What follows belongs to an exercise in optimizing a design on an open flow for small area and a short achievable clock period; a production flow would make more cautious choices. Function was checked by simulation only, so behaviour that the tests miss may differ from the original. Some runs may be left out. An edit can pass the tests and still lose a function that they never use. Power figures rest on the tool's default switching activity, not on a simulated workload.

**Run 1: routed metal, one colour a layer**

Scale: 3 px per µm. Two of the layers only.
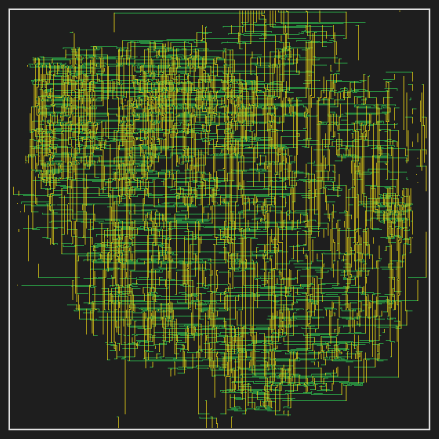
**Run 1: clock network drawn from the DEF**

Scale: 3 px per µm.
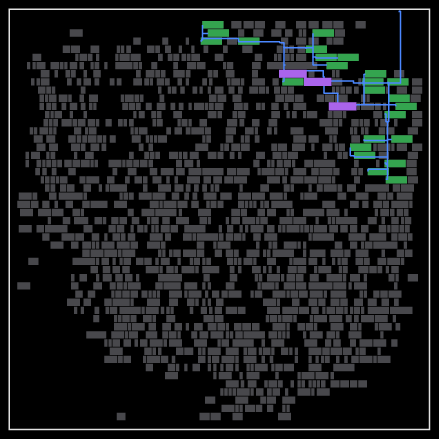
**Run 1: critical path on the layout**

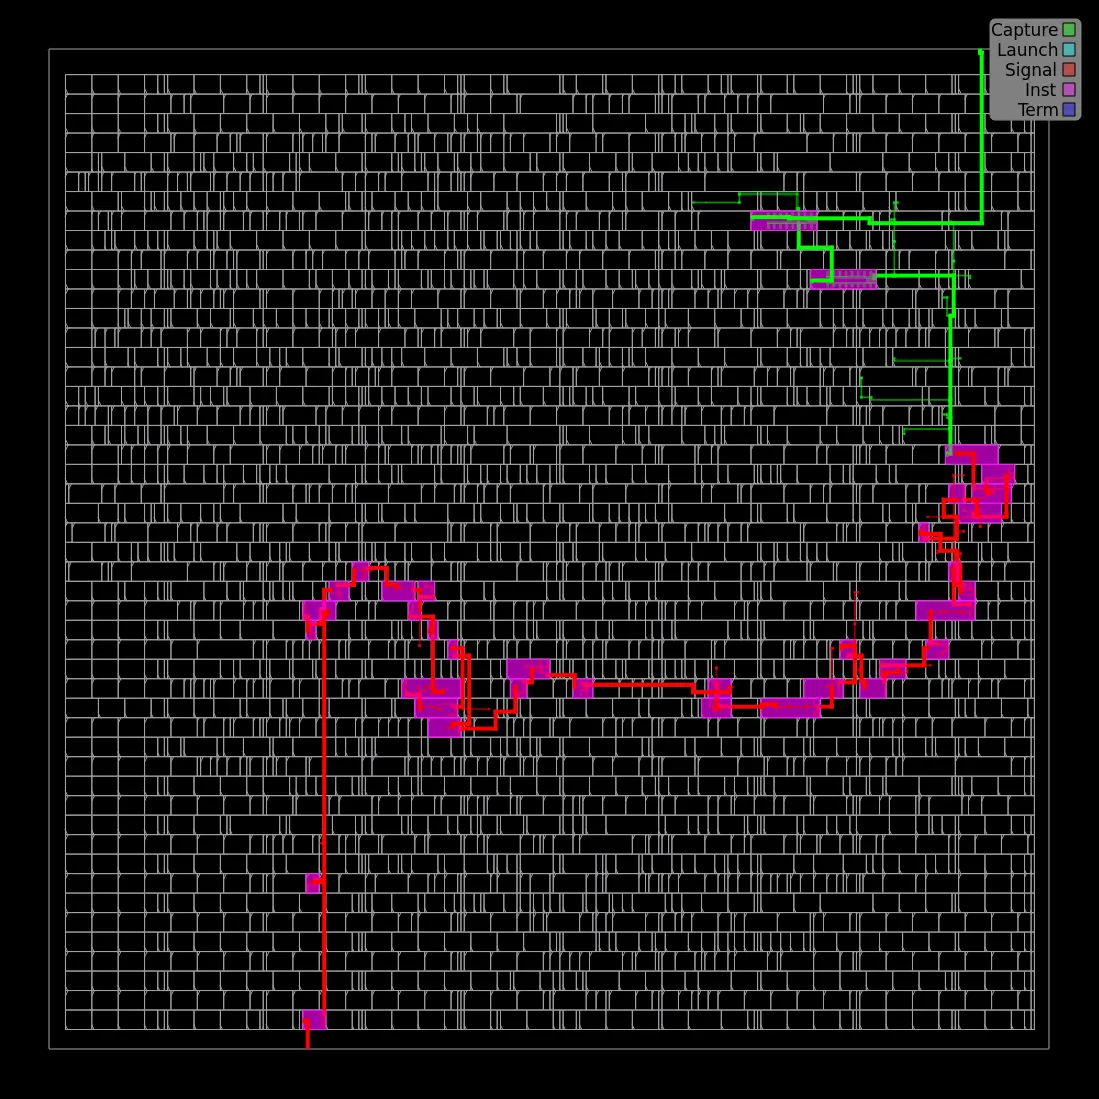
<file path="run.sh">
#!/bin/bash
# synth_recipe.tcl (not shown) runs the flow's synth.tcl, then flattens the netlist and writes it again
# the make line also repeats each setting of config.mk as NAME=value (left out here)
make -C /OpenROAD-flow-scripts/flow DESIGN_CONFIG=/design/flow/config.mk WORK_HOME=/design/flow/orfs CLKGATE_MAP_FILE= SYNTH_SCRIPT=/design/flow/synth_recipe.tcl finish
</file>
<file path="config.mk">
export PLATFORM = sky130hd
export DESIGN_NAME = ALU8bit
export DESIGN_NICKNAME = ALU8bit
export VERILOG_FILES = /design/flow/design.v
export SDC_FILE = /design/flow/constraint.sdc
export NUM_CORES = 4
export LEC_CHECK = 0
export CAP_MARGIN = 20
export CORE_MARGIN = 2
export CORE_UTILIZATION = 40
export SLEW_MARGIN = 20
</file>
<file path="constraint.sdc">
create_clock -name core_clock -period 8.0 [get_ports {clk}]
set_input_delay 1.6000 -clock core_clock [delete_from_list [all_inputs] [get_ports {clk}]]
set_output_delay 1.6000 -clock core_clock [all_outputs]
set_load 0.01 [all_outputs]
</file>
<file path="design.v">
module adder8bit(input [7:0] a, input [7:0] b, input c0, input Binv,
					  output [7:0] Sum, output Carry);
wire [1:0] P;
wire [1:0] G;
wire Carry1;
wire Carry2;
adder4bit A40(.a(a[3:0]), .b(b[3:0]), .CI(c0), .Binv(Binv), .result(Sum[3:0]), .P_out(P[0]), .G_out(G[0]));
CarryIn1 C1(.g0(G[0]), .p0(P[0]), .c0(c0), .c1(Carry1));
adder4bit A41(.a(a[7:4]), .b(b[7:4]), .CI(Carry1), .Binv(Binv), .result(Sum[7:4]), .P_out(P[1]), .G_out(G[1]));
CarryIn2 C2(.g(G[1:0]), .p(P[1:0]), .c0(c0), .c2(Carry2));
assign Carry = Carry2;
endmodule
module adder4bit(input [3:0] a, input [3:0] b, input CI, input Binv,
					  output [3:0]result, output P_out, output G_out);
wire [3:0] bInv;					  
wire [3:0] net_g;
wire [3:0] net_p;
wire c1, c2, c3, c4;
wire [3:0] net_result;
wire netP, netG;
assign bInv = (Binv) ? ~b : b;
_generate _G0(.ai(a[0]), .bi(bInv[0]), .gi(net_g[0]));
_generate _G1(.ai(a[1]), .bi(bInv[1]), .gi(net_g[1]));
_generate _G2(.ai(a[2]), .bi(bInv[2]), .gi(net_g[2]));
_generate _G3(.ai(a[3]), .bi(bInv[3]), .gi(net_g[3]));
_propagate _P0(.ai(a[0]), .bi(bInv[0]), .pi(net_p[0]));
_propagate _P1(.ai(a[1]), .bi(bInv[1]), .pi(net_p[1]));
_propagate _P2(.ai(a[2]), .bi(bInv[2]), .pi(net_p[2]));
_propagate _P3(.ai(a[3]), .bi(bInv[3]), .pi(net_p[3]));
CarryIn1 _CI1(.g0(net_g[0]), .p0(net_p[0]), .c0(CI), .c1(c1));
CarryIn2 _CI2(.g(net_g[1:0]), .p(net_p[1:0]), .c0(CI), .c2(c2));
CarryIn3 _CI3(.g(net_g[2:0]), .p(net_p[2:0]), .c0(CI), .c3(c3));
Propagate P0(.p(net_p[3:0]), .P(netP));
Generate G0(.g(net_g[3:0]), .p(net_p[3:0]), .G(netG));
adder1bit A10(.a(a[0]), .b(bInv[0]), .ci(CI), .result(net_result[0]));
adder1bit A11(.a(a[1]), .b(bInv[1]), .ci(c1), .result(net_result[1]));
adder1bit A12(.a(a[2]), .b(bInv[2]), .ci(c2), .result(net_result[2]));
adder1bit A13(.a(a[3]), .b(bInv[3]), .ci(c3), .result(net_result[3]));
assign result = net_result; assign P_out = netP; assign G_out = netG;
endmodule
module _generate(input ai, input bi, output gi);
	assign gi = ai & bi;
endmodule
module _propagate(input ai, input bi, output pi);
	assign pi = ai | bi;
endmodule
module CarryIn1(input g0, input p0, input c0, output c1);
	assign c1 = g0 | (p0 & c0);
endmodule
module CarryIn2(input [1:0] g, input [1:0] p, input c0, output c2);
	assign c2 = g[1] | (p[1] & g[0]) | (p[1] & p[0] & c0);
endmodule
module CarryIn3(input [2:0] g, input [2:0] p, input c0, output c3);
	assign c3 = g[2] | (p[2] & g[1]) | (p[2] & p[1] & g[0]) | (p[2] & p[1] & p[0] & c0);
endmodule
module CarryIn4(input [3:0] g, input [3:0] p, input c0, output c4);
	assign c4 = g[3] | (p[3] & g[2]) | (p[3] & p[2] & g[1]) | (p[3] & p[2] & p[1] & g[0]) | (p[3] & p[2] & p[1] & p[0] & c0);
endmodule
module Propagate(input [3:0] p, output P);
	assign P = p[3] & p[2] & p[1] & p[0];
endmodule
module Generate(input [3:0] g, input [3:0] p, output G);
	assign G = g[3] | (p[3] & g[2]) | (p[3] & p[2] & g[1]) | (p[3] & p[2] & p[1] & g[0]);
endmodule
module adder1bit(input a, input b,  
					  input ci,
					  output result);
	assign result = a ^ b ^ ci;
endmodule
module Multiply(input [7:0] a_in, input [7:0] b_in, output [15:0] product);
wire [7:0] net00, net01, net10, net11, net20, net21, net30, net31;
wire [7:0] net40, net41, net50, net51, net60, net61, net70, net71;
wire check;
assign check = a_in[7] ^ b_in[7];
wire [7:0] a1, b1; 
wire [7:0] a2, b2; 
wire check_a, check_b;
wire [7:0] a, b;
assign a1 = ~a_in;
assign b1 = ~b_in;
assign check_a = a_in[7];
assign check_b = b_in[7];
adder8bit IN_TC0(.a(a1), .b(8'b00000001), .c0(1'b0), .Binv(1'b0), .Sum(a2), .Carry());
adder8bit IN_TC1(.a(b1), .b(8'b00000001), .c0(1'b0), .Binv(1'b0), .Sum(b2), .Carry());
assign a = (check_a) ? (a2) : a_in;
assign b = (check_b) ? (b2) : b_in;
assign net00[0] = a[0] & b[0];
assign net00[1] = a[1] & b[0];
assign net00[2] = a[2] & b[0];
assign net00[3] = a[3] & b[0];
assign net00[4] = a[4] & b[0];
assign net00[5] = a[5] & b[0];
assign net00[6] = a[6] & b[0];
assign net00[7] = a[7] & b[0];
assign net01[0] = a[7] & b[1];
assign net01[1] = a[7] & b[2];
assign net01[2] = a[7] & b[3];
assign net01[3] = a[7] & b[4];
assign net01[4] = a[7] & b[5];
assign net01[5] = a[7] & b[6];
assign net01[6] = a[7] & b[7];
assign net01[7] = 1'b0;
assign net10[0] = 1'b0;
assign net10[1] = a[0] & b[1];
assign net10[2] = a[1] & b[1];
assign net10[3] = a[2] & b[1];
assign net10[4] = a[3] & b[1];
assign net10[5] = a[4] & b[1];
assign net10[6] = a[5] & b[1];
assign net10[7] = a[6] & b[1];
assign net11[0] = a[6] & b[2];
assign net11[1] = a[6] & b[3];
assign net11[2] = a[6] & b[4];
assign net11[3] = a[6] & b[5];
assign net11[4] = a[6] & b[6];
assign net11[5] = a[6] & b[7];
assign net11[6] = 1'b0;
assign net11[7] = 1'b0;
assign net20[0] = 1'b0;
assign net20[1] = 1'b0;
assign net20[2] = a[0] & b[2];
assign net20[3] = a[1] & b[2];
assign net20[4] = a[2] & b[2];
assign net20[5] = a[3] & b[2];
assign net20[6] = a[4] & b[2];
assign net20[7] = a[5] & b[2];
assign net21[0] = a[5] & b[3];
assign net21[1] = a[5] & b[4];
assign net21[2] = a[5] & b[5];
assign net21[3] = a[5] & b[6];
assign net21[4] = a[5] & b[7];
assign net21[5] = 1'b0;
assign net21[6] = 1'b0;
assign net21[7] = 1'b0;
assign net30[0] = 1'b0;
assign net30[1] = 1'b0;
assign net30[2] = 1'b0;
assign net30[3] = a[0] & b[3];
assign net30[4] = a[1] & b[3];
assign net30[5] = a[2] & b[3];
assign net30[6] = a[3] & b[3];
assign net30[7] = a[4] & b[3];
assign net31[0] = a[4] & b[4];
assign net31[1] = a[4] & b[5];
assign net31[2] = a[4] & b[6];
assign net31[3] = a[4] & b[7];
assign net31[4] = 1'b0;
assign net31[5] = 1'b0;
assign net31[6] = 1'b0;
assign net31[7] = 1'b0;
assign net40[0] = 1'b0;
assign net40[1] = 1'b0;
assign net40[2] = 1'b0;
assign net40[3] = 1'b0;
assign net40[4] = a[0] & b[4];
assign net40[5] = a[1] & b[4];
assign net40[6] = a[2] & b[4];
assign net40[7] = a[3] & b[4];
assign net41[0] = a[3] & b[5];
assign net41[1] = a[3] & b[6];
assign net41[2] = a[3] & b[7];
assign net41[3] = 1'b0;
assign net41[4] = 1'b0;
assign net41[5] = 1'b0;
assign net41[6] = 1'b0;
assign net41[7] = 1'b0;
assign net50[0] = 1'b0;
assign net50[1] = 1'b0;
assign net50[2] = 1'b0;
assign net50[3] = 1'b0;
assign net50[4] = 1'b0;
assign net50[5] = a[0] & b[5];
assign net50[6] = a[1] & b[5];
assign net50[7] = a[2] & b[5];
assign net51[0] = a[2] & b[6];
assign net51[1] = a[2] & b[7];
assign net51[2] = 1'b0;
assign net51[3] = 1'b0;
assign net51[4] = 1'b0;
assign net51[5] = 1'b0;
assign net51[6] = 1'b0;
assign net51[7] = 1'b0;
assign net60[0] = 1'b0;
assign net60[1] = 1'b0;
assign net60[2] = 1'b0;
assign net60[3] = 1'b0;
assign net60[4] = 1'b0;
assign net60[5] = 1'b0;
assign net60[6] = a[0] & b[6];
assign net60[7] = a[1] & b[6];
assign net61[0] = a[1] & b[7];
assign net61[1] = 1'b0;
assign net61[2] = 1'b0;
assign net61[3] = 1'b0;
assign net61[4] = 1'b0;
assign net61[5] = 1'b0;
assign net61[6] = 1'b0;
assign net61[7] = 1'b0;
assign net70[0] = 1'b0;
assign net70[1] = 1'b0;
assign net70[2] = 1'b0;
assign net70[3] = 1'b0;
assign net70[4] = 1'b0;
assign net70[5] = 1'b0;
assign net70[6] = 1'b0;
assign net70[7] = a[0] & b[7];
assign net71[0] = 1'b0;
assign net71[1] = 1'b0;
assign net71[2] = 1'b0;
assign net71[3] = 1'b0;
assign net71[4] = 1'b0;
assign net71[5] = 1'b0;
assign net71[6] = 1'b0;
assign net71[7] = 1'b0;
wire [7:0] add0Result, add1Result, add2Result, add3Result, add4Result, add5Result, add6Result, add7Result;
wire [7:0] add8Result, add9Result, add10Result, add11Result, add12Result, add13Result;
wire carry0, carry1, carry2, carry3, carry4, carry5, carry6;
adder8bit ADD0(.a(net00), .b(net10), .c0(1'b0), .Binv(1'b0), .Sum(add0Result), .Carry(carry0));
adder8bit ADD1(.a(net20), .b(net30), .c0(1'b0), .Binv(1'b0), .Sum(add1Result), .Carry(carry1));
adder8bit ADD2(.a(net40), .b(net50), .c0(1'b0), .Binv(1'b0), .Sum(add2Result), .Carry(carry2));
adder8bit ADD3(.a(net60), .b(net70), .c0(1'b0), .Binv(1'b0), .Sum(add3Result), .Carry(carry3));
adder8bit ADD4(.a(net01), .b(net11), .c0(carry0), .Binv(1'b0), .Sum(add4Result), .Carry());
adder8bit ADD5(.a(net21), .b(net31), .c0(carry1), .Binv(1'b0), .Sum(add5Result), .Carry());
adder8bit ADD6(.a(net41), .b(net51), .c0(carry2), .Binv(1'b0), .Sum(add6Result), .Carry());
adder8bit ADD7(.a(net61), .b(net71), .c0(carry3), .Binv(1'b0), .Sum(add7Result), .Carry());
adder8bit ADD8(.a(add0Result), .b(add1Result), .c0(1'b0), .Binv(1'b0), .Sum(add8Result), .Carry(carry4));
adder8bit ADD9(.a(add2Result), .b(add3Result), .c0(1'b0), .Binv(1'b0), .Sum(add9Result), .Carry(carry5));
adder8bit ADD10(.a(add4Result), .b(add5Result), .c0(carry4), .Binv(1'b0), .Sum(add10Result), .Carry());
adder8bit ADD11(.a(add6Result), .b(add7Result), .c0(carry5), .Binv(1'b0), .Sum(add11Result), .Carry());
adder8bit ADD12(.a(add8Result), .b(add9Result), .c0(1'b0), .Binv(1'b0), .Sum(add12Result), .Carry(carry6));
adder8bit ADD13(.a(add10Result), .b(add11Result), .c0(carry6), .Binv(1'b0), .Sum(add13Result), .Carry());
wire [7:0] add12Result_1, add12Result_2;
wire [7:0] add13Result_1, add13Result_2;
wire carry7;
assign add12Result_1 = ~add12Result;
assign add13Result_1 = ~add13Result;
adder8bit OUT_TC0(.a(add12Result_1), .b(8'b00000001), .c0(1'b0), .Binv(1'b0), .Sum(add12Result_2), .Carry(carry7));
adder8bit OUT_TC1(.a(add13Result_1), .b(8'b0), .c0(carry7), .Binv(1'b0), .Sum(add13Result_2), .Carry());
assign product[7:0] = (check) ? add12Result_2 : add12Result;
assign product[15:8] = (check) ? add13Result_2 : add13Result;
endmodule
module Overflow(input Binv, input c0, input a, input b, input Sum, output OF);
wire a1, b1, Binv1, c01;
assign a1 = ~a; assign b1 = ~b; assign Binv1 = ~Binv; assign c01 = ~c0;
assign OF = (Sum & ((a1 & b1 & c01 & Binv1) | (a1 & b & c0 & Binv))) | (~Sum & ((a & b & c01 & Binv1) | (a & b1 & c0 & Binv)));
endmodule
module rotate_left(input [7:0] a, input [2:0] b, output [7:0] r);
assign r[7:0] = (b == 3'd0) ? a :
					 (b == 3'd1) ? {a[6:0], a[7]} :
			       (b == 3'd2) ? {a[5:0], a[7:6]} :
			       (b == 3'd3) ? {a[4:0], a[7:5]} :
			       (b == 3'd4) ? {a[3:0], a[7:4]} :
			       (b == 3'd5) ? {a[2:0], a[7:3]} :
			       (b == 3'd6) ? {a[1:0], a[7:2]} : {a[0], a[7:1]};
endmodule
module rotate_right(input [7:0] a, input [2:0] b, output [7:0] r);
assign r[7:0] = (b == 3'd0) ? a :
					 (b == 3'd1) ? {a[0], a[7:1]} :
					 (b == 3'd2) ? {a[1:0], a[7:2]} :
					 (b == 3'd3) ? {a[2:0], a[7:3]} :
					 (b == 3'd4) ? {a[3:0], a[7:4]} :
					 (b == 3'd5) ? {a[4:0], a[7:5]} :
					 (b == 3'd6) ? {a[5:0], a[7:6]} : {a[6:0], a[7]};
endmodule
module shift_left_arithmetic(input [7:0] a, input [7:0] b, output [7:0] r);
assign r[7:0] = (b == 8'd0) ? a : 
					 (b == 8'd1) ? {a[7], a[5:0], 1'b0} :
					 (b == 8'd2) ? {a[7], a[4:0], 2'b0} :
					 (b == 8'd3) ? {a[7], a[3:0], 3'b0} :
					 (b == 8'd4) ? {a[7], a[2:0], 4'b0} :
					 (b == 8'd5) ? {a[7], a[1:0], 5'b0} :
					 (b == 8'd6) ? {a[7], a[0], 6'b0} : {a[7], 7'b0};
endmodule
module shift_left_logic(input [7:0] a, input [7:0] b, output [7:0] r);
assign r[7:0] = (b == 8'd0) ? a : 
					 (b == 8'd1) ? {a[6:0], 1'b0} :
					 (b == 8'd2) ? {a[5:0], 2'b0} :
					 (b == 8'd3) ? {a[4:0], 3'b0} :
					 (b == 8'd4) ? {a[3:0], 4'b0} :
					 (b == 8'd5) ? {a[2:0], 5'b0} :
					 (b == 8'd6) ? {a[1:0], 6'b0} : 
					 (b == 8'd7) ? {a[0], 7'b0} : 8'b0;
endmodule
module shift_right_arithmetic(input [7:0] a, input [7:0] b, output [7:0] r);
assign r[7:0] = (b == 8'd0) ? a : 
					 (b == 8'd1) ? {a[7], a[7:1]} :
					 (b == 8'd2) ? {a[7], a[7], a[7:2]} :
					 (b == 8'd3) ? {a[7], a[7], a[7], a[7:3]} :
					 (b == 8'd4) ? {a[7], a[7], a[7], a[7], a[7:4]} :
					 (b == 8'd5) ? {a[7], a[7], a[7], a[7], a[7], a[7:5]} :
					 (b == 8'd6) ? {a[7], a[7], a[7], a[7], a[7], a[7], a[7:6]} : {a[7], a[7], a[7], a[7], a[7], a[7], a[7], a[7]};
endmodule
module shift_right_logic(input [7:0] a, input [7:0] b, output [7:0] r);
assign r[7:0] = (b == 8'd0) ? a : 
					 (b == 8'd1) ? {1'b0, a[7:1]} :
					 (b == 8'd2) ? {2'b0, a[7:2]} :
					 (b == 8'd3) ? {3'b0, a[7:3]} :
					 (b == 8'd4) ? {4'b0, a[7:4]} :
					 (b == 8'd5) ? {5'b0, a[7:5]} :
					 (b == 8'd6) ? {6'b0, a[7:6]} : 
					 (b == 8'd7) ? {7'b0, a[7]} : 8'b0;
endmodule
module ALU8bit(input clk, input [3:0] Op,
					input [7:0] a, input [7:0] b,
					output reg [7:0] result, output reg [15:0] product,
					output OF, output zero, output slt);
wire [7:0] invResult, andResult, orResult; 
wire [7:0] sll, srl, sla, sra, rl, rr;
wire [7:0] arithmetic; wire [15:0] netProduct;
wire Binv, c0, CarryOut;
assign Binv = (Op == 4'b1010) ? 1'b1 : 1'b0;
assign c0 = (Op == 4'b1010) ? 1'b1 : 1'b0;
assign invResult = ~a;
assign andResult = a & b;
assign orResult = a | b;
shift_left_logic SLL(.a(a), .b(b), .r(sll));
shift_right_logic SRL(.a(a), .b(b), .r(srl));
shift_left_arithmetic SLA(.a(a), .b(b), .r(sla));
shift_right_arithmetic SRA(.a(a), .b(b), .r(sra));
rotate_left RL(.a(a), .b(b[2:0]), .r(rl));
rotate_right RR(.a(a), .b(b[2:0]), .r(rr));
adder8bit A80(.a(a), .b(b), .c0(c0), .Binv(Binv), .Sum(arithmetic), .Carry(CarryOut));
Multiply M0(.a_in(a), .b_in(b), .product(netProduct));
Overflow OV(.Binv(Binv), .c0(c0), .a(a[7]), .b(b[7]), .Sum(arithmetic[7]), .OF(OF));
assign zero = ((result == 8'b0) && (!OF)) ? 1'b1 : 1'b0;
assign slt = result[7] & Binv & c0 & (~OF);
always @(posedge clk) begin
	case(Op)
		4'b0000:begin  
			result <= invResult;
			product <= 16'b0;
		end
		4'b0001:begin  
			result <= andResult;
			product <= 16'b0;
		end
		4'b0010:begin  
			result <= orResult;
			product <= 16'b0;
		end
		4'b0011:begin  
			result <= sll;
			product <= 16'b0;
		end
		4'b0100:begin  
			result <= srl;
			product <= 16'b0;
		end
		4'b0101:begin  
			result <= sla;
			product <= 16'b0;
		end
		4'b0110:begin  
			result <= sra;
			product <= 16'b0;
		end
		4'b0111:begin  
			result <= rl;
			product <= 16'b0;
		end
		4'b1000:begin  
			result <= rr;
			product <= 16'b0;
		end
		4'b1001:begin  
			result <= arithmetic;
			product <= 16'b0;
		end
		4'b1010:begin  
			result <= arithmetic;
			product <= 16'b0;
		end
		4'b1011:begin  
			product <= netProduct;
			result <= 8'b0;
		end
		default:begin  
			result <= 8'b0;
			product <= 16'b0;
		end
	endcase
end
endmodule
</file>
==> impl_metrics.yaml, run 1 <==
drt:
  drc: 0
placed_design:
  dp_hpwl_um: 19100
  io_buffers: 47
setup_path:
  slowest_stage: "fa_2"
  crit_type: "primary input to flop"
  crit_required_ps: 8150
  critPathTopFamily: "adder cells"
  crit_path_start: "b[0]"
  crit_end: "product[15]"
timing:
  fmax_mhz: 131
  max-slew-margin-rel_pct: 36.4
yosys:
  synthMuxAreaShare_pct: 1.24
  synth.ff_latch_count: 24
  synthAdderAreaFrac_pct: 26.8
  synth_area_leaders: "ha_1 22%, inv_1 6.8%, dfxtp_1 6.5%"
  synth_common_cells: "133 x inv_1, 128 x ha_1, 111 x nor2_1"
cells_and_area:
  buf_share_pct: 14.9
  largest_reg_flops: 16
  layout.non_clock_inverters: 138
  area_delta_synth_final_pct: 22.9
  clock_buffers: 3
  fin_nets: 1323
clock_network:
  cts_tree: "done"
  cts_buffers: 3
  post_cts_resized: 16
  clk_path_buf_depth: 2
floorplan:
  initial_core_util_pct: 40.8
global_routing:
  grtUsageMet3_pct: 2.82
  grt_pass1_vias: 7356
outcome:
  status: "complete, no violations"
About 'routed metal, one colour a layer':
colour	layer	wire length
green	M1	10400 µm
yellow	M2	11100 µm

About 'clock network drawn from the DEF':
[green] flip-flops | count: 24
[purple] clock-net drivers | count: 3
[blue] clock wires | length: 278 µm
flops lie	north-east
routed clock nets	4

About 'critical path on the layout':
Layout Utilization: 50.1%
Setup WS post-layout: 352 ps

[run 1: routing by layer]
metal,vias up,share of wire (%)
met5,-,0
met4,0,1.8
met3,43,7.8
met2,324,47
met1,3595,44
li1,3761,-
[run 1: cells in the final DEF (no fill, tap or decap), types with 6 or more instances in the layout]
cell / n
a211o_1: 7
a211oi_1: 11
a21o_1: 11
a21oi_1: 84
a221oi_1: 8
a31oi_1: 6
and3_1: 7
buf_4: 113
clkdlybuf4s50_1: 37
dfxtp_1: 24
dlymetal6s2s_1: 8
fa_1: 15
ha_1: 124
inv_1: 129
mux2i_1: 7
nand2_1: 101
nand2b_1: 21
nand3_1: 13
nor2_1: 106
nor2b_1: 11
nor3_1: 9
nor4_1: 6
o211ai_1: 7
o21ai_0: 35
o21ai_1: 6
o21bai_1: 8
o221ai_1: 22
o22ai_1: 6
or2_2: 7
or3_1: 7
xnor2_1: 38
xor2_1: 33
[run 1: metrics by stage]
step	power, mW	cells	setup slack, ps
final	1.41	1384	352
after CTS	1.38	1382	28.3
after detailed placement	1.22	1378	-470
after global routing	1.55	1384	-31.7
after global placement	1.21	1378	-308
after floorplan	0.842	1046	19.4
**Run 1: sequential cells coloured by netlist name**

Scale: 3 px per µm. Other cells in grey.
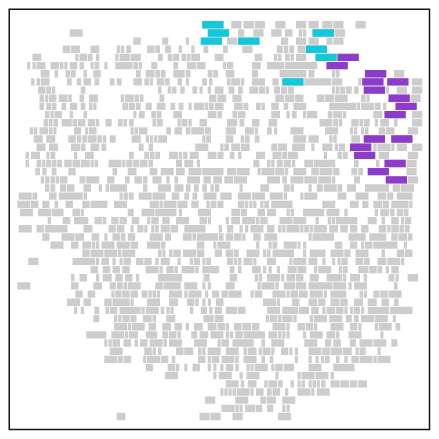

==> run 2: a larger rewrite; changed files in full <==
removed: run.sh
==> design.v <==
module mul8s(input [7:0] a, input [7:0] b, output [15:0] p);
wire pp_0_0 = a[0] & b[0];
wire pp_0_1 = a[1] & b[0];
wire pp_0_2 = a[2] & b[0];
wire pp_0_3 = a[3] & b[0];
wire pp_0_4 = a[4] & b[0];
wire pp_0_5 = a[5] & b[0];
wire pp_0_6 = a[6] & b[0];
wire pp_0_7 = ~(a[7] & b[0]);
wire pp_1_0 = a[0] & b[1];
wire pp_1_1 = a[1] & b[1];
wire pp_1_2 = a[2] & b[1];
wire pp_1_3 = a[3] & b[1];
wire pp_1_4 = a[4] & b[1];
wire pp_1_5 = a[5] & b[1];
wire pp_1_6 = a[6] & b[1];
wire pp_1_7 = ~(a[7] & b[1]);
wire pp_2_0 = a[0] & b[2];
wire pp_2_1 = a[1] & b[2];
wire pp_2_2 = a[2] & b[2];
wire pp_2_3 = a[3] & b[2];
wire pp_2_4 = a[4] & b[2];
wire pp_2_5 = a[5] & b[2];
wire pp_2_6 = a[6] & b[2];
wire pp_2_7 = ~(a[7] & b[2]);
wire pp_3_0 = a[0] & b[3];
wire pp_3_1 = a[1] & b[3];
wire pp_3_2 = a[2] & b[3];
wire pp_3_3 = a[3] & b[3];
wire pp_3_4 = a[4] & b[3];
wire pp_3_5 = a[5] & b[3];
wire pp_3_6 = a[6] & b[3];
wire pp_3_7 = ~(a[7] & b[3]);
wire pp_4_0 = a[0] & b[4];
wire pp_4_1 = a[1] & b[4];
wire pp_4_2 = a[2] & b[4];
wire pp_4_3 = a[3] & b[4];
wire pp_4_4 = a[4] & b[4];
wire pp_4_5 = a[5] & b[4];
wire pp_4_6 = a[6] & b[4];
wire pp_4_7 = ~(a[7] & b[4]);
wire pp_5_0 = a[0] & b[5];
wire pp_5_1 = a[1] & b[5];
wire pp_5_2 = a[2] & b[5];
wire pp_5_3 = a[3] & b[5];
wire pp_5_4 = a[4] & b[5];
wire pp_5_5 = a[5] & b[5];
wire pp_5_6 = a[6] & b[5];
wire pp_5_7 = ~(a[7] & b[5]);
wire pp_6_0 = a[0] & b[6];
wire pp_6_1 = a[1] & b[6];
wire pp_6_2 = a[2] & b[6];
wire pp_6_3 = a[3] & b[6];
wire pp_6_4 = a[4] & b[6];
wire pp_6_5 = a[5] & b[6];
wire pp_6_6 = a[6] & b[6];
wire pp_6_7 = ~(a[7] & b[6]);
wire pp_7_0 = ~(a[0] & b[7]);
wire pp_7_1 = ~(a[1] & b[7]);
wire pp_7_2 = ~(a[2] & b[7]);
wire pp_7_3 = ~(a[3] & b[7]);
wire pp_7_4 = ~(a[4] & b[7]);
wire pp_7_5 = ~(a[5] & b[7]);
wire pp_7_6 = ~(a[6] & b[7]);
wire pp_7_7 = a[7] & b[7];
wire s1, c2;
assign {c2, s1} = pp_0_6 + pp_1_5;
wire s3, c4;
assign {c4, s3} = pp_0_7 + pp_1_6 + pp_2_5;
wire s5, c6;
assign {c6, s5} = pp_3_4 + pp_4_3;
wire s7, c8;
assign {c8, s7} = pp_1_7 + pp_2_6 + pp_3_5;
wire s9, c10;
assign {c10, s9} = pp_4_4 + pp_5_3 + pp_6_2;
wire s11, c12;
assign {c12, s11} = pp_2_7 + pp_3_6 + pp_4_5;
wire s13, c14;
assign {c14, s13} = pp_0_4 + pp_1_3;
wire s15, c16;
assign {c16, s15} = pp_0_5 + pp_1_4 + pp_2_3;
wire s17, c18;
assign {c18, s17} = pp_3_2 + pp_4_1;
wire s19, c20;
assign {c20, s19} = s1 + pp_2_4 + pp_3_3;
wire s21, c22;
assign {c22, s21} = pp_4_2 + pp_5_1 + pp_6_0;
wire s23, c24;
assign {c24, s23} = c2 + s3 + s5;
wire s25, c26;
assign {c26, s25} = pp_5_2 + pp_6_1 + pp_7_0;
wire s27, c28;
assign {c28, s27} = c4 + c6 + s7;
wire s29, c30;
assign {c30, s29} = s9 + pp_7_1 + 1'b1;
wire s31, c32;
assign {c32, s31} = c8 + c10 + s11;
wire s33, c34;
assign {c34, s33} = pp_5_4 + pp_6_3 + pp_7_2;
wire s35, c36;
assign {c36, s35} = c12 + pp_3_7 + pp_4_6;
wire s37, c38;
assign {c38, s37} = pp_5_5 + pp_6_4 + pp_7_3;
wire s39, c40;
assign {c40, s39} = pp_4_7 + pp_5_6 + pp_6_5;
wire s41, c42;
assign {c42, s41} = pp_0_3 + pp_1_2;
wire s43, c44;
assign {c44, s43} = s13 + pp_2_2 + pp_3_1;
wire s45, c46;
assign {c46, s45} = c14 + s15 + s17;
wire s47, c48;
assign {c48, s47} = c16 + c18 + s19;
wire s49, c50;
assign {c50, s49} = c20 + c22 + s23;
wire s51, c52;
assign {c52, s51} = c24 + c26 + s27;
wire s53, c54;
assign {c54, s53} = c28 + c30 + s31;
wire s55, c56;
assign {c56, s55} = c32 + c34 + s35;
wire s57, c58;
assign {c58, s57} = c36 + c38 + s39;
wire s59, c60;
assign {c60, s59} = c40 + pp_5_7 + pp_6_6;
wire s61, c62;
assign {c62, s61} = pp_0_2 + pp_1_1;
wire s63, c64;
assign {c64, s63} = s41 + pp_2_1 + pp_3_0;
wire s65, c66;
assign {c66, s65} = c42 + s43 + pp_4_0;
wire s67, c68;
assign {c68, s67} = c44 + s45 + pp_5_0;
wire s69, c70;
assign {c70, s69} = c46 + s47 + s21;
wire s71, c72;
assign {c72, s71} = c48 + s49 + s25;
wire s73, c74;
assign {c74, s73} = c50 + s51 + s29;
wire s75, c76;
assign {c76, s75} = c52 + s53 + s33;
wire s77, c78;
assign {c78, s77} = c54 + s55 + s37;
wire s79, c80;
assign {c80, s79} = c56 + s57 + pp_7_4;
wire s81, c82;
assign {c82, s81} = c58 + s59 + pp_7_5;
wire s83, c84;
assign {c84, s83} = c60 + pp_6_7 + pp_7_6;
wire [15:0] x = {1'b1, c84, c82, c80, c78, c76, c74, c72, c70, c68, c66, c64, c62, s61, pp_0_1, pp_0_0};
wire [15:0] y = {1'b0, pp_7_7, s83, s81, s79, s77, s75, s73, s71, s69, s67, s65, s63, pp_2_0, pp_1_0, 1'b0};
assign p = x + y;
endmodule
module ALU8bit(input clk, input [3:0] Op,
               input [7:0] a, input [7:0] b,
               output reg [7:0] result, output reg [15:0] product,
               output OF, output zero, output slt);
wire sub = (Op == 4'd10);
function carry7(input [6:0] g, input [6:0] p);
  reg g10, p10, g32, p32, g54, p54, g30, g64, p64;
  begin
    g10 = g[1] | (p[1] & g[0]);
    g32 = g[3] | (p[3] & g[2]); p32 = p[3] & p[2];
    g54 = g[5] | (p[5] & g[4]); p54 = p[5] & p[4];
    g30 = g32 | (p32 & g10);
    g64 = g[6] | (p[6] & g54);  p64 = p[6] & p54;
    carry7 = g64 | (p64 & g30);
  end
endfunction
wire [6:0] bn = ~b[6:0];
wire c7a = carry7(a[6:0] & b[6:0], a[6:0] | b[6:0]);
wire c7s = carry7({a[6:1] & bn[6:1], a[0] | bn[0]}, a[6:0] | bn);
wire c7  = sub ? c7s : c7a;
wire b7x = b[7] ^ sub;
assign OF = c7 ? (~a[7] & ~b7x) : (a[7] & b7x);
assign zero = (result == 8'd0) & ~OF;
assign slt  = result[7] & sub & ~OF;
wire [7:0] arith = a + (b ^ {8{sub}}) + {7'd0, sub};
wire [2:0] s   = b[2:0];
wire big       = |b[7:3];
wire right     = (Op == 4'd4) | (Op == 4'd6) | (Op == 4'd8);
wire rot_op    = (Op == 4'd7) | (Op == 4'd8);
wire [2:0] L   = right ? (3'd0 - s) : s;
wire [7:0] r1  = L[0] ? {a[6:0], a[7]}    : a;
wire [7:0] r2  = L[1] ? {r1[5:0], r1[7:6]} : r1;
wire [7:0] rot = L[2] ? {r2[3:0], r2[7:4]} : r2;
wire [7:0] t;
genvar i;
generate for (i = 0; i < 8; i = i + 1) begin : g_t
  assign t[i] = (i >= s);
end endgenerate
wire [7:0] trev = {t[0], t[1], t[2], t[3], t[4], t[5], t[6], t[7]};
wire [7:0] keep = rot_op ? 8'hff : big ? 8'h00 : (right ? trev : t);
wire fill = (Op == 4'd6) & a[7];
wire [7:0] shres = (rot & keep) | ({8{fill}} & ~keep);
wire [15:0] mul;
mul8s M0(.a(a), .b(b), .p(mul));
always @(posedge clk) begin
  case (Op)
    4'd0: result <= ~a;
    4'd1: result <= a & b;
    4'd2: result <= a | b;
    4'd3, 4'd4, 4'd6, 4'd7, 4'd8: result <= shres;
    4'd5: result <= {a[7], shres[6:0]};
    4'd9, 4'd10: result <= arith;
    default: result <= 8'd0;
  endcase
  product <= (Op == 4'd11) ? mul : 16'd0;
end
endmodule
==> flow/run.sh <==
#!/bin/bash
# Own layout flow: the standard ORFS flow (standard.sh), run unchanged for
# synthesis, then for the layout with these changes to how it is made:
#  - port buffers are sky130_fd_sc_hd__buf_1 (ORFS otherwise picks a delay cell);
#  - clock tree built from small clock buffers, without dummy loads.
# Each make call writes its full output to its own log file in this folder.
set -euo pipefail
bash standard.sh synth > flow_synth.log 2>&1
bash standard.sh \
  "BUFFER_PORTS_ARGS=-buffer_cell sky130_fd_sc_hd__buf_1" \
  "CTS_ARGS=-sink_clustering_enable -repair_clock_nets -dont_use_dummy_load -buf_list {sky130_fd_sc_hd__clkbuf_2 sky130_fd_sc_hd__clkbuf_4 sky130_fd_sc_hd__clkbuf_8}" \
  finish > flow_layout.log 2>&1
==> standard.sh <==
#!/bin/bash
# synth_recipe.tcl (not shown) runs the flow's synth.tcl, then flattens the netlist and writes it again
# the make line also repeats each setting of config.mk as NAME=value (left out here)
make -C /OpenROAD-flow-scripts/flow DESIGN_CONFIG=/design/flow/config.mk WORK_HOME=/design/flow/orfs CLKGATE_MAP_FILE= SYNTH_SCRIPT=/design/flow/synth_recipe.tcl "${@:-finish}"
==> config.mk <==
export PLATFORM = sky130hd
export DESIGN_NAME = ALU8bit
export DESIGN_NICKNAME = ALU8bit
export VERILOG_FILES = /design/flow/design.v
export SDC_FILE = /design/flow/constraint.sdc
export NUM_CORES = 4
export LEC_CHECK = 0
export CAP_MARGIN = 20
export CORE_MARGIN = 2
export CORE_UTILIZATION = 70
export SETUP_SLACK_MARGIN = 2
export SLEW_MARGIN = 20
**Run 2: sequential cells coloured by netlist name**

Scale: 4 px per µm. Other cells in grey.
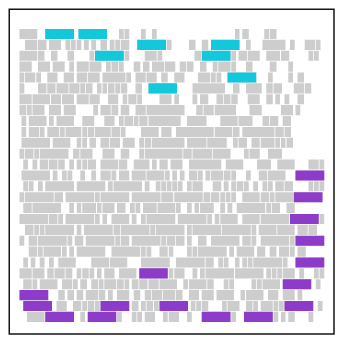
colour	netlist name	placed flops
purple	product	16
cyan	result	8

**Run 2: routed metal, one colour a layer**

Scale: 6 px per µm. Two of the layers only.
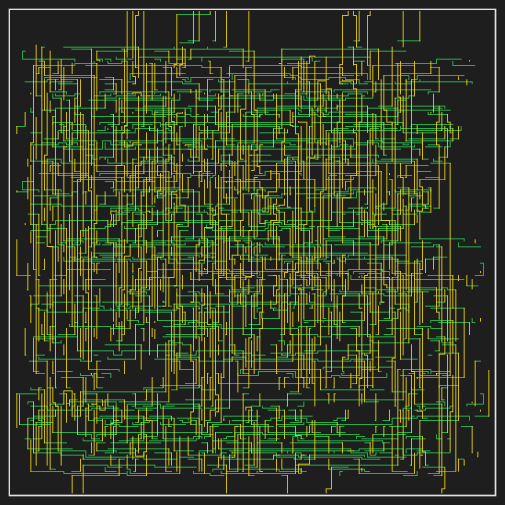
colour	layer	wire length
yellow	M2	4930 µm
green	M1	4520 µm
via count: 3923
Wirelength per Cell: 17.5 µm
Tot GR Track Use: 35.5%
Routed Wire Length: 10900 µm

**Run 2: clock network drawn from the DEF**

Scale: 4 px per µm.
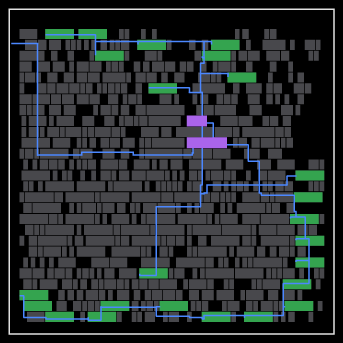
[blue] clock wires | length: 428 µm
[purple] clock-net drivers | count: 3
[green] flip-flops | count: 24
routed clock nets	4

**Run 2: critical path on the layout**

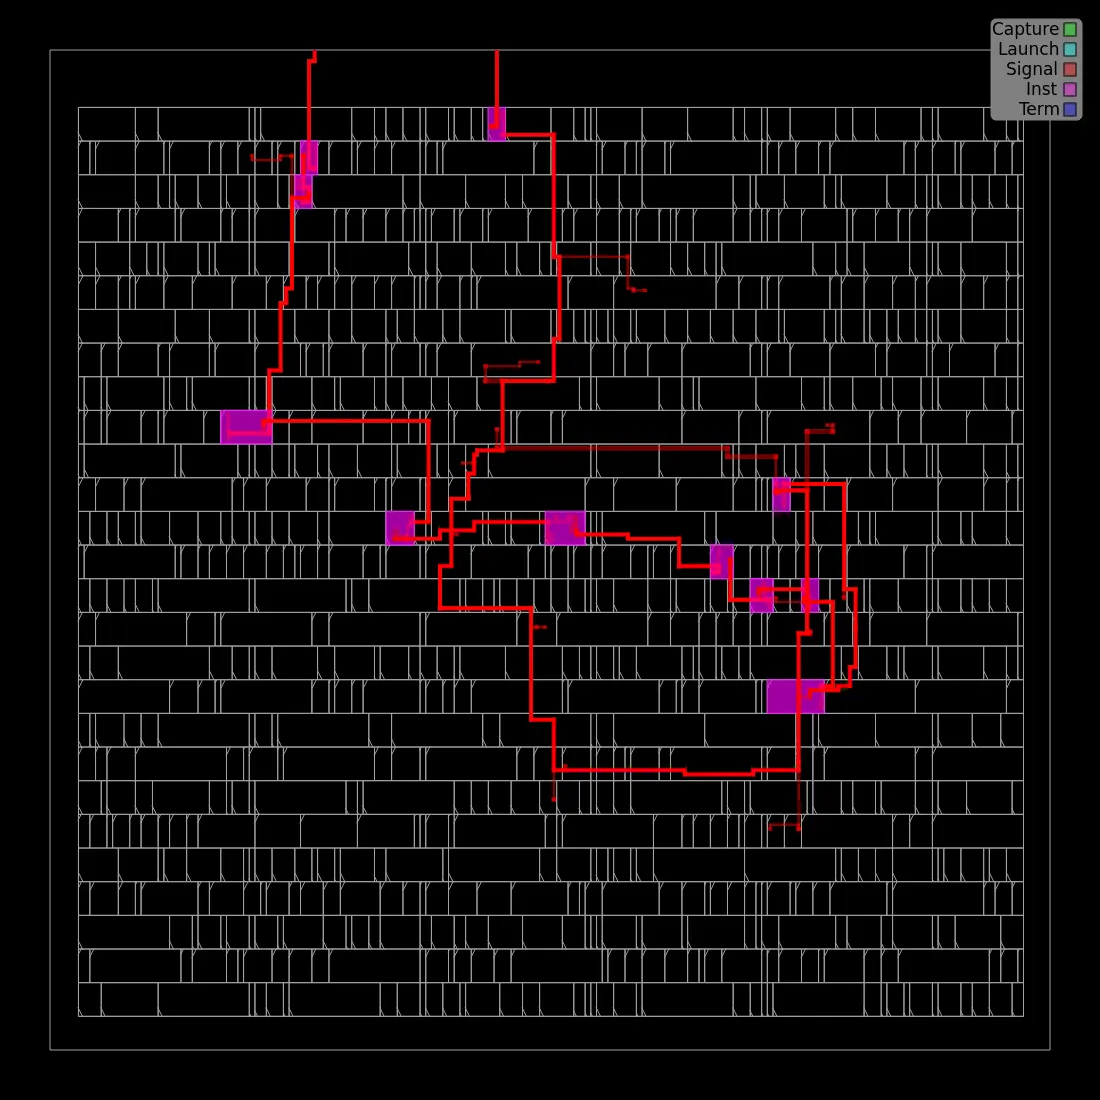
Layout Utilization: 77.9%
Tmin final: 5720 ps
Setup WS post-layout: 2280 ps

==> run 2 against run 1 <==
Still clean. Setup slack gained 1900 ps. Non-clock buffer count decreased by 108. Utilization increased by 28 points. Clock power is 43% lower. Count of clock-buffer cells in the layout is the same. Critical path depth fell by 22. Synthesized area shrank 44%. Critical endpoint is now zero. Highest routed layer unchanged.
==> impl_metrics.yaml, run 2 <==
outcome:
  status: "complete, no violations"
pwr:
  power_mw: 0.777
drt:
  met2_length_um: 4930
  dr_wl_met3_um: 1100
  drt-met1-wl_um: 4520
  drc: 0
  dr.pass1.iters: 7
  vias_per_cell: 6.34
  top_layer: "met4"
floorplan:
  initial_core_util_pct: 73.6
  die_w_um: 80.8
  ios: 48
setup_path:
  crit_buf_inv: 3
  cp.arrival_ps: 4120
  crit_type: "primary input to primary output"
  slowest_stage: "buf_1"
  crit_path_end_kind: "primary output"
  crit_required_ps: 6400
  critPathTopFamily: "buffers and inverters"
  cpPeakStageDelay_ps: 500
yosys:
  synthMuxAreaShare_pct: 7.03
  synth.ff_latch_count: 24
  synth_compound_area_share_pct: 19.2
  synth_area_leaders: "fa_1 18%, dfxtp_1 12%, ha_1 11%"
  async_flop_share_pct: 0
  synth_common_cells: "62 x nand2_1, 61 x inv_1, 45 x nor2_1"
  synth-main-ff-cell: "dfxtp_1"
  synthAdderAreaFrac_pct: 29.1
  yosys.cell_count.top_type: "nand2_1"
clock_network:
  clk_path_buf_depth: 2
  cts-root-buf: "clkbuf_8"
  cts_buffers: 3
  cts_tree: "done"
  htree_levels: 1
placed_design:
  dp_slack_ps: 1570
  io_buffers: 47
  dp.cells: 616
  dp_hpwl_um: 8270
global_routing:
  grt_pass1_wl_um: 17900
  grt_pass1_vias: 3724
  antenna_found_initial: 0
timing:
  finalHoldViolCount: 0
  fmax_mhz: 175
  max-slew-margin-rel_pct: 42.8
cells_and_area:
  fin_nets: 643
  num_antenna_cells: 0
  area_delta_synth_final_pct: 5.85
  largest_reg_flops: 16
  instances_no_fill: 619
  drive_gt1_share_pct: 5.12
  final_cell_mix: "62 x nand2_1, 61 x inv_1, 45 x nor2_1, 44 x buf_1, 37 x fa_1"
  final_common_cell: "nand2_1"
-- run 2: cell count changes after synthesis, sizes merged, moves of 17 or more --
cell,delta
xnor2,-29
o221ai,-19
nand2b,-18
clkbuf,-17
a21oi,-53
xor2,-18
ha,-92
inv,-73
and2,+24
nor2,-66
o21ai,-18
fa,+19
nand2,-41
-- run 2: repair_timing --
action	in CTS	in global routing
hold buffers	0	0
pin swaps	0	0
endpoints found under the setup margin	4	7
gates resized for setup	1	5
-- run 2: layer usage --
layer,GRT usage [%],vias up
li1,-,1820
met1,49.1,1844
met2,56.8,221
met3,7.56,38
met4,10.0,0
met5,0,-
-- run 2: final cells by class --
class,instances,area (µm²),area share [%]
flip-flops and latches,24,480,11.0
multi-input cells,404,3290,75.4
repair buffers,53,225,5.15
clock buffers,3,41.3,0.945
inverters,63,239,5.47
well taps,72,90.1,2.06
-- run 2: path summary, 6_finish.rpt --
check | startpoint | to | slack [ps] | cells after the start
hold / removal | Op[3] | result[7] | 1930 | 3
setup / recovery | a[0] | zero | 2280 | 11
-- run 2: power breakdown --
part,switching [mW],internal [mW],leakage [nW]
combinational,0.326,0.235,1.78
clock,0.0462,0.0339,0.0216
sequential,0.00469,0.131,0.196
**Run 2: drive-strength map**

Scale: 8 px per µm.
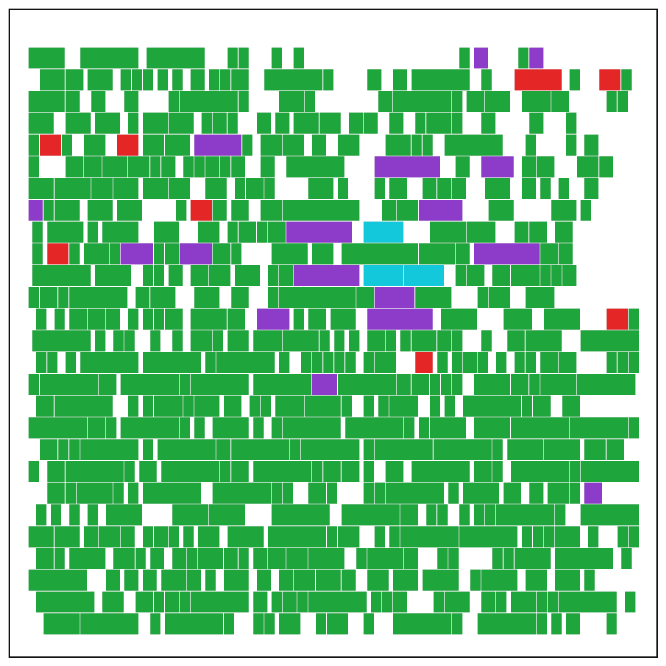

## Run 3: files that changed since run 2, shown whole
==> design.v <==
module mul8s(input [7:0] a, input [7:0] b, output [15:0] p);
wire pp_0_0 = a[0] & b[0];
wire pp_0_1 = a[1] & b[0];
wire pp_0_2 = a[2] & b[0];
wire pp_0_3 = a[3] & b[0];
wire pp_0_4 = a[4] & b[0];
wire pp_0_5 = a[5] & b[0];
wire pp_0_6 = a[6] & b[0];
wire pp_0_7 = ~(a[7] & b[0]);
wire pp_1_0 = a[0] & b[1];
wire pp_1_1 = a[1] & b[1];
wire pp_1_2 = a[2] & b[1];
wire pp_1_3 = a[3] & b[1];
wire pp_1_4 = a[4] & b[1];
wire pp_1_5 = a[5] & b[1];
wire pp_1_6 = a[6] & b[1];
wire pp_1_7 = ~(a[7] & b[1]);
wire pp_2_0 = a[0] & b[2];
wire pp_2_1 = a[1] & b[2];
wire pp_2_2 = a[2] & b[2];
wire pp_2_3 = a[3] & b[2];
wire pp_2_4 = a[4] & b[2];
wire pp_2_5 = a[5] & b[2];
wire pp_2_6 = a[6] & b[2];
wire pp_2_7 = ~(a[7] & b[2]);
wire pp_3_0 = a[0] & b[3];
wire pp_3_1 = a[1] & b[3];
wire pp_3_2 = a[2] & b[3];
wire pp_3_3 = a[3] & b[3];
wire pp_3_4 = a[4] & b[3];
wire pp_3_5 = a[5] & b[3];
wire pp_3_6 = a[6] & b[3];
wire pp_3_7 = ~(a[7] & b[3]);
wire pp_4_0 = a[0] & b[4];
wire pp_4_1 = a[1] & b[4];
wire pp_4_2 = a[2] & b[4];
wire pp_4_3 = a[3] & b[4];
wire pp_4_4 = a[4] & b[4];
wire pp_4_5 = a[5] & b[4];
wire pp_4_6 = a[6] & b[4];
wire pp_4_7 = ~(a[7] & b[4]);
wire pp_5_0 = a[0] & b[5];
wire pp_5_1 = a[1] & b[5];
wire pp_5_2 = a[2] & b[5];
wire pp_5_3 = a[3] & b[5];
wire pp_5_4 = a[4] & b[5];
wire pp_5_5 = a[5] & b[5];
wire pp_5_6 = a[6] & b[5];
wire pp_5_7 = ~(a[7] & b[5]);
wire pp_6_0 = a[0] & b[6];
wire pp_6_1 = a[1] & b[6];
wire pp_6_2 = a[2] & b[6];
wire pp_6_3 = a[3] & b[6];
wire pp_6_4 = a[4] & b[6];
wire pp_6_5 = a[5] & b[6];
wire pp_6_6 = a[6] & b[6];
wire pp_6_7 = ~(a[7] & b[6]);
wire pp_7_0 = ~(a[0] & b[7]);
wire pp_7_1 = ~(a[1] & b[7]);
wire pp_7_2 = ~(a[2] & b[7]);
wire pp_7_3 = ~(a[3] & b[7]);
wire pp_7_4 = ~(a[4] & b[7]);
wire pp_7_5 = ~(a[5] & b[7]);
wire pp_7_6 = ~(a[6] & b[7]);
wire pp_7_7 = a[7] & b[7];
wire s1, c2;
assign {c2, s1} = pp_0_6 + pp_1_5;
wire s3, c4;
assign {c4, s3} = pp_0_7 + pp_1_6 + pp_2_5;
wire s5, c6;
assign {c6, s5} = pp_3_4 + pp_4_3;
wire s7, c8;
assign {c8, s7} = pp_1_7 + pp_2_6 + pp_3_5;
wire s9, c10;
assign {c10, s9} = pp_4_4 + pp_5_3 + pp_6_2;
wire s11, c12;
assign {c12, s11} = pp_2_7 + pp_3_6 + pp_4_5;
wire s13, c14;
assign {c14, s13} = pp_0_4 + pp_1_3;
wire s15, c16;
assign {c16, s15} = pp_0_5 + pp_1_4 + pp_2_3;
wire s17, c18;
assign {c18, s17} = pp_3_2 + pp_4_1;
wire s19, c20;
assign {c20, s19} = s1 + pp_2_4 + pp_3_3;
wire s21, c22;
assign {c22, s21} = pp_4_2 + pp_5_1 + pp_6_0;
wire s23, c24;
assign {c24, s23} = c2 + s3 + s5;
wire s25, c26;
assign {c26, s25} = pp_5_2 + pp_6_1 + pp_7_0;
wire s27, c28;
assign {c28, s27} = c4 + c6 + s7;
wire s29, c30;
assign {c30, s29} = s9 + pp_7_1 + 1'b1;
wire s31, c32;
assign {c32, s31} = c8 + c10 + s11;
wire s33, c34;
assign {c34, s33} = pp_5_4 + pp_6_3 + pp_7_2;
wire s35, c36;
assign {c36, s35} = c12 + pp_3_7 + pp_4_6;
wire s37, c38;
assign {c38, s37} = pp_5_5 + pp_6_4 + pp_7_3;
wire s39, c40;
assign {c40, s39} = pp_4_7 + pp_5_6 + pp_6_5;
wire s41, c42;
assign {c42, s41} = pp_0_3 + pp_1_2;
wire s43, c44;
assign {c44, s43} = s13 + pp_2_2 + pp_3_1;
wire s45, c46;
assign {c46, s45} = c14 + s15 + s17;
wire s47, c48;
assign {c48, s47} = c16 + c18 + s19;
wire s49, c50;
assign {c50, s49} = c20 + c22 + s23;
wire s51, c52;
assign {c52, s51} = c24 + c26 + s27;
wire s53, c54;
assign {c54, s53} = c28 + c30 + s31;
wire s55, c56;
assign {c56, s55} = c32 + c34 + s35;
wire s57, c58;
assign {c58, s57} = c36 + c38 + s39;
wire s59, c60;
assign {c60, s59} = c40 + pp_5_7 + pp_6_6;
wire s61, c62;
assign {c62, s61} = pp_0_2 + pp_1_1;
wire s63, c64;
assign {c64, s63} = s41 + pp_2_1 + pp_3_0;
wire s65, c66;
assign {c66, s65} = c42 + s43 + pp_4_0;
wire s67, c68;
assign {c68, s67} = c44 + s45 + pp_5_0;
wire s69, c70;
assign {c70, s69} = c46 + s47 + s21;
wire s71, c72;
assign {c72, s71} = c48 + s49 + s25;
wire s73, c74;
assign {c74, s73} = c50 + s51 + s29;
wire s75, c76;
assign {c76, s75} = c52 + s53 + s33;
wire s77, c78;
assign {c78, s77} = c54 + s55 + s37;
wire s79, c80;
assign {c80, s79} = c56 + s57 + pp_7_4;
wire s81, c82;
assign {c82, s81} = c58 + s59 + pp_7_5;
wire s83, c84;
assign {c84, s83} = c60 + pp_6_7 + pp_7_6;
assign p[0] = pp_0_0;
wire mw1;
c_nand2 mu1 (.a(pp_0_1), .b(pp_1_0), .y(mw1));
wire mw2;
c_nor2 mu2 (.a(pp_0_1), .b(pp_1_0), .y(mw2));
wire mw3;
c_xor2 mu3 (.a(pp_0_1), .b(pp_1_0), .y(mw3));
wire mw4;
c_nand2 mu4 (.a(s61), .b(pp_2_0), .y(mw4));
wire mw5;
c_nor2 mu5 (.a(s61), .b(pp_2_0), .y(mw5));
wire mw6;
c_xor2 mu6 (.a(s61), .b(pp_2_0), .y(mw6));
wire mw7;
c_nand2 mu7 (.a(c62), .b(s63), .y(mw7));
wire mw8;
c_nor2 mu8 (.a(c62), .b(s63), .y(mw8));
wire mw9;
c_xor2 mu9 (.a(c62), .b(s63), .y(mw9));
wire mw10;
c_nand2 mu10 (.a(c64), .b(s65), .y(mw10));
wire mw11;
c_nor2 mu11 (.a(c64), .b(s65), .y(mw11));
wire mw12;
c_xor2 mu12 (.a(c64), .b(s65), .y(mw12));
wire mw13;
c_nand2 mu13 (.a(c66), .b(s67), .y(mw13));
wire mw14;
c_nor2 mu14 (.a(c66), .b(s67), .y(mw14));
wire mw15;
c_xor2 mu15 (.a(c66), .b(s67), .y(mw15));
wire mw16;
c_nand2 mu16 (.a(c68), .b(s69), .y(mw16));
wire mw17;
c_nor2 mu17 (.a(c68), .b(s69), .y(mw17));
wire mw18;
c_xor2 mu18 (.a(c68), .b(s69), .y(mw18));
wire mw19;
c_nand2 mu19 (.a(c70), .b(s71), .y(mw19));
wire mw20;
c_nor2 mu20 (.a(c70), .b(s71), .y(mw20));
wire mw21;
c_xor2 mu21 (.a(c70), .b(s71), .y(mw21));
wire mw22;
c_nand2 mu22 (.a(c72), .b(s73), .y(mw22));
wire mw23;
c_nor2 mu23 (.a(c72), .b(s73), .y(mw23));
wire mw24;
c_xor2 mu24 (.a(c72), .b(s73), .y(mw24));
wire mw25;
c_nand2 mu25 (.a(c74), .b(s75), .y(mw25));
wire mw26;
c_nor2 mu26 (.a(c74), .b(s75), .y(mw26));
wire mw27;
c_xor2 mu27 (.a(c74), .b(s75), .y(mw27));
wire mw28;
c_nand2 mu28 (.a(c76), .b(s77), .y(mw28));
wire mw29;
c_nor2 mu29 (.a(c76), .b(s77), .y(mw29));
wire mw30;
c_xor2 mu30 (.a(c76), .b(s77), .y(mw30));
wire mw31;
c_nand2 mu31 (.a(c78), .b(s79), .y(mw31));
wire mw32;
c_nor2 mu32 (.a(c78), .b(s79), .y(mw32));
wire mw33;
c_xor2 mu33 (.a(c78), .b(s79), .y(mw33));
wire mw34;
c_nand2 mu34 (.a(c80), .b(s81), .y(mw34));
wire mw35;
c_nor2 mu35 (.a(c80), .b(s81), .y(mw35));
wire mw36;
c_xor2 mu36 (.a(c80), .b(s81), .y(mw36));
wire mw37;
c_nand2 mu37 (.a(c82), .b(s83), .y(mw37));
wire mw38;
c_nor2 mu38 (.a(c82), .b(s83), .y(mw38));
wire mw39;
c_xor2 mu39 (.a(c82), .b(s83), .y(mw39));
wire mw40;
c_nand2 mu40 (.a(c84), .b(pp_7_7), .y(mw40));
wire mw41;
c_nor2 mu41 (.a(c84), .b(pp_7_7), .y(mw41));
wire mw42;
c_xor2 mu42 (.a(c84), .b(pp_7_7), .y(mw42));
wire mw43;
c_oai21 mu43 (.a1(mw5), .a2(mw1), .b1(mw4), .y(mw43));
wire mw44;
c_oai21 mu44 (.a1(mw11), .a2(mw7), .b1(mw10), .y(mw44));
wire mw45;
c_nor2 mu45 (.a(mw11), .b(mw8), .y(mw45));
wire mw46;
c_oai21 mu46 (.a1(mw17), .a2(mw13), .b1(mw16), .y(mw46));
wire mw47;
c_nor2 mu47 (.a(mw17), .b(mw14), .y(mw47));
wire mw48;
c_oai21 mu48 (.a1(mw23), .a2(mw19), .b1(mw22), .y(mw48));
wire mw49;
c_nor2 mu49 (.a(mw23), .b(mw20), .y(mw49));
wire mw50;
c_oai21 mu50 (.a1(mw29), .a2(mw25), .b1(mw28), .y(mw50));
wire mw51;
c_nor2 mu51 (.a(mw29), .b(mw26), .y(mw51));
wire mw52;
c_oai21 mu52 (.a1(mw35), .a2(mw31), .b1(mw34), .y(mw52));
wire mw53;
c_nor2 mu53 (.a(mw35), .b(mw32), .y(mw53));
wire mw54;
c_oai21 mu54 (.a1(mw41), .a2(mw37), .b1(mw40), .y(mw54));
wire mw55;
c_nor2 mu55 (.a(mw41), .b(mw38), .y(mw55));
wire mw56;
c_inv mu56 (.a(mw43), .y(mw56));
wire mw57;
c_oai21 mu57 (.a1(mw8), .a2(mw56), .b1(mw7), .y(mw57));
wire mw58;
c_aoi21 mu58 (.a1(mw45), .a2(mw43), .b1(mw44), .y(mw58));
wire mw59;
c_inv mu59 (.a(mw46), .y(mw59));
wire mw60;
c_oai21 mu60 (.a1(mw20), .a2(mw59), .b1(mw19), .y(mw60));
wire mw61;
c_inv mu61 (.a(mw47), .y(mw61));
wire mw62;
c_nor2 mu62 (.a(mw20), .b(mw61), .y(mw62));
wire mw63;
c_aoi21 mu63 (.a1(mw49), .a2(mw46), .b1(mw48), .y(mw63));
wire mw64;
c_nand2 mu64 (.a(mw49), .b(mw47), .y(mw64));
wire mw65;
c_inv mu65 (.a(mw50), .y(mw65));
wire mw66;
c_oai21 mu66 (.a1(mw32), .a2(mw65), .b1(mw31), .y(mw66));
wire mw67;
c_inv mu67 (.a(mw51), .y(mw67));
wire mw68;
c_nor2 mu68 (.a(mw32), .b(mw67), .y(mw68));
wire mw69;
c_aoi21 mu69 (.a1(mw53), .a2(mw50), .b1(mw52), .y(mw69));
wire mw70;
c_nand2 mu70 (.a(mw53), .b(mw51), .y(mw70));
wire mw71;
c_oai21 mu71 (.a1(mw14), .a2(mw58), .b1(mw13), .y(mw71));
wire mw72;
c_inv mu72 (.a(mw58), .y(mw72));
wire mw73;
c_aoi21 mu73 (.a1(mw47), .a2(mw72), .b1(mw46), .y(mw73));
wire mw74;
c_aoi21 mu74 (.a1(mw62), .a2(mw72), .b1(mw60), .y(mw74));
wire mw75;
c_oai21 mu75 (.a1(mw64), .a2(mw58), .b1(mw63), .y(mw75));
wire mw76;
c_oai21 mu76 (.a1(mw38), .a2(mw69), .b1(mw37), .y(mw76));
wire mw77;
c_nor2 mu77 (.a(mw38), .b(mw70), .y(mw77));
wire mw78;
c_inv mu78 (.a(mw69), .y(mw78));
wire mw79;
c_aoi21 mu79 (.a1(mw55), .a2(mw78), .b1(mw54), .y(mw79));
wire mw80;
c_inv mu80 (.a(mw70), .y(mw80));
wire mw81;
c_nand2 mu81 (.a(mw55), .b(mw80), .y(mw81));
wire mw82;
c_inv mu82 (.a(mw75), .y(mw82));
wire mw83;
c_oai21 mu83 (.a1(mw26), .a2(mw82), .b1(mw25), .y(mw83));
wire mw84;
c_aoi21 mu84 (.a1(mw51), .a2(mw75), .b1(mw50), .y(mw84));
wire mw85;
c_aoi21 mu85 (.a1(mw68), .a2(mw75), .b1(mw66), .y(mw85));
wire mw86;
c_oai21 mu86 (.a1(mw70), .a2(mw82), .b1(mw69), .y(mw86));
wire mw87;
c_aoi21 mu87 (.a1(mw77), .a2(mw75), .b1(mw76), .y(mw87));
wire mw88;
c_oai21 mu88 (.a1(mw81), .a2(mw82), .b1(mw79), .y(mw88));
wire mw89;
c_xnor2 mu89 (.a(mw6), .b(mw1), .y(mw89));
wire mw90;
c_xor2 mu90 (.a(mw9), .b(mw43), .y(mw90));
wire mw91;
c_xor2 mu91 (.a(mw12), .b(mw57), .y(mw91));
wire mw92;
c_xnor2 mu92 (.a(mw15), .b(mw58), .y(mw92));
wire mw93;
c_xor2 mu93 (.a(mw18), .b(mw71), .y(mw93));
wire mw94;
c_xnor2 mu94 (.a(mw21), .b(mw73), .y(mw94));
wire mw95;
c_xnor2 mu95 (.a(mw24), .b(mw74), .y(mw95));
wire mw96;
c_xor2 mu96 (.a(mw27), .b(mw75), .y(mw96));
wire mw97;
c_xor2 mu97 (.a(mw30), .b(mw83), .y(mw97));
wire mw98;
c_xnor2 mu98 (.a(mw33), .b(mw84), .y(mw98));
wire mw99;
c_xnor2 mu99 (.a(mw36), .b(mw85), .y(mw99));
wire mw100;
c_xor2 mu100 (.a(mw39), .b(mw86), .y(mw100));
wire mw101;
c_xnor2 mu101 (.a(mw42), .b(mw87), .y(mw101));
wire mw102;
c_inv mu102 (.a(mw88), .y(mw102));
assign p[1] = mw3;
assign p[2] = mw89;
assign p[3] = mw90;
assign p[4] = mw91;
assign p[5] = mw92;
assign p[6] = mw93;
assign p[7] = mw94;
assign p[8] = mw95;
assign p[9] = mw96;
assign p[10] = mw97;
assign p[11] = mw98;
assign p[12] = mw99;
assign p[13] = mw100;
assign p[14] = mw101;
assign p[15] = mw102;
endmodule
module alu_flags(input [3:0] Op, input [7:0] a, input [7:0] b, input rz, input r7,
                 output OF, output zero, output slt);
wire sub = (Op == 4'd10);
wire ow1;
c_nand2 ou1 (.a(a[0]), .b(b[0]), .y(ow1));
wire ow2;
c_nand2 ou2 (.a(a[1]), .b(b[1]), .y(ow2));
wire ow3;
c_nand2 ou3 (.a(a[2]), .b(b[2]), .y(ow3));
wire ow4;
c_nand2 ou4 (.a(a[3]), .b(b[3]), .y(ow4));
wire ow5;
c_nand2 ou5 (.a(a[4]), .b(b[4]), .y(ow5));
wire ow6;
c_nand2 ou6 (.a(a[5]), .b(b[5]), .y(ow6));
wire ow7;
c_nand2 ou7 (.a(a[6]), .b(b[6]), .y(ow7));
wire ow8;
c_nor2 ou8 (.a(a[0]), .b(b[0]), .y(ow8));
wire ow9;
c_nor2 ou9 (.a(a[1]), .b(b[1]), .y(ow9));
wire ow10;
c_nor2 ou10 (.a(a[2]), .b(b[2]), .y(ow10));
wire ow11;
c_nor2 ou11 (.a(a[3]), .b(b[3]), .y(ow11));
wire ow12;
c_nor2 ou12 (.a(a[4]), .b(b[4]), .y(ow12));
wire ow13;
c_nor2 ou13 (.a(a[5]), .b(b[5]), .y(ow13));
wire ow14;
c_nor2 ou14 (.a(a[6]), .b(b[6]), .y(ow14));
wire ow15;
c_inv ou15 (.a(b[0]), .y(ow15));
wire ow16;
c_inv ou16 (.a(b[1]), .y(ow16));
wire ow17;
c_inv ou17 (.a(b[2]), .y(ow17));
wire ow18;
c_inv ou18 (.a(b[3]), .y(ow18));
wire ow19;
c_inv ou19 (.a(b[4]), .y(ow19));
wire ow20;
c_inv ou20 (.a(b[5]), .y(ow20));
wire ow21;
c_inv ou21 (.a(b[6]), .y(ow21));
wire ow22;
c_nand2 ou22 (.a(a[1]), .b(ow16), .y(ow22));
wire ow23;
c_nand2 ou23 (.a(a[2]), .b(ow17), .y(ow23));
wire ow24;
c_nand2 ou24 (.a(a[3]), .b(ow18), .y(ow24));
wire ow25;
c_nand2 ou25 (.a(a[4]), .b(ow19), .y(ow25));
wire ow26;
c_nand2 ou26 (.a(a[5]), .b(ow20), .y(ow26));
wire ow27;
c_nand2 ou27 (.a(a[6]), .b(ow21), .y(ow27));
wire ow28;
c_nor2 ou28 (.a(a[0]), .b(ow15), .y(ow28));
wire ow29;
c_nor2 ou29 (.a(a[1]), .b(ow16), .y(ow29));
wire ow30;
c_nor2 ou30 (.a(a[2]), .b(ow17), .y(ow30));
wire ow31;
c_nor2 ou31 (.a(a[3]), .b(ow18), .y(ow31));
wire ow32;
c_nor2 ou32 (.a(a[4]), .b(ow19), .y(ow32));
wire ow33;
c_nor2 ou33 (.a(a[5]), .b(ow20), .y(ow33));
wire ow34;
c_nor2 ou34 (.a(a[6]), .b(ow21), .y(ow34));
wire ow35;
c_oai21 ou35 (.a1(ow9), .a2(ow1), .b1(ow2), .y(ow35));
wire ow36;
c_oai21 ou36 (.a1(ow11), .a2(ow3), .b1(ow4), .y(ow36));
wire ow37;
c_nor2 ou37 (.a(ow11), .b(ow10), .y(ow37));
wire ow38;
c_oai21 ou38 (.a1(ow13), .a2(ow5), .b1(ow6), .y(ow38));
wire ow39;
c_nor2 ou39 (.a(ow13), .b(ow12), .y(ow39));
wire ow40;
c_inv ou40 (.a(ow35), .y(ow40));
wire ow41;
c_oai21 ou41 (.a1(ow10), .a2(ow40), .b1(ow3), .y(ow41));
wire ow42;
c_aoi21 ou42 (.a1(ow37), .a2(ow35), .b1(ow36), .y(ow42));
wire ow43;
c_inv ou43 (.a(ow38), .y(ow43));
wire ow44;
c_oai21 ou44 (.a1(ow14), .a2(ow43), .b1(ow7), .y(ow44));
wire ow45;
c_inv ou45 (.a(ow39), .y(ow45));
wire ow46;
c_nor2 ou46 (.a(ow14), .b(ow45), .y(ow46));
wire ow47;
c_oai21 ou47 (.a1(ow12), .a2(ow42), .b1(ow5), .y(ow47));
wire ow48;
c_inv ou48 (.a(ow42), .y(ow48));
wire ow49;
c_aoi21 ou49 (.a1(ow39), .a2(ow48), .b1(ow38), .y(ow49));
wire ow50;
c_aoi21 ou50 (.a1(ow46), .a2(ow48), .b1(ow44), .y(ow50));
wire ow51;
c_oai21 ou51 (.a1(ow29), .a2(ow28), .b1(ow22), .y(ow51));
wire ow52;
c_oai21 ou52 (.a1(ow31), .a2(ow23), .b1(ow24), .y(ow52));
wire ow53;
c_nor2 ou53 (.a(ow31), .b(ow30), .y(ow53));
wire ow54;
c_oai21 ou54 (.a1(ow33), .a2(ow25), .b1(ow26), .y(ow54));
wire ow55;
c_nor2 ou55 (.a(ow33), .b(ow32), .y(ow55));
wire ow56;
c_inv ou56 (.a(ow51), .y(ow56));
wire ow57;
c_oai21 ou57 (.a1(ow30), .a2(ow56), .b1(ow23), .y(ow57));
wire ow58;
c_aoi21 ou58 (.a1(ow53), .a2(ow51), .b1(ow52), .y(ow58));
wire ow59;
c_inv ou59 (.a(ow54), .y(ow59));
wire ow60;
c_oai21 ou60 (.a1(ow34), .a2(ow59), .b1(ow27), .y(ow60));
wire ow61;
c_inv ou61 (.a(ow55), .y(ow61));
wire ow62;
c_nor2 ou62 (.a(ow34), .b(ow61), .y(ow62));
wire ow63;
c_oai21 ou63 (.a1(ow32), .a2(ow58), .b1(ow25), .y(ow63));
wire ow64;
c_inv ou64 (.a(ow58), .y(ow64));
wire ow65;
c_aoi21 ou65 (.a1(ow55), .a2(ow64), .b1(ow54), .y(ow65));
wire ow66;
c_aoi21 ou66 (.a1(ow62), .a2(ow64), .b1(ow60), .y(ow66));
wire c7 = sub ? ow66 : ow50;   
wire b7x = b[7] ^ sub;
wire of1 = ~a[7] & ~b7x;
wire of0 = a[7] & b7x;
c_mux2 f_of (.a1(of0), .a0(of1), .s(c7), .y(OF));
c_mux2 f_zero (.a1(rz & ~of0), .a0(rz & ~of1), .s(c7), .y(zero));
c_mux2 f_slt (.a1(r7 & sub & ~of0), .a0(r7 & sub & ~of1), .s(c7), .y(slt));
endmodule
module c_nand2(input a, input b, output y); assign y = ~(a & b); endmodule
module c_nor2(input a, input b, output y); assign y = ~(a | b); endmodule
module c_inv(input a, output y); assign y = ~a; endmodule
module c_xor2(input a, input b, output y); assign y = a ^ b; endmodule
module c_xnor2(input a, input b, output y); assign y = ~(a ^ b); endmodule
module c_aoi21(input a1, input a2, input b1, output y); assign y = ~((a1 & a2) | b1); endmodule
module c_oai21(input a1, input a2, input b1, output y); assign y = ~((a1 | a2) & b1); endmodule
module c_nand2b(input an, input b, output y); assign y = ~(~an & b); endmodule
module c_nor2b(input a, input bn, output y); assign y = ~(a | ~bn); endmodule
module c_mux2(input a0, input a1, input s, output y); assign y = s ? a1 : a0; endmodule
module ALU8bit(input clk, input [3:0] Op,
               input [7:0] a, input [7:0] b,
               output reg [7:0] result, output reg [15:0] product,
               output OF, output zero, output slt);
wire sub = (Op == 4'd10);
alu_flags FL(.Op(Op), .a(a), .b(b), .rz(result == 8'd0), .r7(result[7]),
             .OF(OF), .zero(zero), .slt(slt));
wire [7:0] arith = a + (b ^ {8{sub}}) + {7'd0, sub};
wire [7:0] shres;
wire [2:0] s   = b[2:0];
wire big       = |b[7:3];
wire right     = (Op == 4'd4) | (Op == 4'd6) | (Op == 4'd8);
wire rot_op    = (Op == 4'd7) | (Op == 4'd8);
wire [2:0] L   = right ? (3'd0 - s) : s;
wire [7:0] r1  = L[0] ? {a[6:0], a[7]}    : a;
wire [7:0] r2  = L[1] ? {r1[5:0], r1[7:6]} : r1;
wire [7:0] rot = L[2] ? {r2[3:0], r2[7:4]} : r2;
wire [7:0] t;
genvar i;
generate for (i = 0; i < 8; i = i + 1) begin : g_t
  assign t[i] = (i >= s);
end endgenerate
wire [7:0] trev = {t[0], t[1], t[2], t[3], t[4], t[5], t[6], t[7]};
wire [7:0] keep = rot_op ? 8'hff : big ? 8'h00 : (right ? trev : t);
wire fill = (Op == 4'd6) & a[7];
assign shres = (rot & keep) | ({8{fill}} & ~keep);
wire [15:0] mul;
mul8s M0(.a(a), .b(b), .p(mul));
always @(posedge clk) begin
  case (Op)
    4'd0: result <= ~a;
    4'd1: result <= a & b;
    4'd2: result <= a | b;
    4'd3, 4'd4, 4'd6, 4'd7, 4'd8: result <= shres;
    4'd5: result <= {a[7], shres[6:0]};
    4'd9, 4'd10: result <= arith;
    default: result <= 8'd0;
  endcase
  product <= (Op == 4'd11) ? mul : 16'd0;
end
endmodule
==> flow/run.sh <==
#!/bin/bash
# Own layout flow: the standard ORFS flow (standard.sh), run unchanged for
# synthesis, then for the layout with these changes to how it is made:
#  - port buffers are sky130_fd_sc_hd__buf_2 (ORFS otherwise picks a delay cell);
#  - clock tree built from small clock buffers, without dummy loads.
# Each make call writes its full output to its own log file in this folder.
set -euo pipefail
bash standard.sh synth > flow_synth.log 2>&1
bash standard.sh \
  "BUFFER_PORTS_ARGS=-buffer_cell sky130_fd_sc_hd__buf_2" \
  "CTS_ARGS=-sink_clustering_enable -repair_clock_nets -dont_use_dummy_load -buf_list {sky130_fd_sc_hd__clkbuf_2 sky130_fd_sc_hd__clkbuf_4 sky130_fd_sc_hd__clkbuf_8}" \
  finish > flow_layout.log 2>&1
==> config.mk <==
export PLATFORM = sky130hd
export DESIGN_NAME = ALU8bit
export DESIGN_NICKNAME = ALU8bit
export VERILOG_FILES = /design/flow/design.v
export SDC_FILE = /design/flow/constraint.sdc
export NUM_CORES = 4
export LEC_CHECK = 0
export CAP_MARGIN = 20
export CORE_MARGIN = 2
export CORE_UTILIZATION = 70
export SETUP_SLACK_MARGIN = 2.8
export SLEW_MARGIN = 20
export SYNTH_HIERARCHICAL = 1
**Run 3: drive-strength map**

Scale: 8 px per µm.
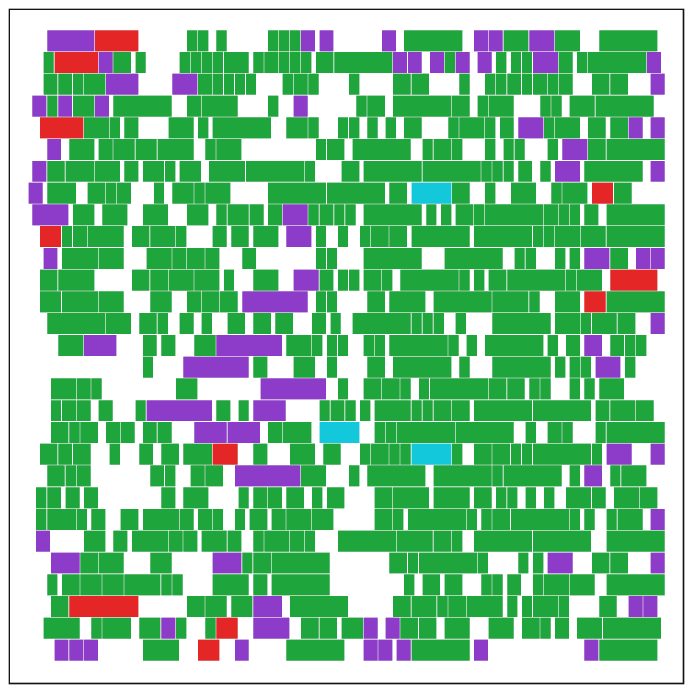
colour	size	cells	share
cyan	x6 and larger	3	0.48%
red	x3 and x4	11	1.8%
green	x1 and smaller	528	85%
purple	x2	77	12%

**Run 3: sequential cells coloured by netlist name**

Scale: 4 px per µm. Other cells in grey.
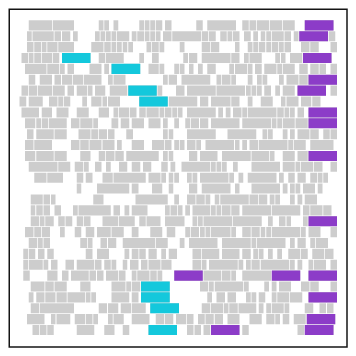
colour	netlist name	placed flops
cyan	result	8
purple	product	16
Layout Utilization: 75.4%
fraction of area in registers: 10.2%
Reg area: 480 µm²
Seq. pwr: 0.135 mW

==> run 3 against run 2 <==
Hold slack worse by 46 ps. Total power is 2.0% higher. Largest cell class unchanged. Cell count rose by 12%. Design area increased by 8.3%. Routed wire length fell by 1.7%. Highest routed layer unchanged. Sequential share of layout area shrank 0.84 points.
==> impl_metrics.yaml, run 3 <==
outcome:
  status: "complete, no violations"
floorplan:
  initial_core_util_pct: 71.5
  ios: 48
  die_w_um: 84.1
drt:
  routedWlPerCell_um: 15.3
  met2_length_um: 5220
  totalWireLength_um: 10700
  drc: 0
  dr_wl_met3_um: 652
worst_hold_path:
  hold_depth: 3
  holdPathEnd: "product[0]"
yosys:
  synth_area_leaders: "fa_1 16%, dfxtp_1 11%, and2_1 8.1%"
  synth.ff_latch_count: 24
  yosys.cell_count.top_type: "inv_1"
  synth-main-ff-cell: "dfxtp_1"
  async_flop_share_pct: 0
  synthAdderAreaFrac_pct: 21.6
  synthMuxAreaShare_pct: 6.16
clock_network:
  cts_buffers: 3
  cts_hold_buffers: 0
  post_cts_resized: 1
  clk_path_buf_depth: 2
timing:
  finalHoldViolCount: 0
  max-slew-margin-rel_pct: 41.3
global_routing:
  antenna_found_initial: 0
  grt_use_met2_pct: 55.5
  grtUsageMet3_pct: 2.27
  grt_pass1_wl_um: 18300
  top_usage_layer: "met2"
  gr-usage-met1_pct: 39.1
  grt_pass1_vias: 4029
  grtUsageTotal_pct: 31.4
placed_design:
  dp.cells: 691
  dp_slack_ps: 2400
  dp_hpwl_um: 8000
setup_path:
  crit_required_ps: 8220
  crit_type: "primary input to flop"
cells_and_area:
  largest_reg_flops: 16
  final_common_cell: "inv_1"
pwr:
  power_mw: 0.792
**Run 3: critical path on the layout**

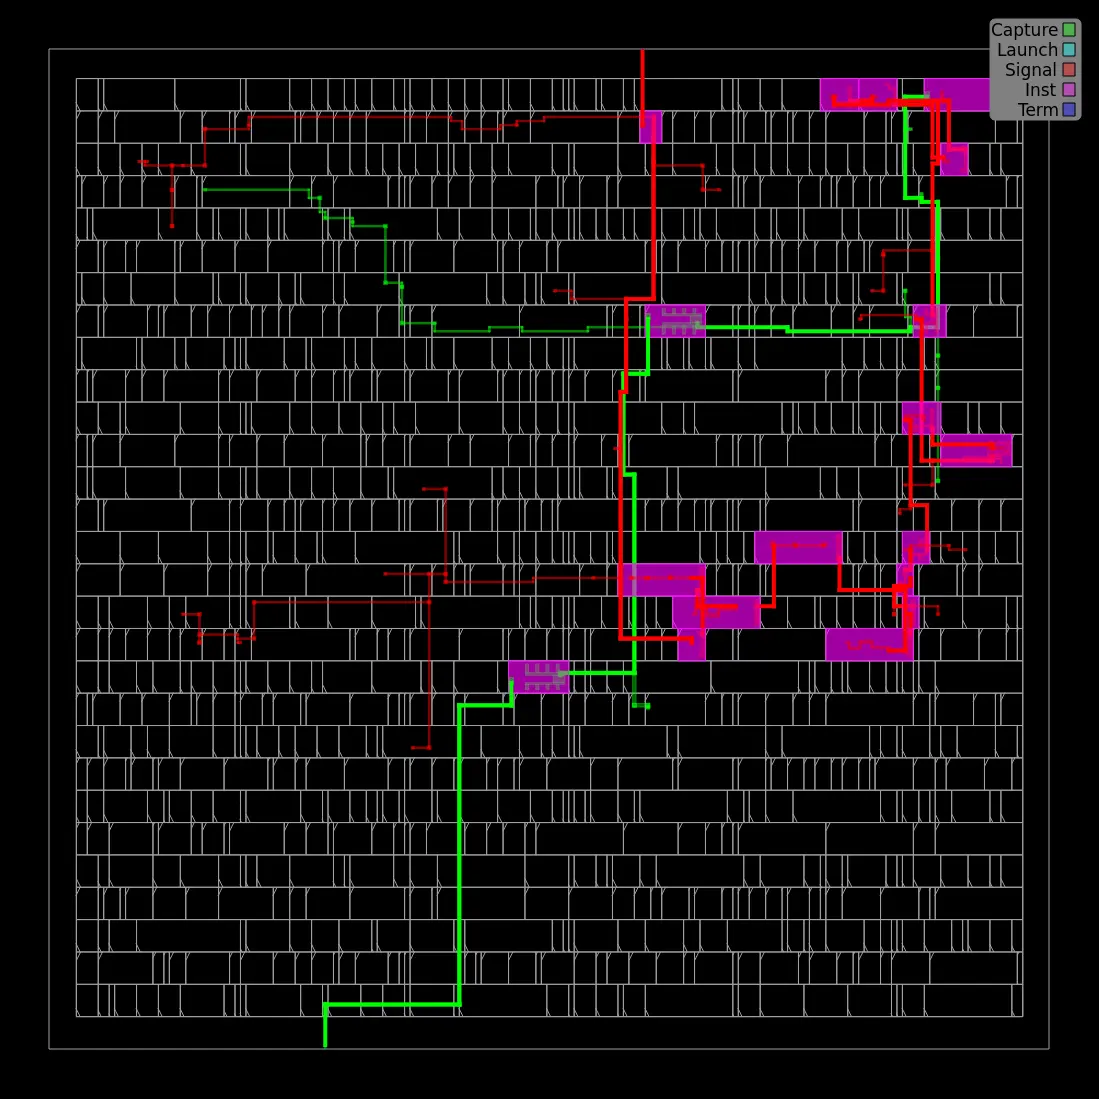
Setup WS post-layout: 3010 ps
final std cells w/o fill: 696
setup TNS: 0 ps
Tmin final: 4990 ps

**Run 3: clock network drawn from the DEF**

Scale: 4 px per µm.
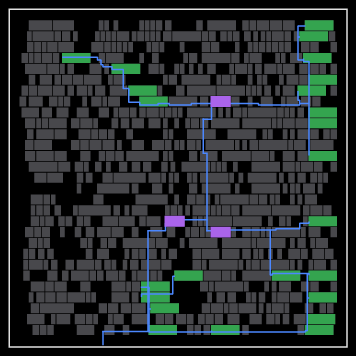
[blue] clock wires | length: 332 µm
[purple] clock-net drivers | count: 3
[green] flip-flops | count: 24
routed clock nets	4

-- run 3: power breakdown --
part / switching [mW] / internal [mW]
registers: 0.00380 / 0.131
logic: 0.337 / 0.248
clock network: 0.0395 / 0.0338
total: 0.380 / 0.412
-- run 3: worst max path at each step --
stage                     from          end  cells after the start  slack (ps)
after global routing      a[7]  product[12]                     15        2800
final                     a[7]  product[14]                     15        3010
after CTS                 b[2]  product[10]                     15        2870
after global placement    b[2]  product[13]                     15        2590
after detailed placement  a[7]  product[10]                     15        2400
after floorplan           a[7]  product[13]                     15        2900
-- run 3: critical path, stage by stage --
cell	delay (ps)
buf_2	230
and2_1	230
fa_1	550
fa_1	440
fa_1	500
fa_1	490
inv_1	60
nor2_1	200
nor2_2	80
a21oi_2	180
o21ai_4	90
buf_4	160
a21oi_2	120
xnor2_1	120
and2_1	130
-- run 3: cell type report --
cell class / instances / area, µm² / share of cell area (%)
timing repair buffer: 50 / 263 / 5.55
multi-input combinational: 462 / 3550 / 75.0
inverter: 80 / 300 / 6.35
clock buffer: 3 / 41.3 / 0.873
tap: 77 / 96.3 / 2.04
sequential: 24 / 480 / 10.2
**Run 3: routed metal, one colour a layer**

Scale: 6 px per µm. Two of the layers only.
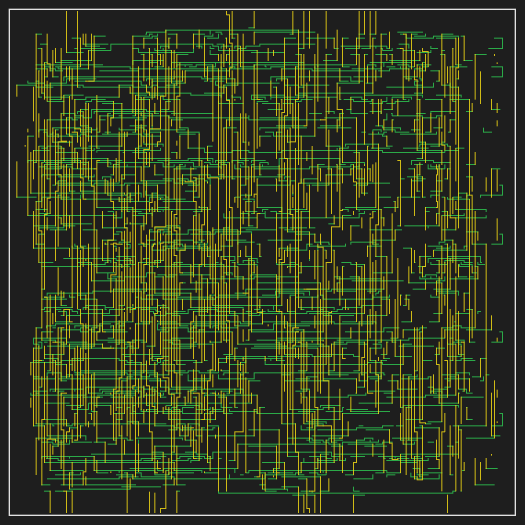

==> inputs of run 4 (changes only) <==
--- a/design.v
+++ b/design.v
@@ -1,4 +1,4 @@
-module mul8s(input [7:0] a, input [7:0] b, output [15:0] p);
+module mul8s(input [7:0] a, input [7:0] b, input en, output [15:0] p);
 wire pp_0_0 = a[0] & b[0];
 wire pp_0_1 = a[1] & b[0];
 wire pp_0_2 = a[2] & b[0];
@@ -147,91 +147,91 @@
 assign {c82, s81} = c58 + s59 + pp_7_5;
 wire s83, c84;
 assign {c84, s83} = c60 + pp_6_7 + pp_7_6;
-assign p[0] = pp_0_0;
+assign p[0] = en & pp_0_0;
 wire mw1;
-c_nand2 mu1 (.a(pp_0_1), .b(pp_1_0), .y(mw1));
+c_nand3 mu1 (.a(pp_0_1), .b(pp_1_0), .c(en), .y(mw1));
 wire mw2;
 c_nor2 mu2 (.a(pp_0_1), .b(pp_1_0), .y(mw2));
 wire mw3;
-c_xor2 mu3 (.a(pp_0_1), .b(pp_1_0), .y(mw3));
+c_xora mu3 (.a(pp_0_1), .b(pp_1_0), .e(en), .y(mw3));
 wire mw4;
-c_nand2 mu4 (.a(s61), .b(pp_2_0), .y(mw4));
+c_nand3 mu4 (.a(s61), .b(pp_2_0), .c(en), .y(mw4));
 wire mw5;
 c_nor2 mu5 (.a(s61), .b(pp_2_0), .y(mw5));
 wire mw6;
-c_xor2 mu6 (.a(s61), .b(pp_2_0), .y(mw6));
+c_xora mu6 (.a(s61), .b(pp_2_0), .e(en), .y(mw6));
 wire mw7;
-c_nand2 mu7 (.a(c62), .b(s63), .y(mw7));
+c_nand3 mu7 (.a(c62), .b(s63), .c(en), .y(mw7));
 wire mw8;
 c_nor2 mu8 (.a(c62), .b(s63), .y(mw8));
 wire mw9;
-c_xor2 mu9 (.a(c62), .b(s63), .y(mw9));
+c_xora mu9 (.a(c62), .b(s63), .e(en), .y(mw9));
 wire mw10;
-c_nand2 mu10 (.a(c64), .b(s65), .y(mw10));
+c_nand3 mu10 (.a(c64), .b(s65), .c(en), .y(mw10));
 wire mw11;
 c_nor2 mu11 (.a(c64), .b(s65), .y(mw11));
 wire mw12;
-c_xor2 mu12 (.a(c64), .b(s65), .y(mw12));
+c_xora mu12 (.a(c64), .b(s65), .e(en), .y(mw12));
 wire mw13;
-c_nand2 mu13 (.a(c66), .b(s67), .y(mw13));
+c_nand3 mu13 (.a(c66), .b(s67), .c(en), .y(mw13));
 wire mw14;
 c_nor2 mu14 (.a(c66), .b(s67), .y(mw14));
 wire mw15;
-c_xor2 mu15 (.a(c66), .b(s67), .y(mw15));
+c_xora mu15 (.a(c66), .b(s67), .e(en), .y(mw15));
 wire mw16;
-c_nand2 mu16 (.a(c68), .b(s69), .y(mw16));
+c_nand3 mu16 (.a(c68), .b(s69), .c(en), .y(mw16));
 wire mw17;
 c_nor2 mu17 (.a(c68), .b(s69), .y(mw17));
 wire mw18;
-c_xor2 mu18 (.a(c68), .b(s69), .y(mw18));
+c_xora mu18 (.a(c68), .b(s69), .e(en), .y(mw18));
 wire mw19;
-c_nand2 mu19 (.a(c70), .b(s71), .y(mw19));
+c_nand3 mu19 (.a(c70), .b(s71), .c(en), .y(mw19));
 wire mw20;
 c_nor2 mu20 (.a(c70), .b(s71), .y(mw20));
 wire mw21;
-c_xor2 mu21 (.a(c70), .b(s71), .y(mw21));
+c_xora mu21 (.a(c70), .b(s71), .e(en), .y(mw21));
 wire mw22;
-c_nand2 mu22 (.a(c72), .b(s73), .y(mw22));
+c_nand3 mu22 (.a(c72), .b(s73), .c(en), .y(mw22));
 wire mw23;
 c_nor2 mu23 (.a(c72), .b(s73), .y(mw23));
 wire mw24;
-c_xor2 mu24 (.a(c72), .b(s73), .y(mw24));
+c_xora mu24 (.a(c72), .b(s73), .e(en), .y(mw24));
 wire mw25;
-c_nand2 mu25 (.a(c74), .b(s75), .y(mw25));
+c_nand3 mu25 (.a(c74), .b(s75), .c(en), .y(mw25));
 wire mw26;
 c_nor2 mu26 (.a(c74), .b(s75), .y(mw26));
 wire mw27;
-c_xor2 mu27 (.a(c74), .b(s75), .y(mw27));
+c_xora mu27 (.a(c74), .b(s75), .e(en), .y(mw27));
 wire mw28;
-c_nand2 mu28 (.a(c76), .b(s77), .y(mw28));
+c_nand3 mu28 (.a(c76), .b(s77), .c(en), .y(mw28));
 wire mw29;
 c_nor2 mu29 (.a(c76), .b(s77), .y(mw29));
 wire mw30;
-c_xor2 mu30 (.a(c76), .b(s77), .y(mw30));
+c_xora mu30 (.a(c76), .b(s77), .e(en), .y(mw30));
 wire mw31;
-c_nand2 mu31 (.a(c78), .b(s79), .y(mw31));
+c_nand3 mu31 (.a(c78), .b(s79), .c(en), .y(mw31));
 wire mw32;
 c_nor2 mu32 (.a(c78), .b(s79), .y(mw32));
 wire mw33;
-c_xor2 mu33 (.a(c78), .b(s79), .y(mw33));
+c_xora mu33 (.a(c78), .b(s79), .e(en), .y(mw33));
 wire mw34;
-c_nand2 mu34 (.a(c80), .b(s81), .y(mw34));
+c_nand3 mu34 (.a(c80), .b(s81), .c(en), .y(mw34));
 wire mw35;
 c_nor2 mu35 (.a(c80), .b(s81), .y(mw35));
 wire mw36;
-c_xor2 mu36 (.a(c80), .b(s81), .y(mw36));
+c_xora mu36 (.a(c80), .b(s81), .e(en), .y(mw36));
 wire mw37;
-c_nand2 mu37 (.a(c82), .b(s83), .y(mw37));
+c_nand3 mu37 (.a(c82), .b(s83), .c(en), .y(mw37));
 wire mw38;
 c_nor2 mu38 (.a(c82), .b(s83), .y(mw38));
 wire mw39;
-c_xor2 mu39 (.a(c82), .b(s83), .y(mw39));
+c_xora mu39 (.a(c82), .b(s83), .e(en), .y(mw39));
 wire mw40;
-c_nand2 mu40 (.a(c84), .b(pp_7_7), .y(mw40));
+c_nand3 mu40 (.a(c84), .b(pp_7_7), .c(en), .y(mw40));
 wire mw41;
 c_nor2 mu41 (.a(c84), .b(pp_7_7), .y(mw41));
 wire mw42;
-c_xor2 mu42 (.a(c84), .b(pp_7_7), .y(mw42));
+c_xora mu42 (.a(c84), .b(pp_7_7), .e(en), .y(mw42));
 wire mw43;
 c_oai21 mu43 (.a1(mw5), .a2(mw1), .b1(mw4), .y(mw43));
 wire mw44;
@@ -350,8 +350,6 @@
 c_xor2 mu100 (.a(mw39), .b(mw86), .y(mw100));
 wire mw101;
 c_xnor2 mu101 (.a(mw42), .b(mw87), .y(mw101));
-wire mw102;
-c_inv mu102 (.a(mw88), .y(mw102));
 assign p[1] = mw3;
 assign p[2] = mw89;
 assign p[3] = mw90;
@@ -366,7 +364,7 @@
 assign p[12] = mw99;
 assign p[13] = mw100;
 assign p[14] = mw101;
-assign p[15] = mw102;
+assign p[15] = (en & ~mw88);
 endmodule
 module alu_flags(input [3:0] Op, input [7:0] a, input [7:0] b, input rz, input r7,
                  output OF, output zero, output slt);
@@ -521,6 +519,12 @@
 module c_nand2b(input an, input b, output y); assign y = ~(~an & b); endmodule
 module c_nor2b(input a, input bn, output y); assign y = ~(a | ~bn); endmodule
 module c_mux2(input a0, input a1, input s, output y); assign y = s ? a1 : a0; endmodule
+module c_mux2i(input a0, input a1, input s, output y); assign y = ~(s ? a1 : a0); endmodule
+module c_a21o(input a1, input a2, input b1, output y); assign y = (a1 & a2) | b1; endmodule
+module c_nand3b(input an, input b, input c, output y); assign y = ~(~an & b & c); endmodule
+module c_o21a(input a1, input a2, input b1, output y); assign y = (a1 | a2) & b1; endmodule
+module c_nand3(input a, input b, input c, output y); assign y = ~(a & b & c); endmodule
+module c_xora(input a, input b, input e, output y); assign y = (a ^ b) & e; endmodule
 module ALU8bit(input clk, input [3:0] Op,
                input [7:0] a, input [7:0] b,
                output reg [7:0] result, output reg [15:0] product,
@@ -548,7 +552,7 @@
 wire fill = (Op == 4'd6) & a[7];
 assign shres = (rot & keep) | ({8{fill}} & ~keep);
 wire [15:0] mul;
-mul8s M0(.a(a), .b(b), .p(mul));
+mul8s M0(.a(a), .b(b), .en(Op == 4'd11), .p(mul));
 always @(posedge clk) begin
   case (Op)
     4'd0: result <= ~a;
@@ -559,6 +563,6 @@
     4'd9, 4'd10: result <= arith;
     default: result <= 8'd0;
   endcase
-  product <= (Op == 4'd11) ? mul : 16'd0;
+  product <= mul;
 end
 endmodule
--- a/config.mk
+++ b/config.mk
@@ -8,6 +8,6 @@
 export CAP_MARGIN = 20
 export CORE_MARGIN = 2
 export CORE_UTILIZATION = 70
-export SETUP_SLACK_MARGIN = 2.8
+export SETUP_SLACK_MARGIN = 3.0
 export SLEW_MARGIN = 20
 export SYNTH_HIERARCHICAL = 1
**Run 4: routed metal, one colour a layer**

Scale: 6 px per µm. Two of the layers only.
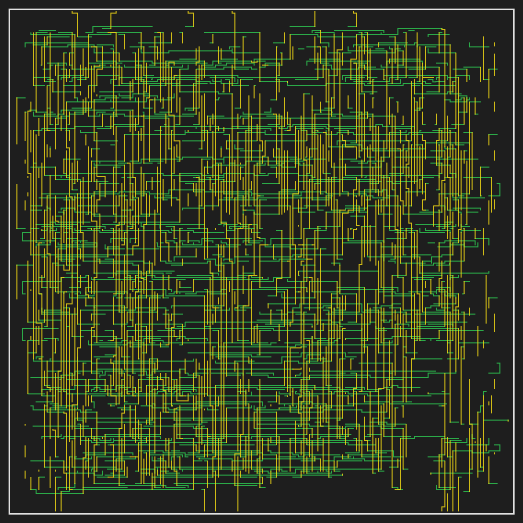
colour	layer	wire length
green	M1	4700 µm
yellow	M2	5260 µm

**Run 4: drive-strength map**

Scale: 8 px per µm.
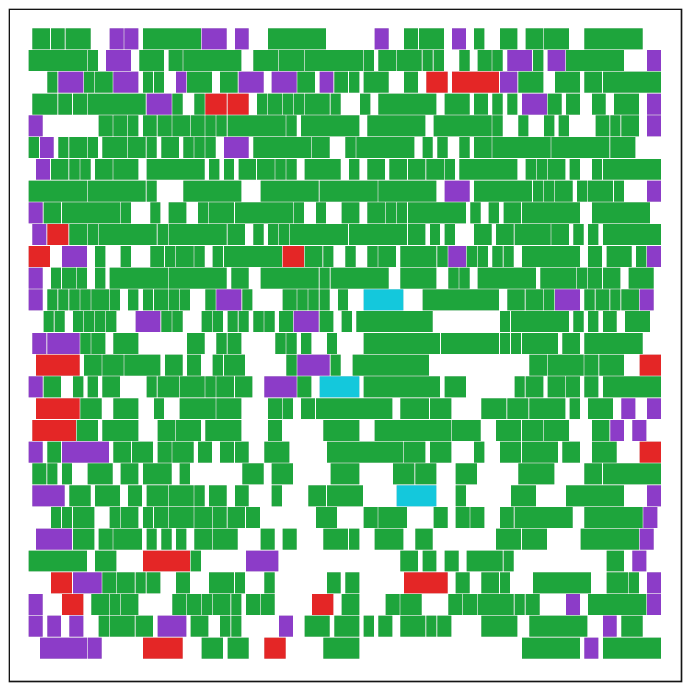
colour	size	cells	share
green	x1 and smaller	513	85%
red	x3 and x4	19	3.1%
purple	x2	71	12%
cyan	x6 and larger	3	0.50%

**Run 4: critical path on the layout**

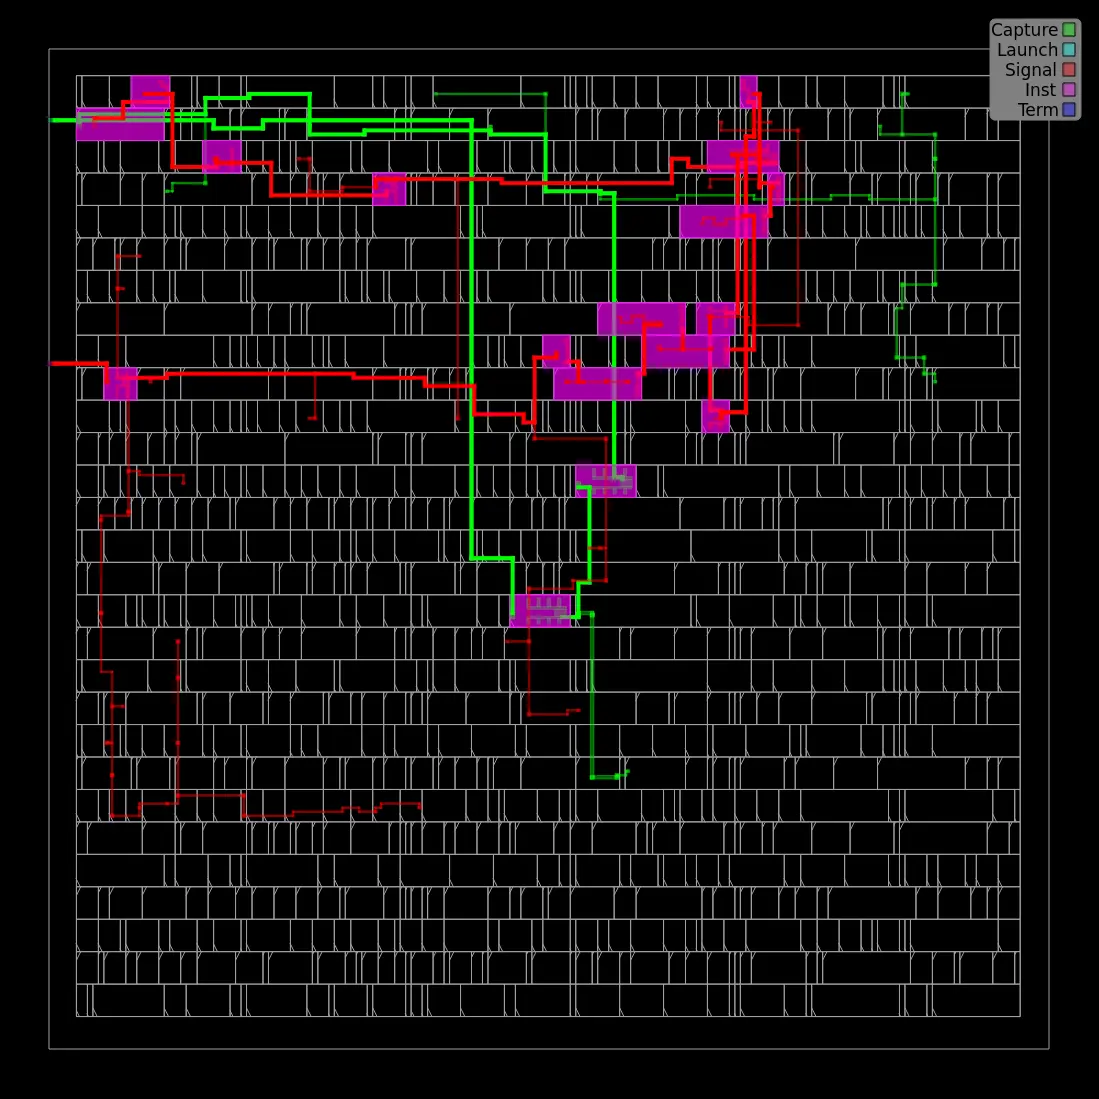
Setup WS post-layout: 3080 ps
Layout Utilization: 76.5%

**Run 4: sequential cells coloured by netlist name**

Scale: 4 px per µm. Other cells in grey.
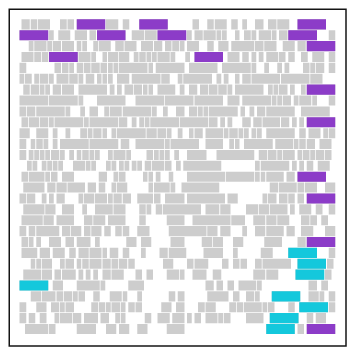
colour	netlist name	placed flops
cyan	result	8
purple	product	16

==> run 4 against run 3 <==
Still clean. Hold slack worse by 170 ps. Synthesized cell count down 3.2%. Cell count down 1.9%. Via count up 0.41%. Die area down 0.59%. Non-clock buffer count up 3. Clock power up 7.6%. Highest routed layer unchanged.
==> impl_metrics.yaml, run 4 <==
timing:
  max-slew-margin-rel_pct: 51.1
  finalHoldViolCount: 0
  min_period_ps: 4920
  tns_ps: 0
setup_path:
  crit_required_ps: 8210
  slowest_stage: "fa_1"
  cpPeakStageDelay_ps: 550
  crit_path_cell_trace: "buf_4 > and2_1 > fa_1 > fa_1 > fa_1 > fa_1 > inv_1 > nor2_1 > nor2_2 > a21oi_2 > o21ai_4 > buf_4 > a21oi_2 > xnor2_1"
  worst_path_most_repeated_cell: "fa_1"
  crit_type: "primary input to flop"
  crit_cells: 14
  crit_end: "product[14]"
yosys:
  synthMuxAreaShare_pct: 8.44
  async_flop_share_pct: 0
  synthAdderAreaFrac_pct: 21.8
pwr:
  power_mw: 0.644
clock_network:
  cts_buffers: 3
  clk_path_buf_depth: 2
cells_and_area:
  largest_reg_flops: 16
  instances_no_fill: 683
floorplan:
  initial_core_util_pct: 71.5
  ios: 48
placed_design:
  dp.cells: 676
  dp_slack_ps: 2470
  dp_hpwl_um: 8030
global_routing:
  grt_pass1_wl_um: 18300
  grtUsageTotal_pct: 31.9
drt:
  routedWlPerCell_um: 15.9
worst_hold_path:
  hold_depth: 2
outcome:
  status: "complete, no violations"
## run 4: timing repair
action | 4_1_cts | 5_1_grt
resized for setup | 4 | 13
endpoints found under the setup margin | 6 | 6
gates cloned | 0 | 0
buffers inserted | 0 | 4
pin swaps | 0 | 3
## run 4: power by group
part           internal (mW)  switching [mW]  total [mW]
Sequential             0.133         0.00459       0.138
Combinational          0.165           0.263       0.428
Clock                 0.0339          0.0450      0.0789
## run 4: routing by layer
layer	vias to the layer above	part of all wire [%]	track usage, %
met3	8	7.3	4.25
li1	1972	-	-
met5	-	0	0
met2	162	48	53.4
met4	0	0.89	6.60
met1	1984	43	44.5
## run 4: how the worst min path moves through the flow
stage	startpoint	to
6_report	b[0]	product[0]
5_1_grt	b[0]	product[0]
4_1_cts	a[0]	product[0]
3_5_place_dp	product[12]	product[12]
3_3_place_gp	product[12]	product[12]
2_1_floorplan	b[0]	product[0]
## run 4: cell type report
type | count | area [µm²]
clock buffer | 3 | 41.3
fill | 483 | 1470
tap | 77 | 96.3
sequential | 24 | 480
multi-input combinational | 450 | 3580
timing repair buffer | 53 | 295
inverter | 76 | 285

-- afterwards: timing with drivers on the ports --
How much do the figures lean on ideal ports? The routed layouts below were timed once more, with nothing changed but the port constraints.
Step 1, drivers: a clkbuf_16 drives clk and a buf_2 each remaining input, both assumed.
Step 2 adds t to the input delays and takes it off the output delays; t is the mean of the earliest and latest rising clock arrival at the registers after step 1. Input paths then give back, and output paths get back, about the clock's delay inside the block.
Three values: ideal ports, drivers, drivers and shift; two values: the first two.
run	t, ns	slack for setup (ns)	worst setup path after step 2	worst slew at a driven data input, ns
run 1	0.282	0.352 / 0.362 / 0.080	input to register	0.05
run 2	0.306	2.278 / 2.253 / 2.027	input to register	0.04
run 3	0.294	3.015 / 3.018 / 2.723	input to register	0.03
run 4	0.307	3.076 / 3.085 / 2.778	input to register	0.03
After both steps setup and hold are still met in every run listed. The setup slack of run 4, which loses most, moves by +0.009 ns with the drivers and by -0.298 ns with both steps.
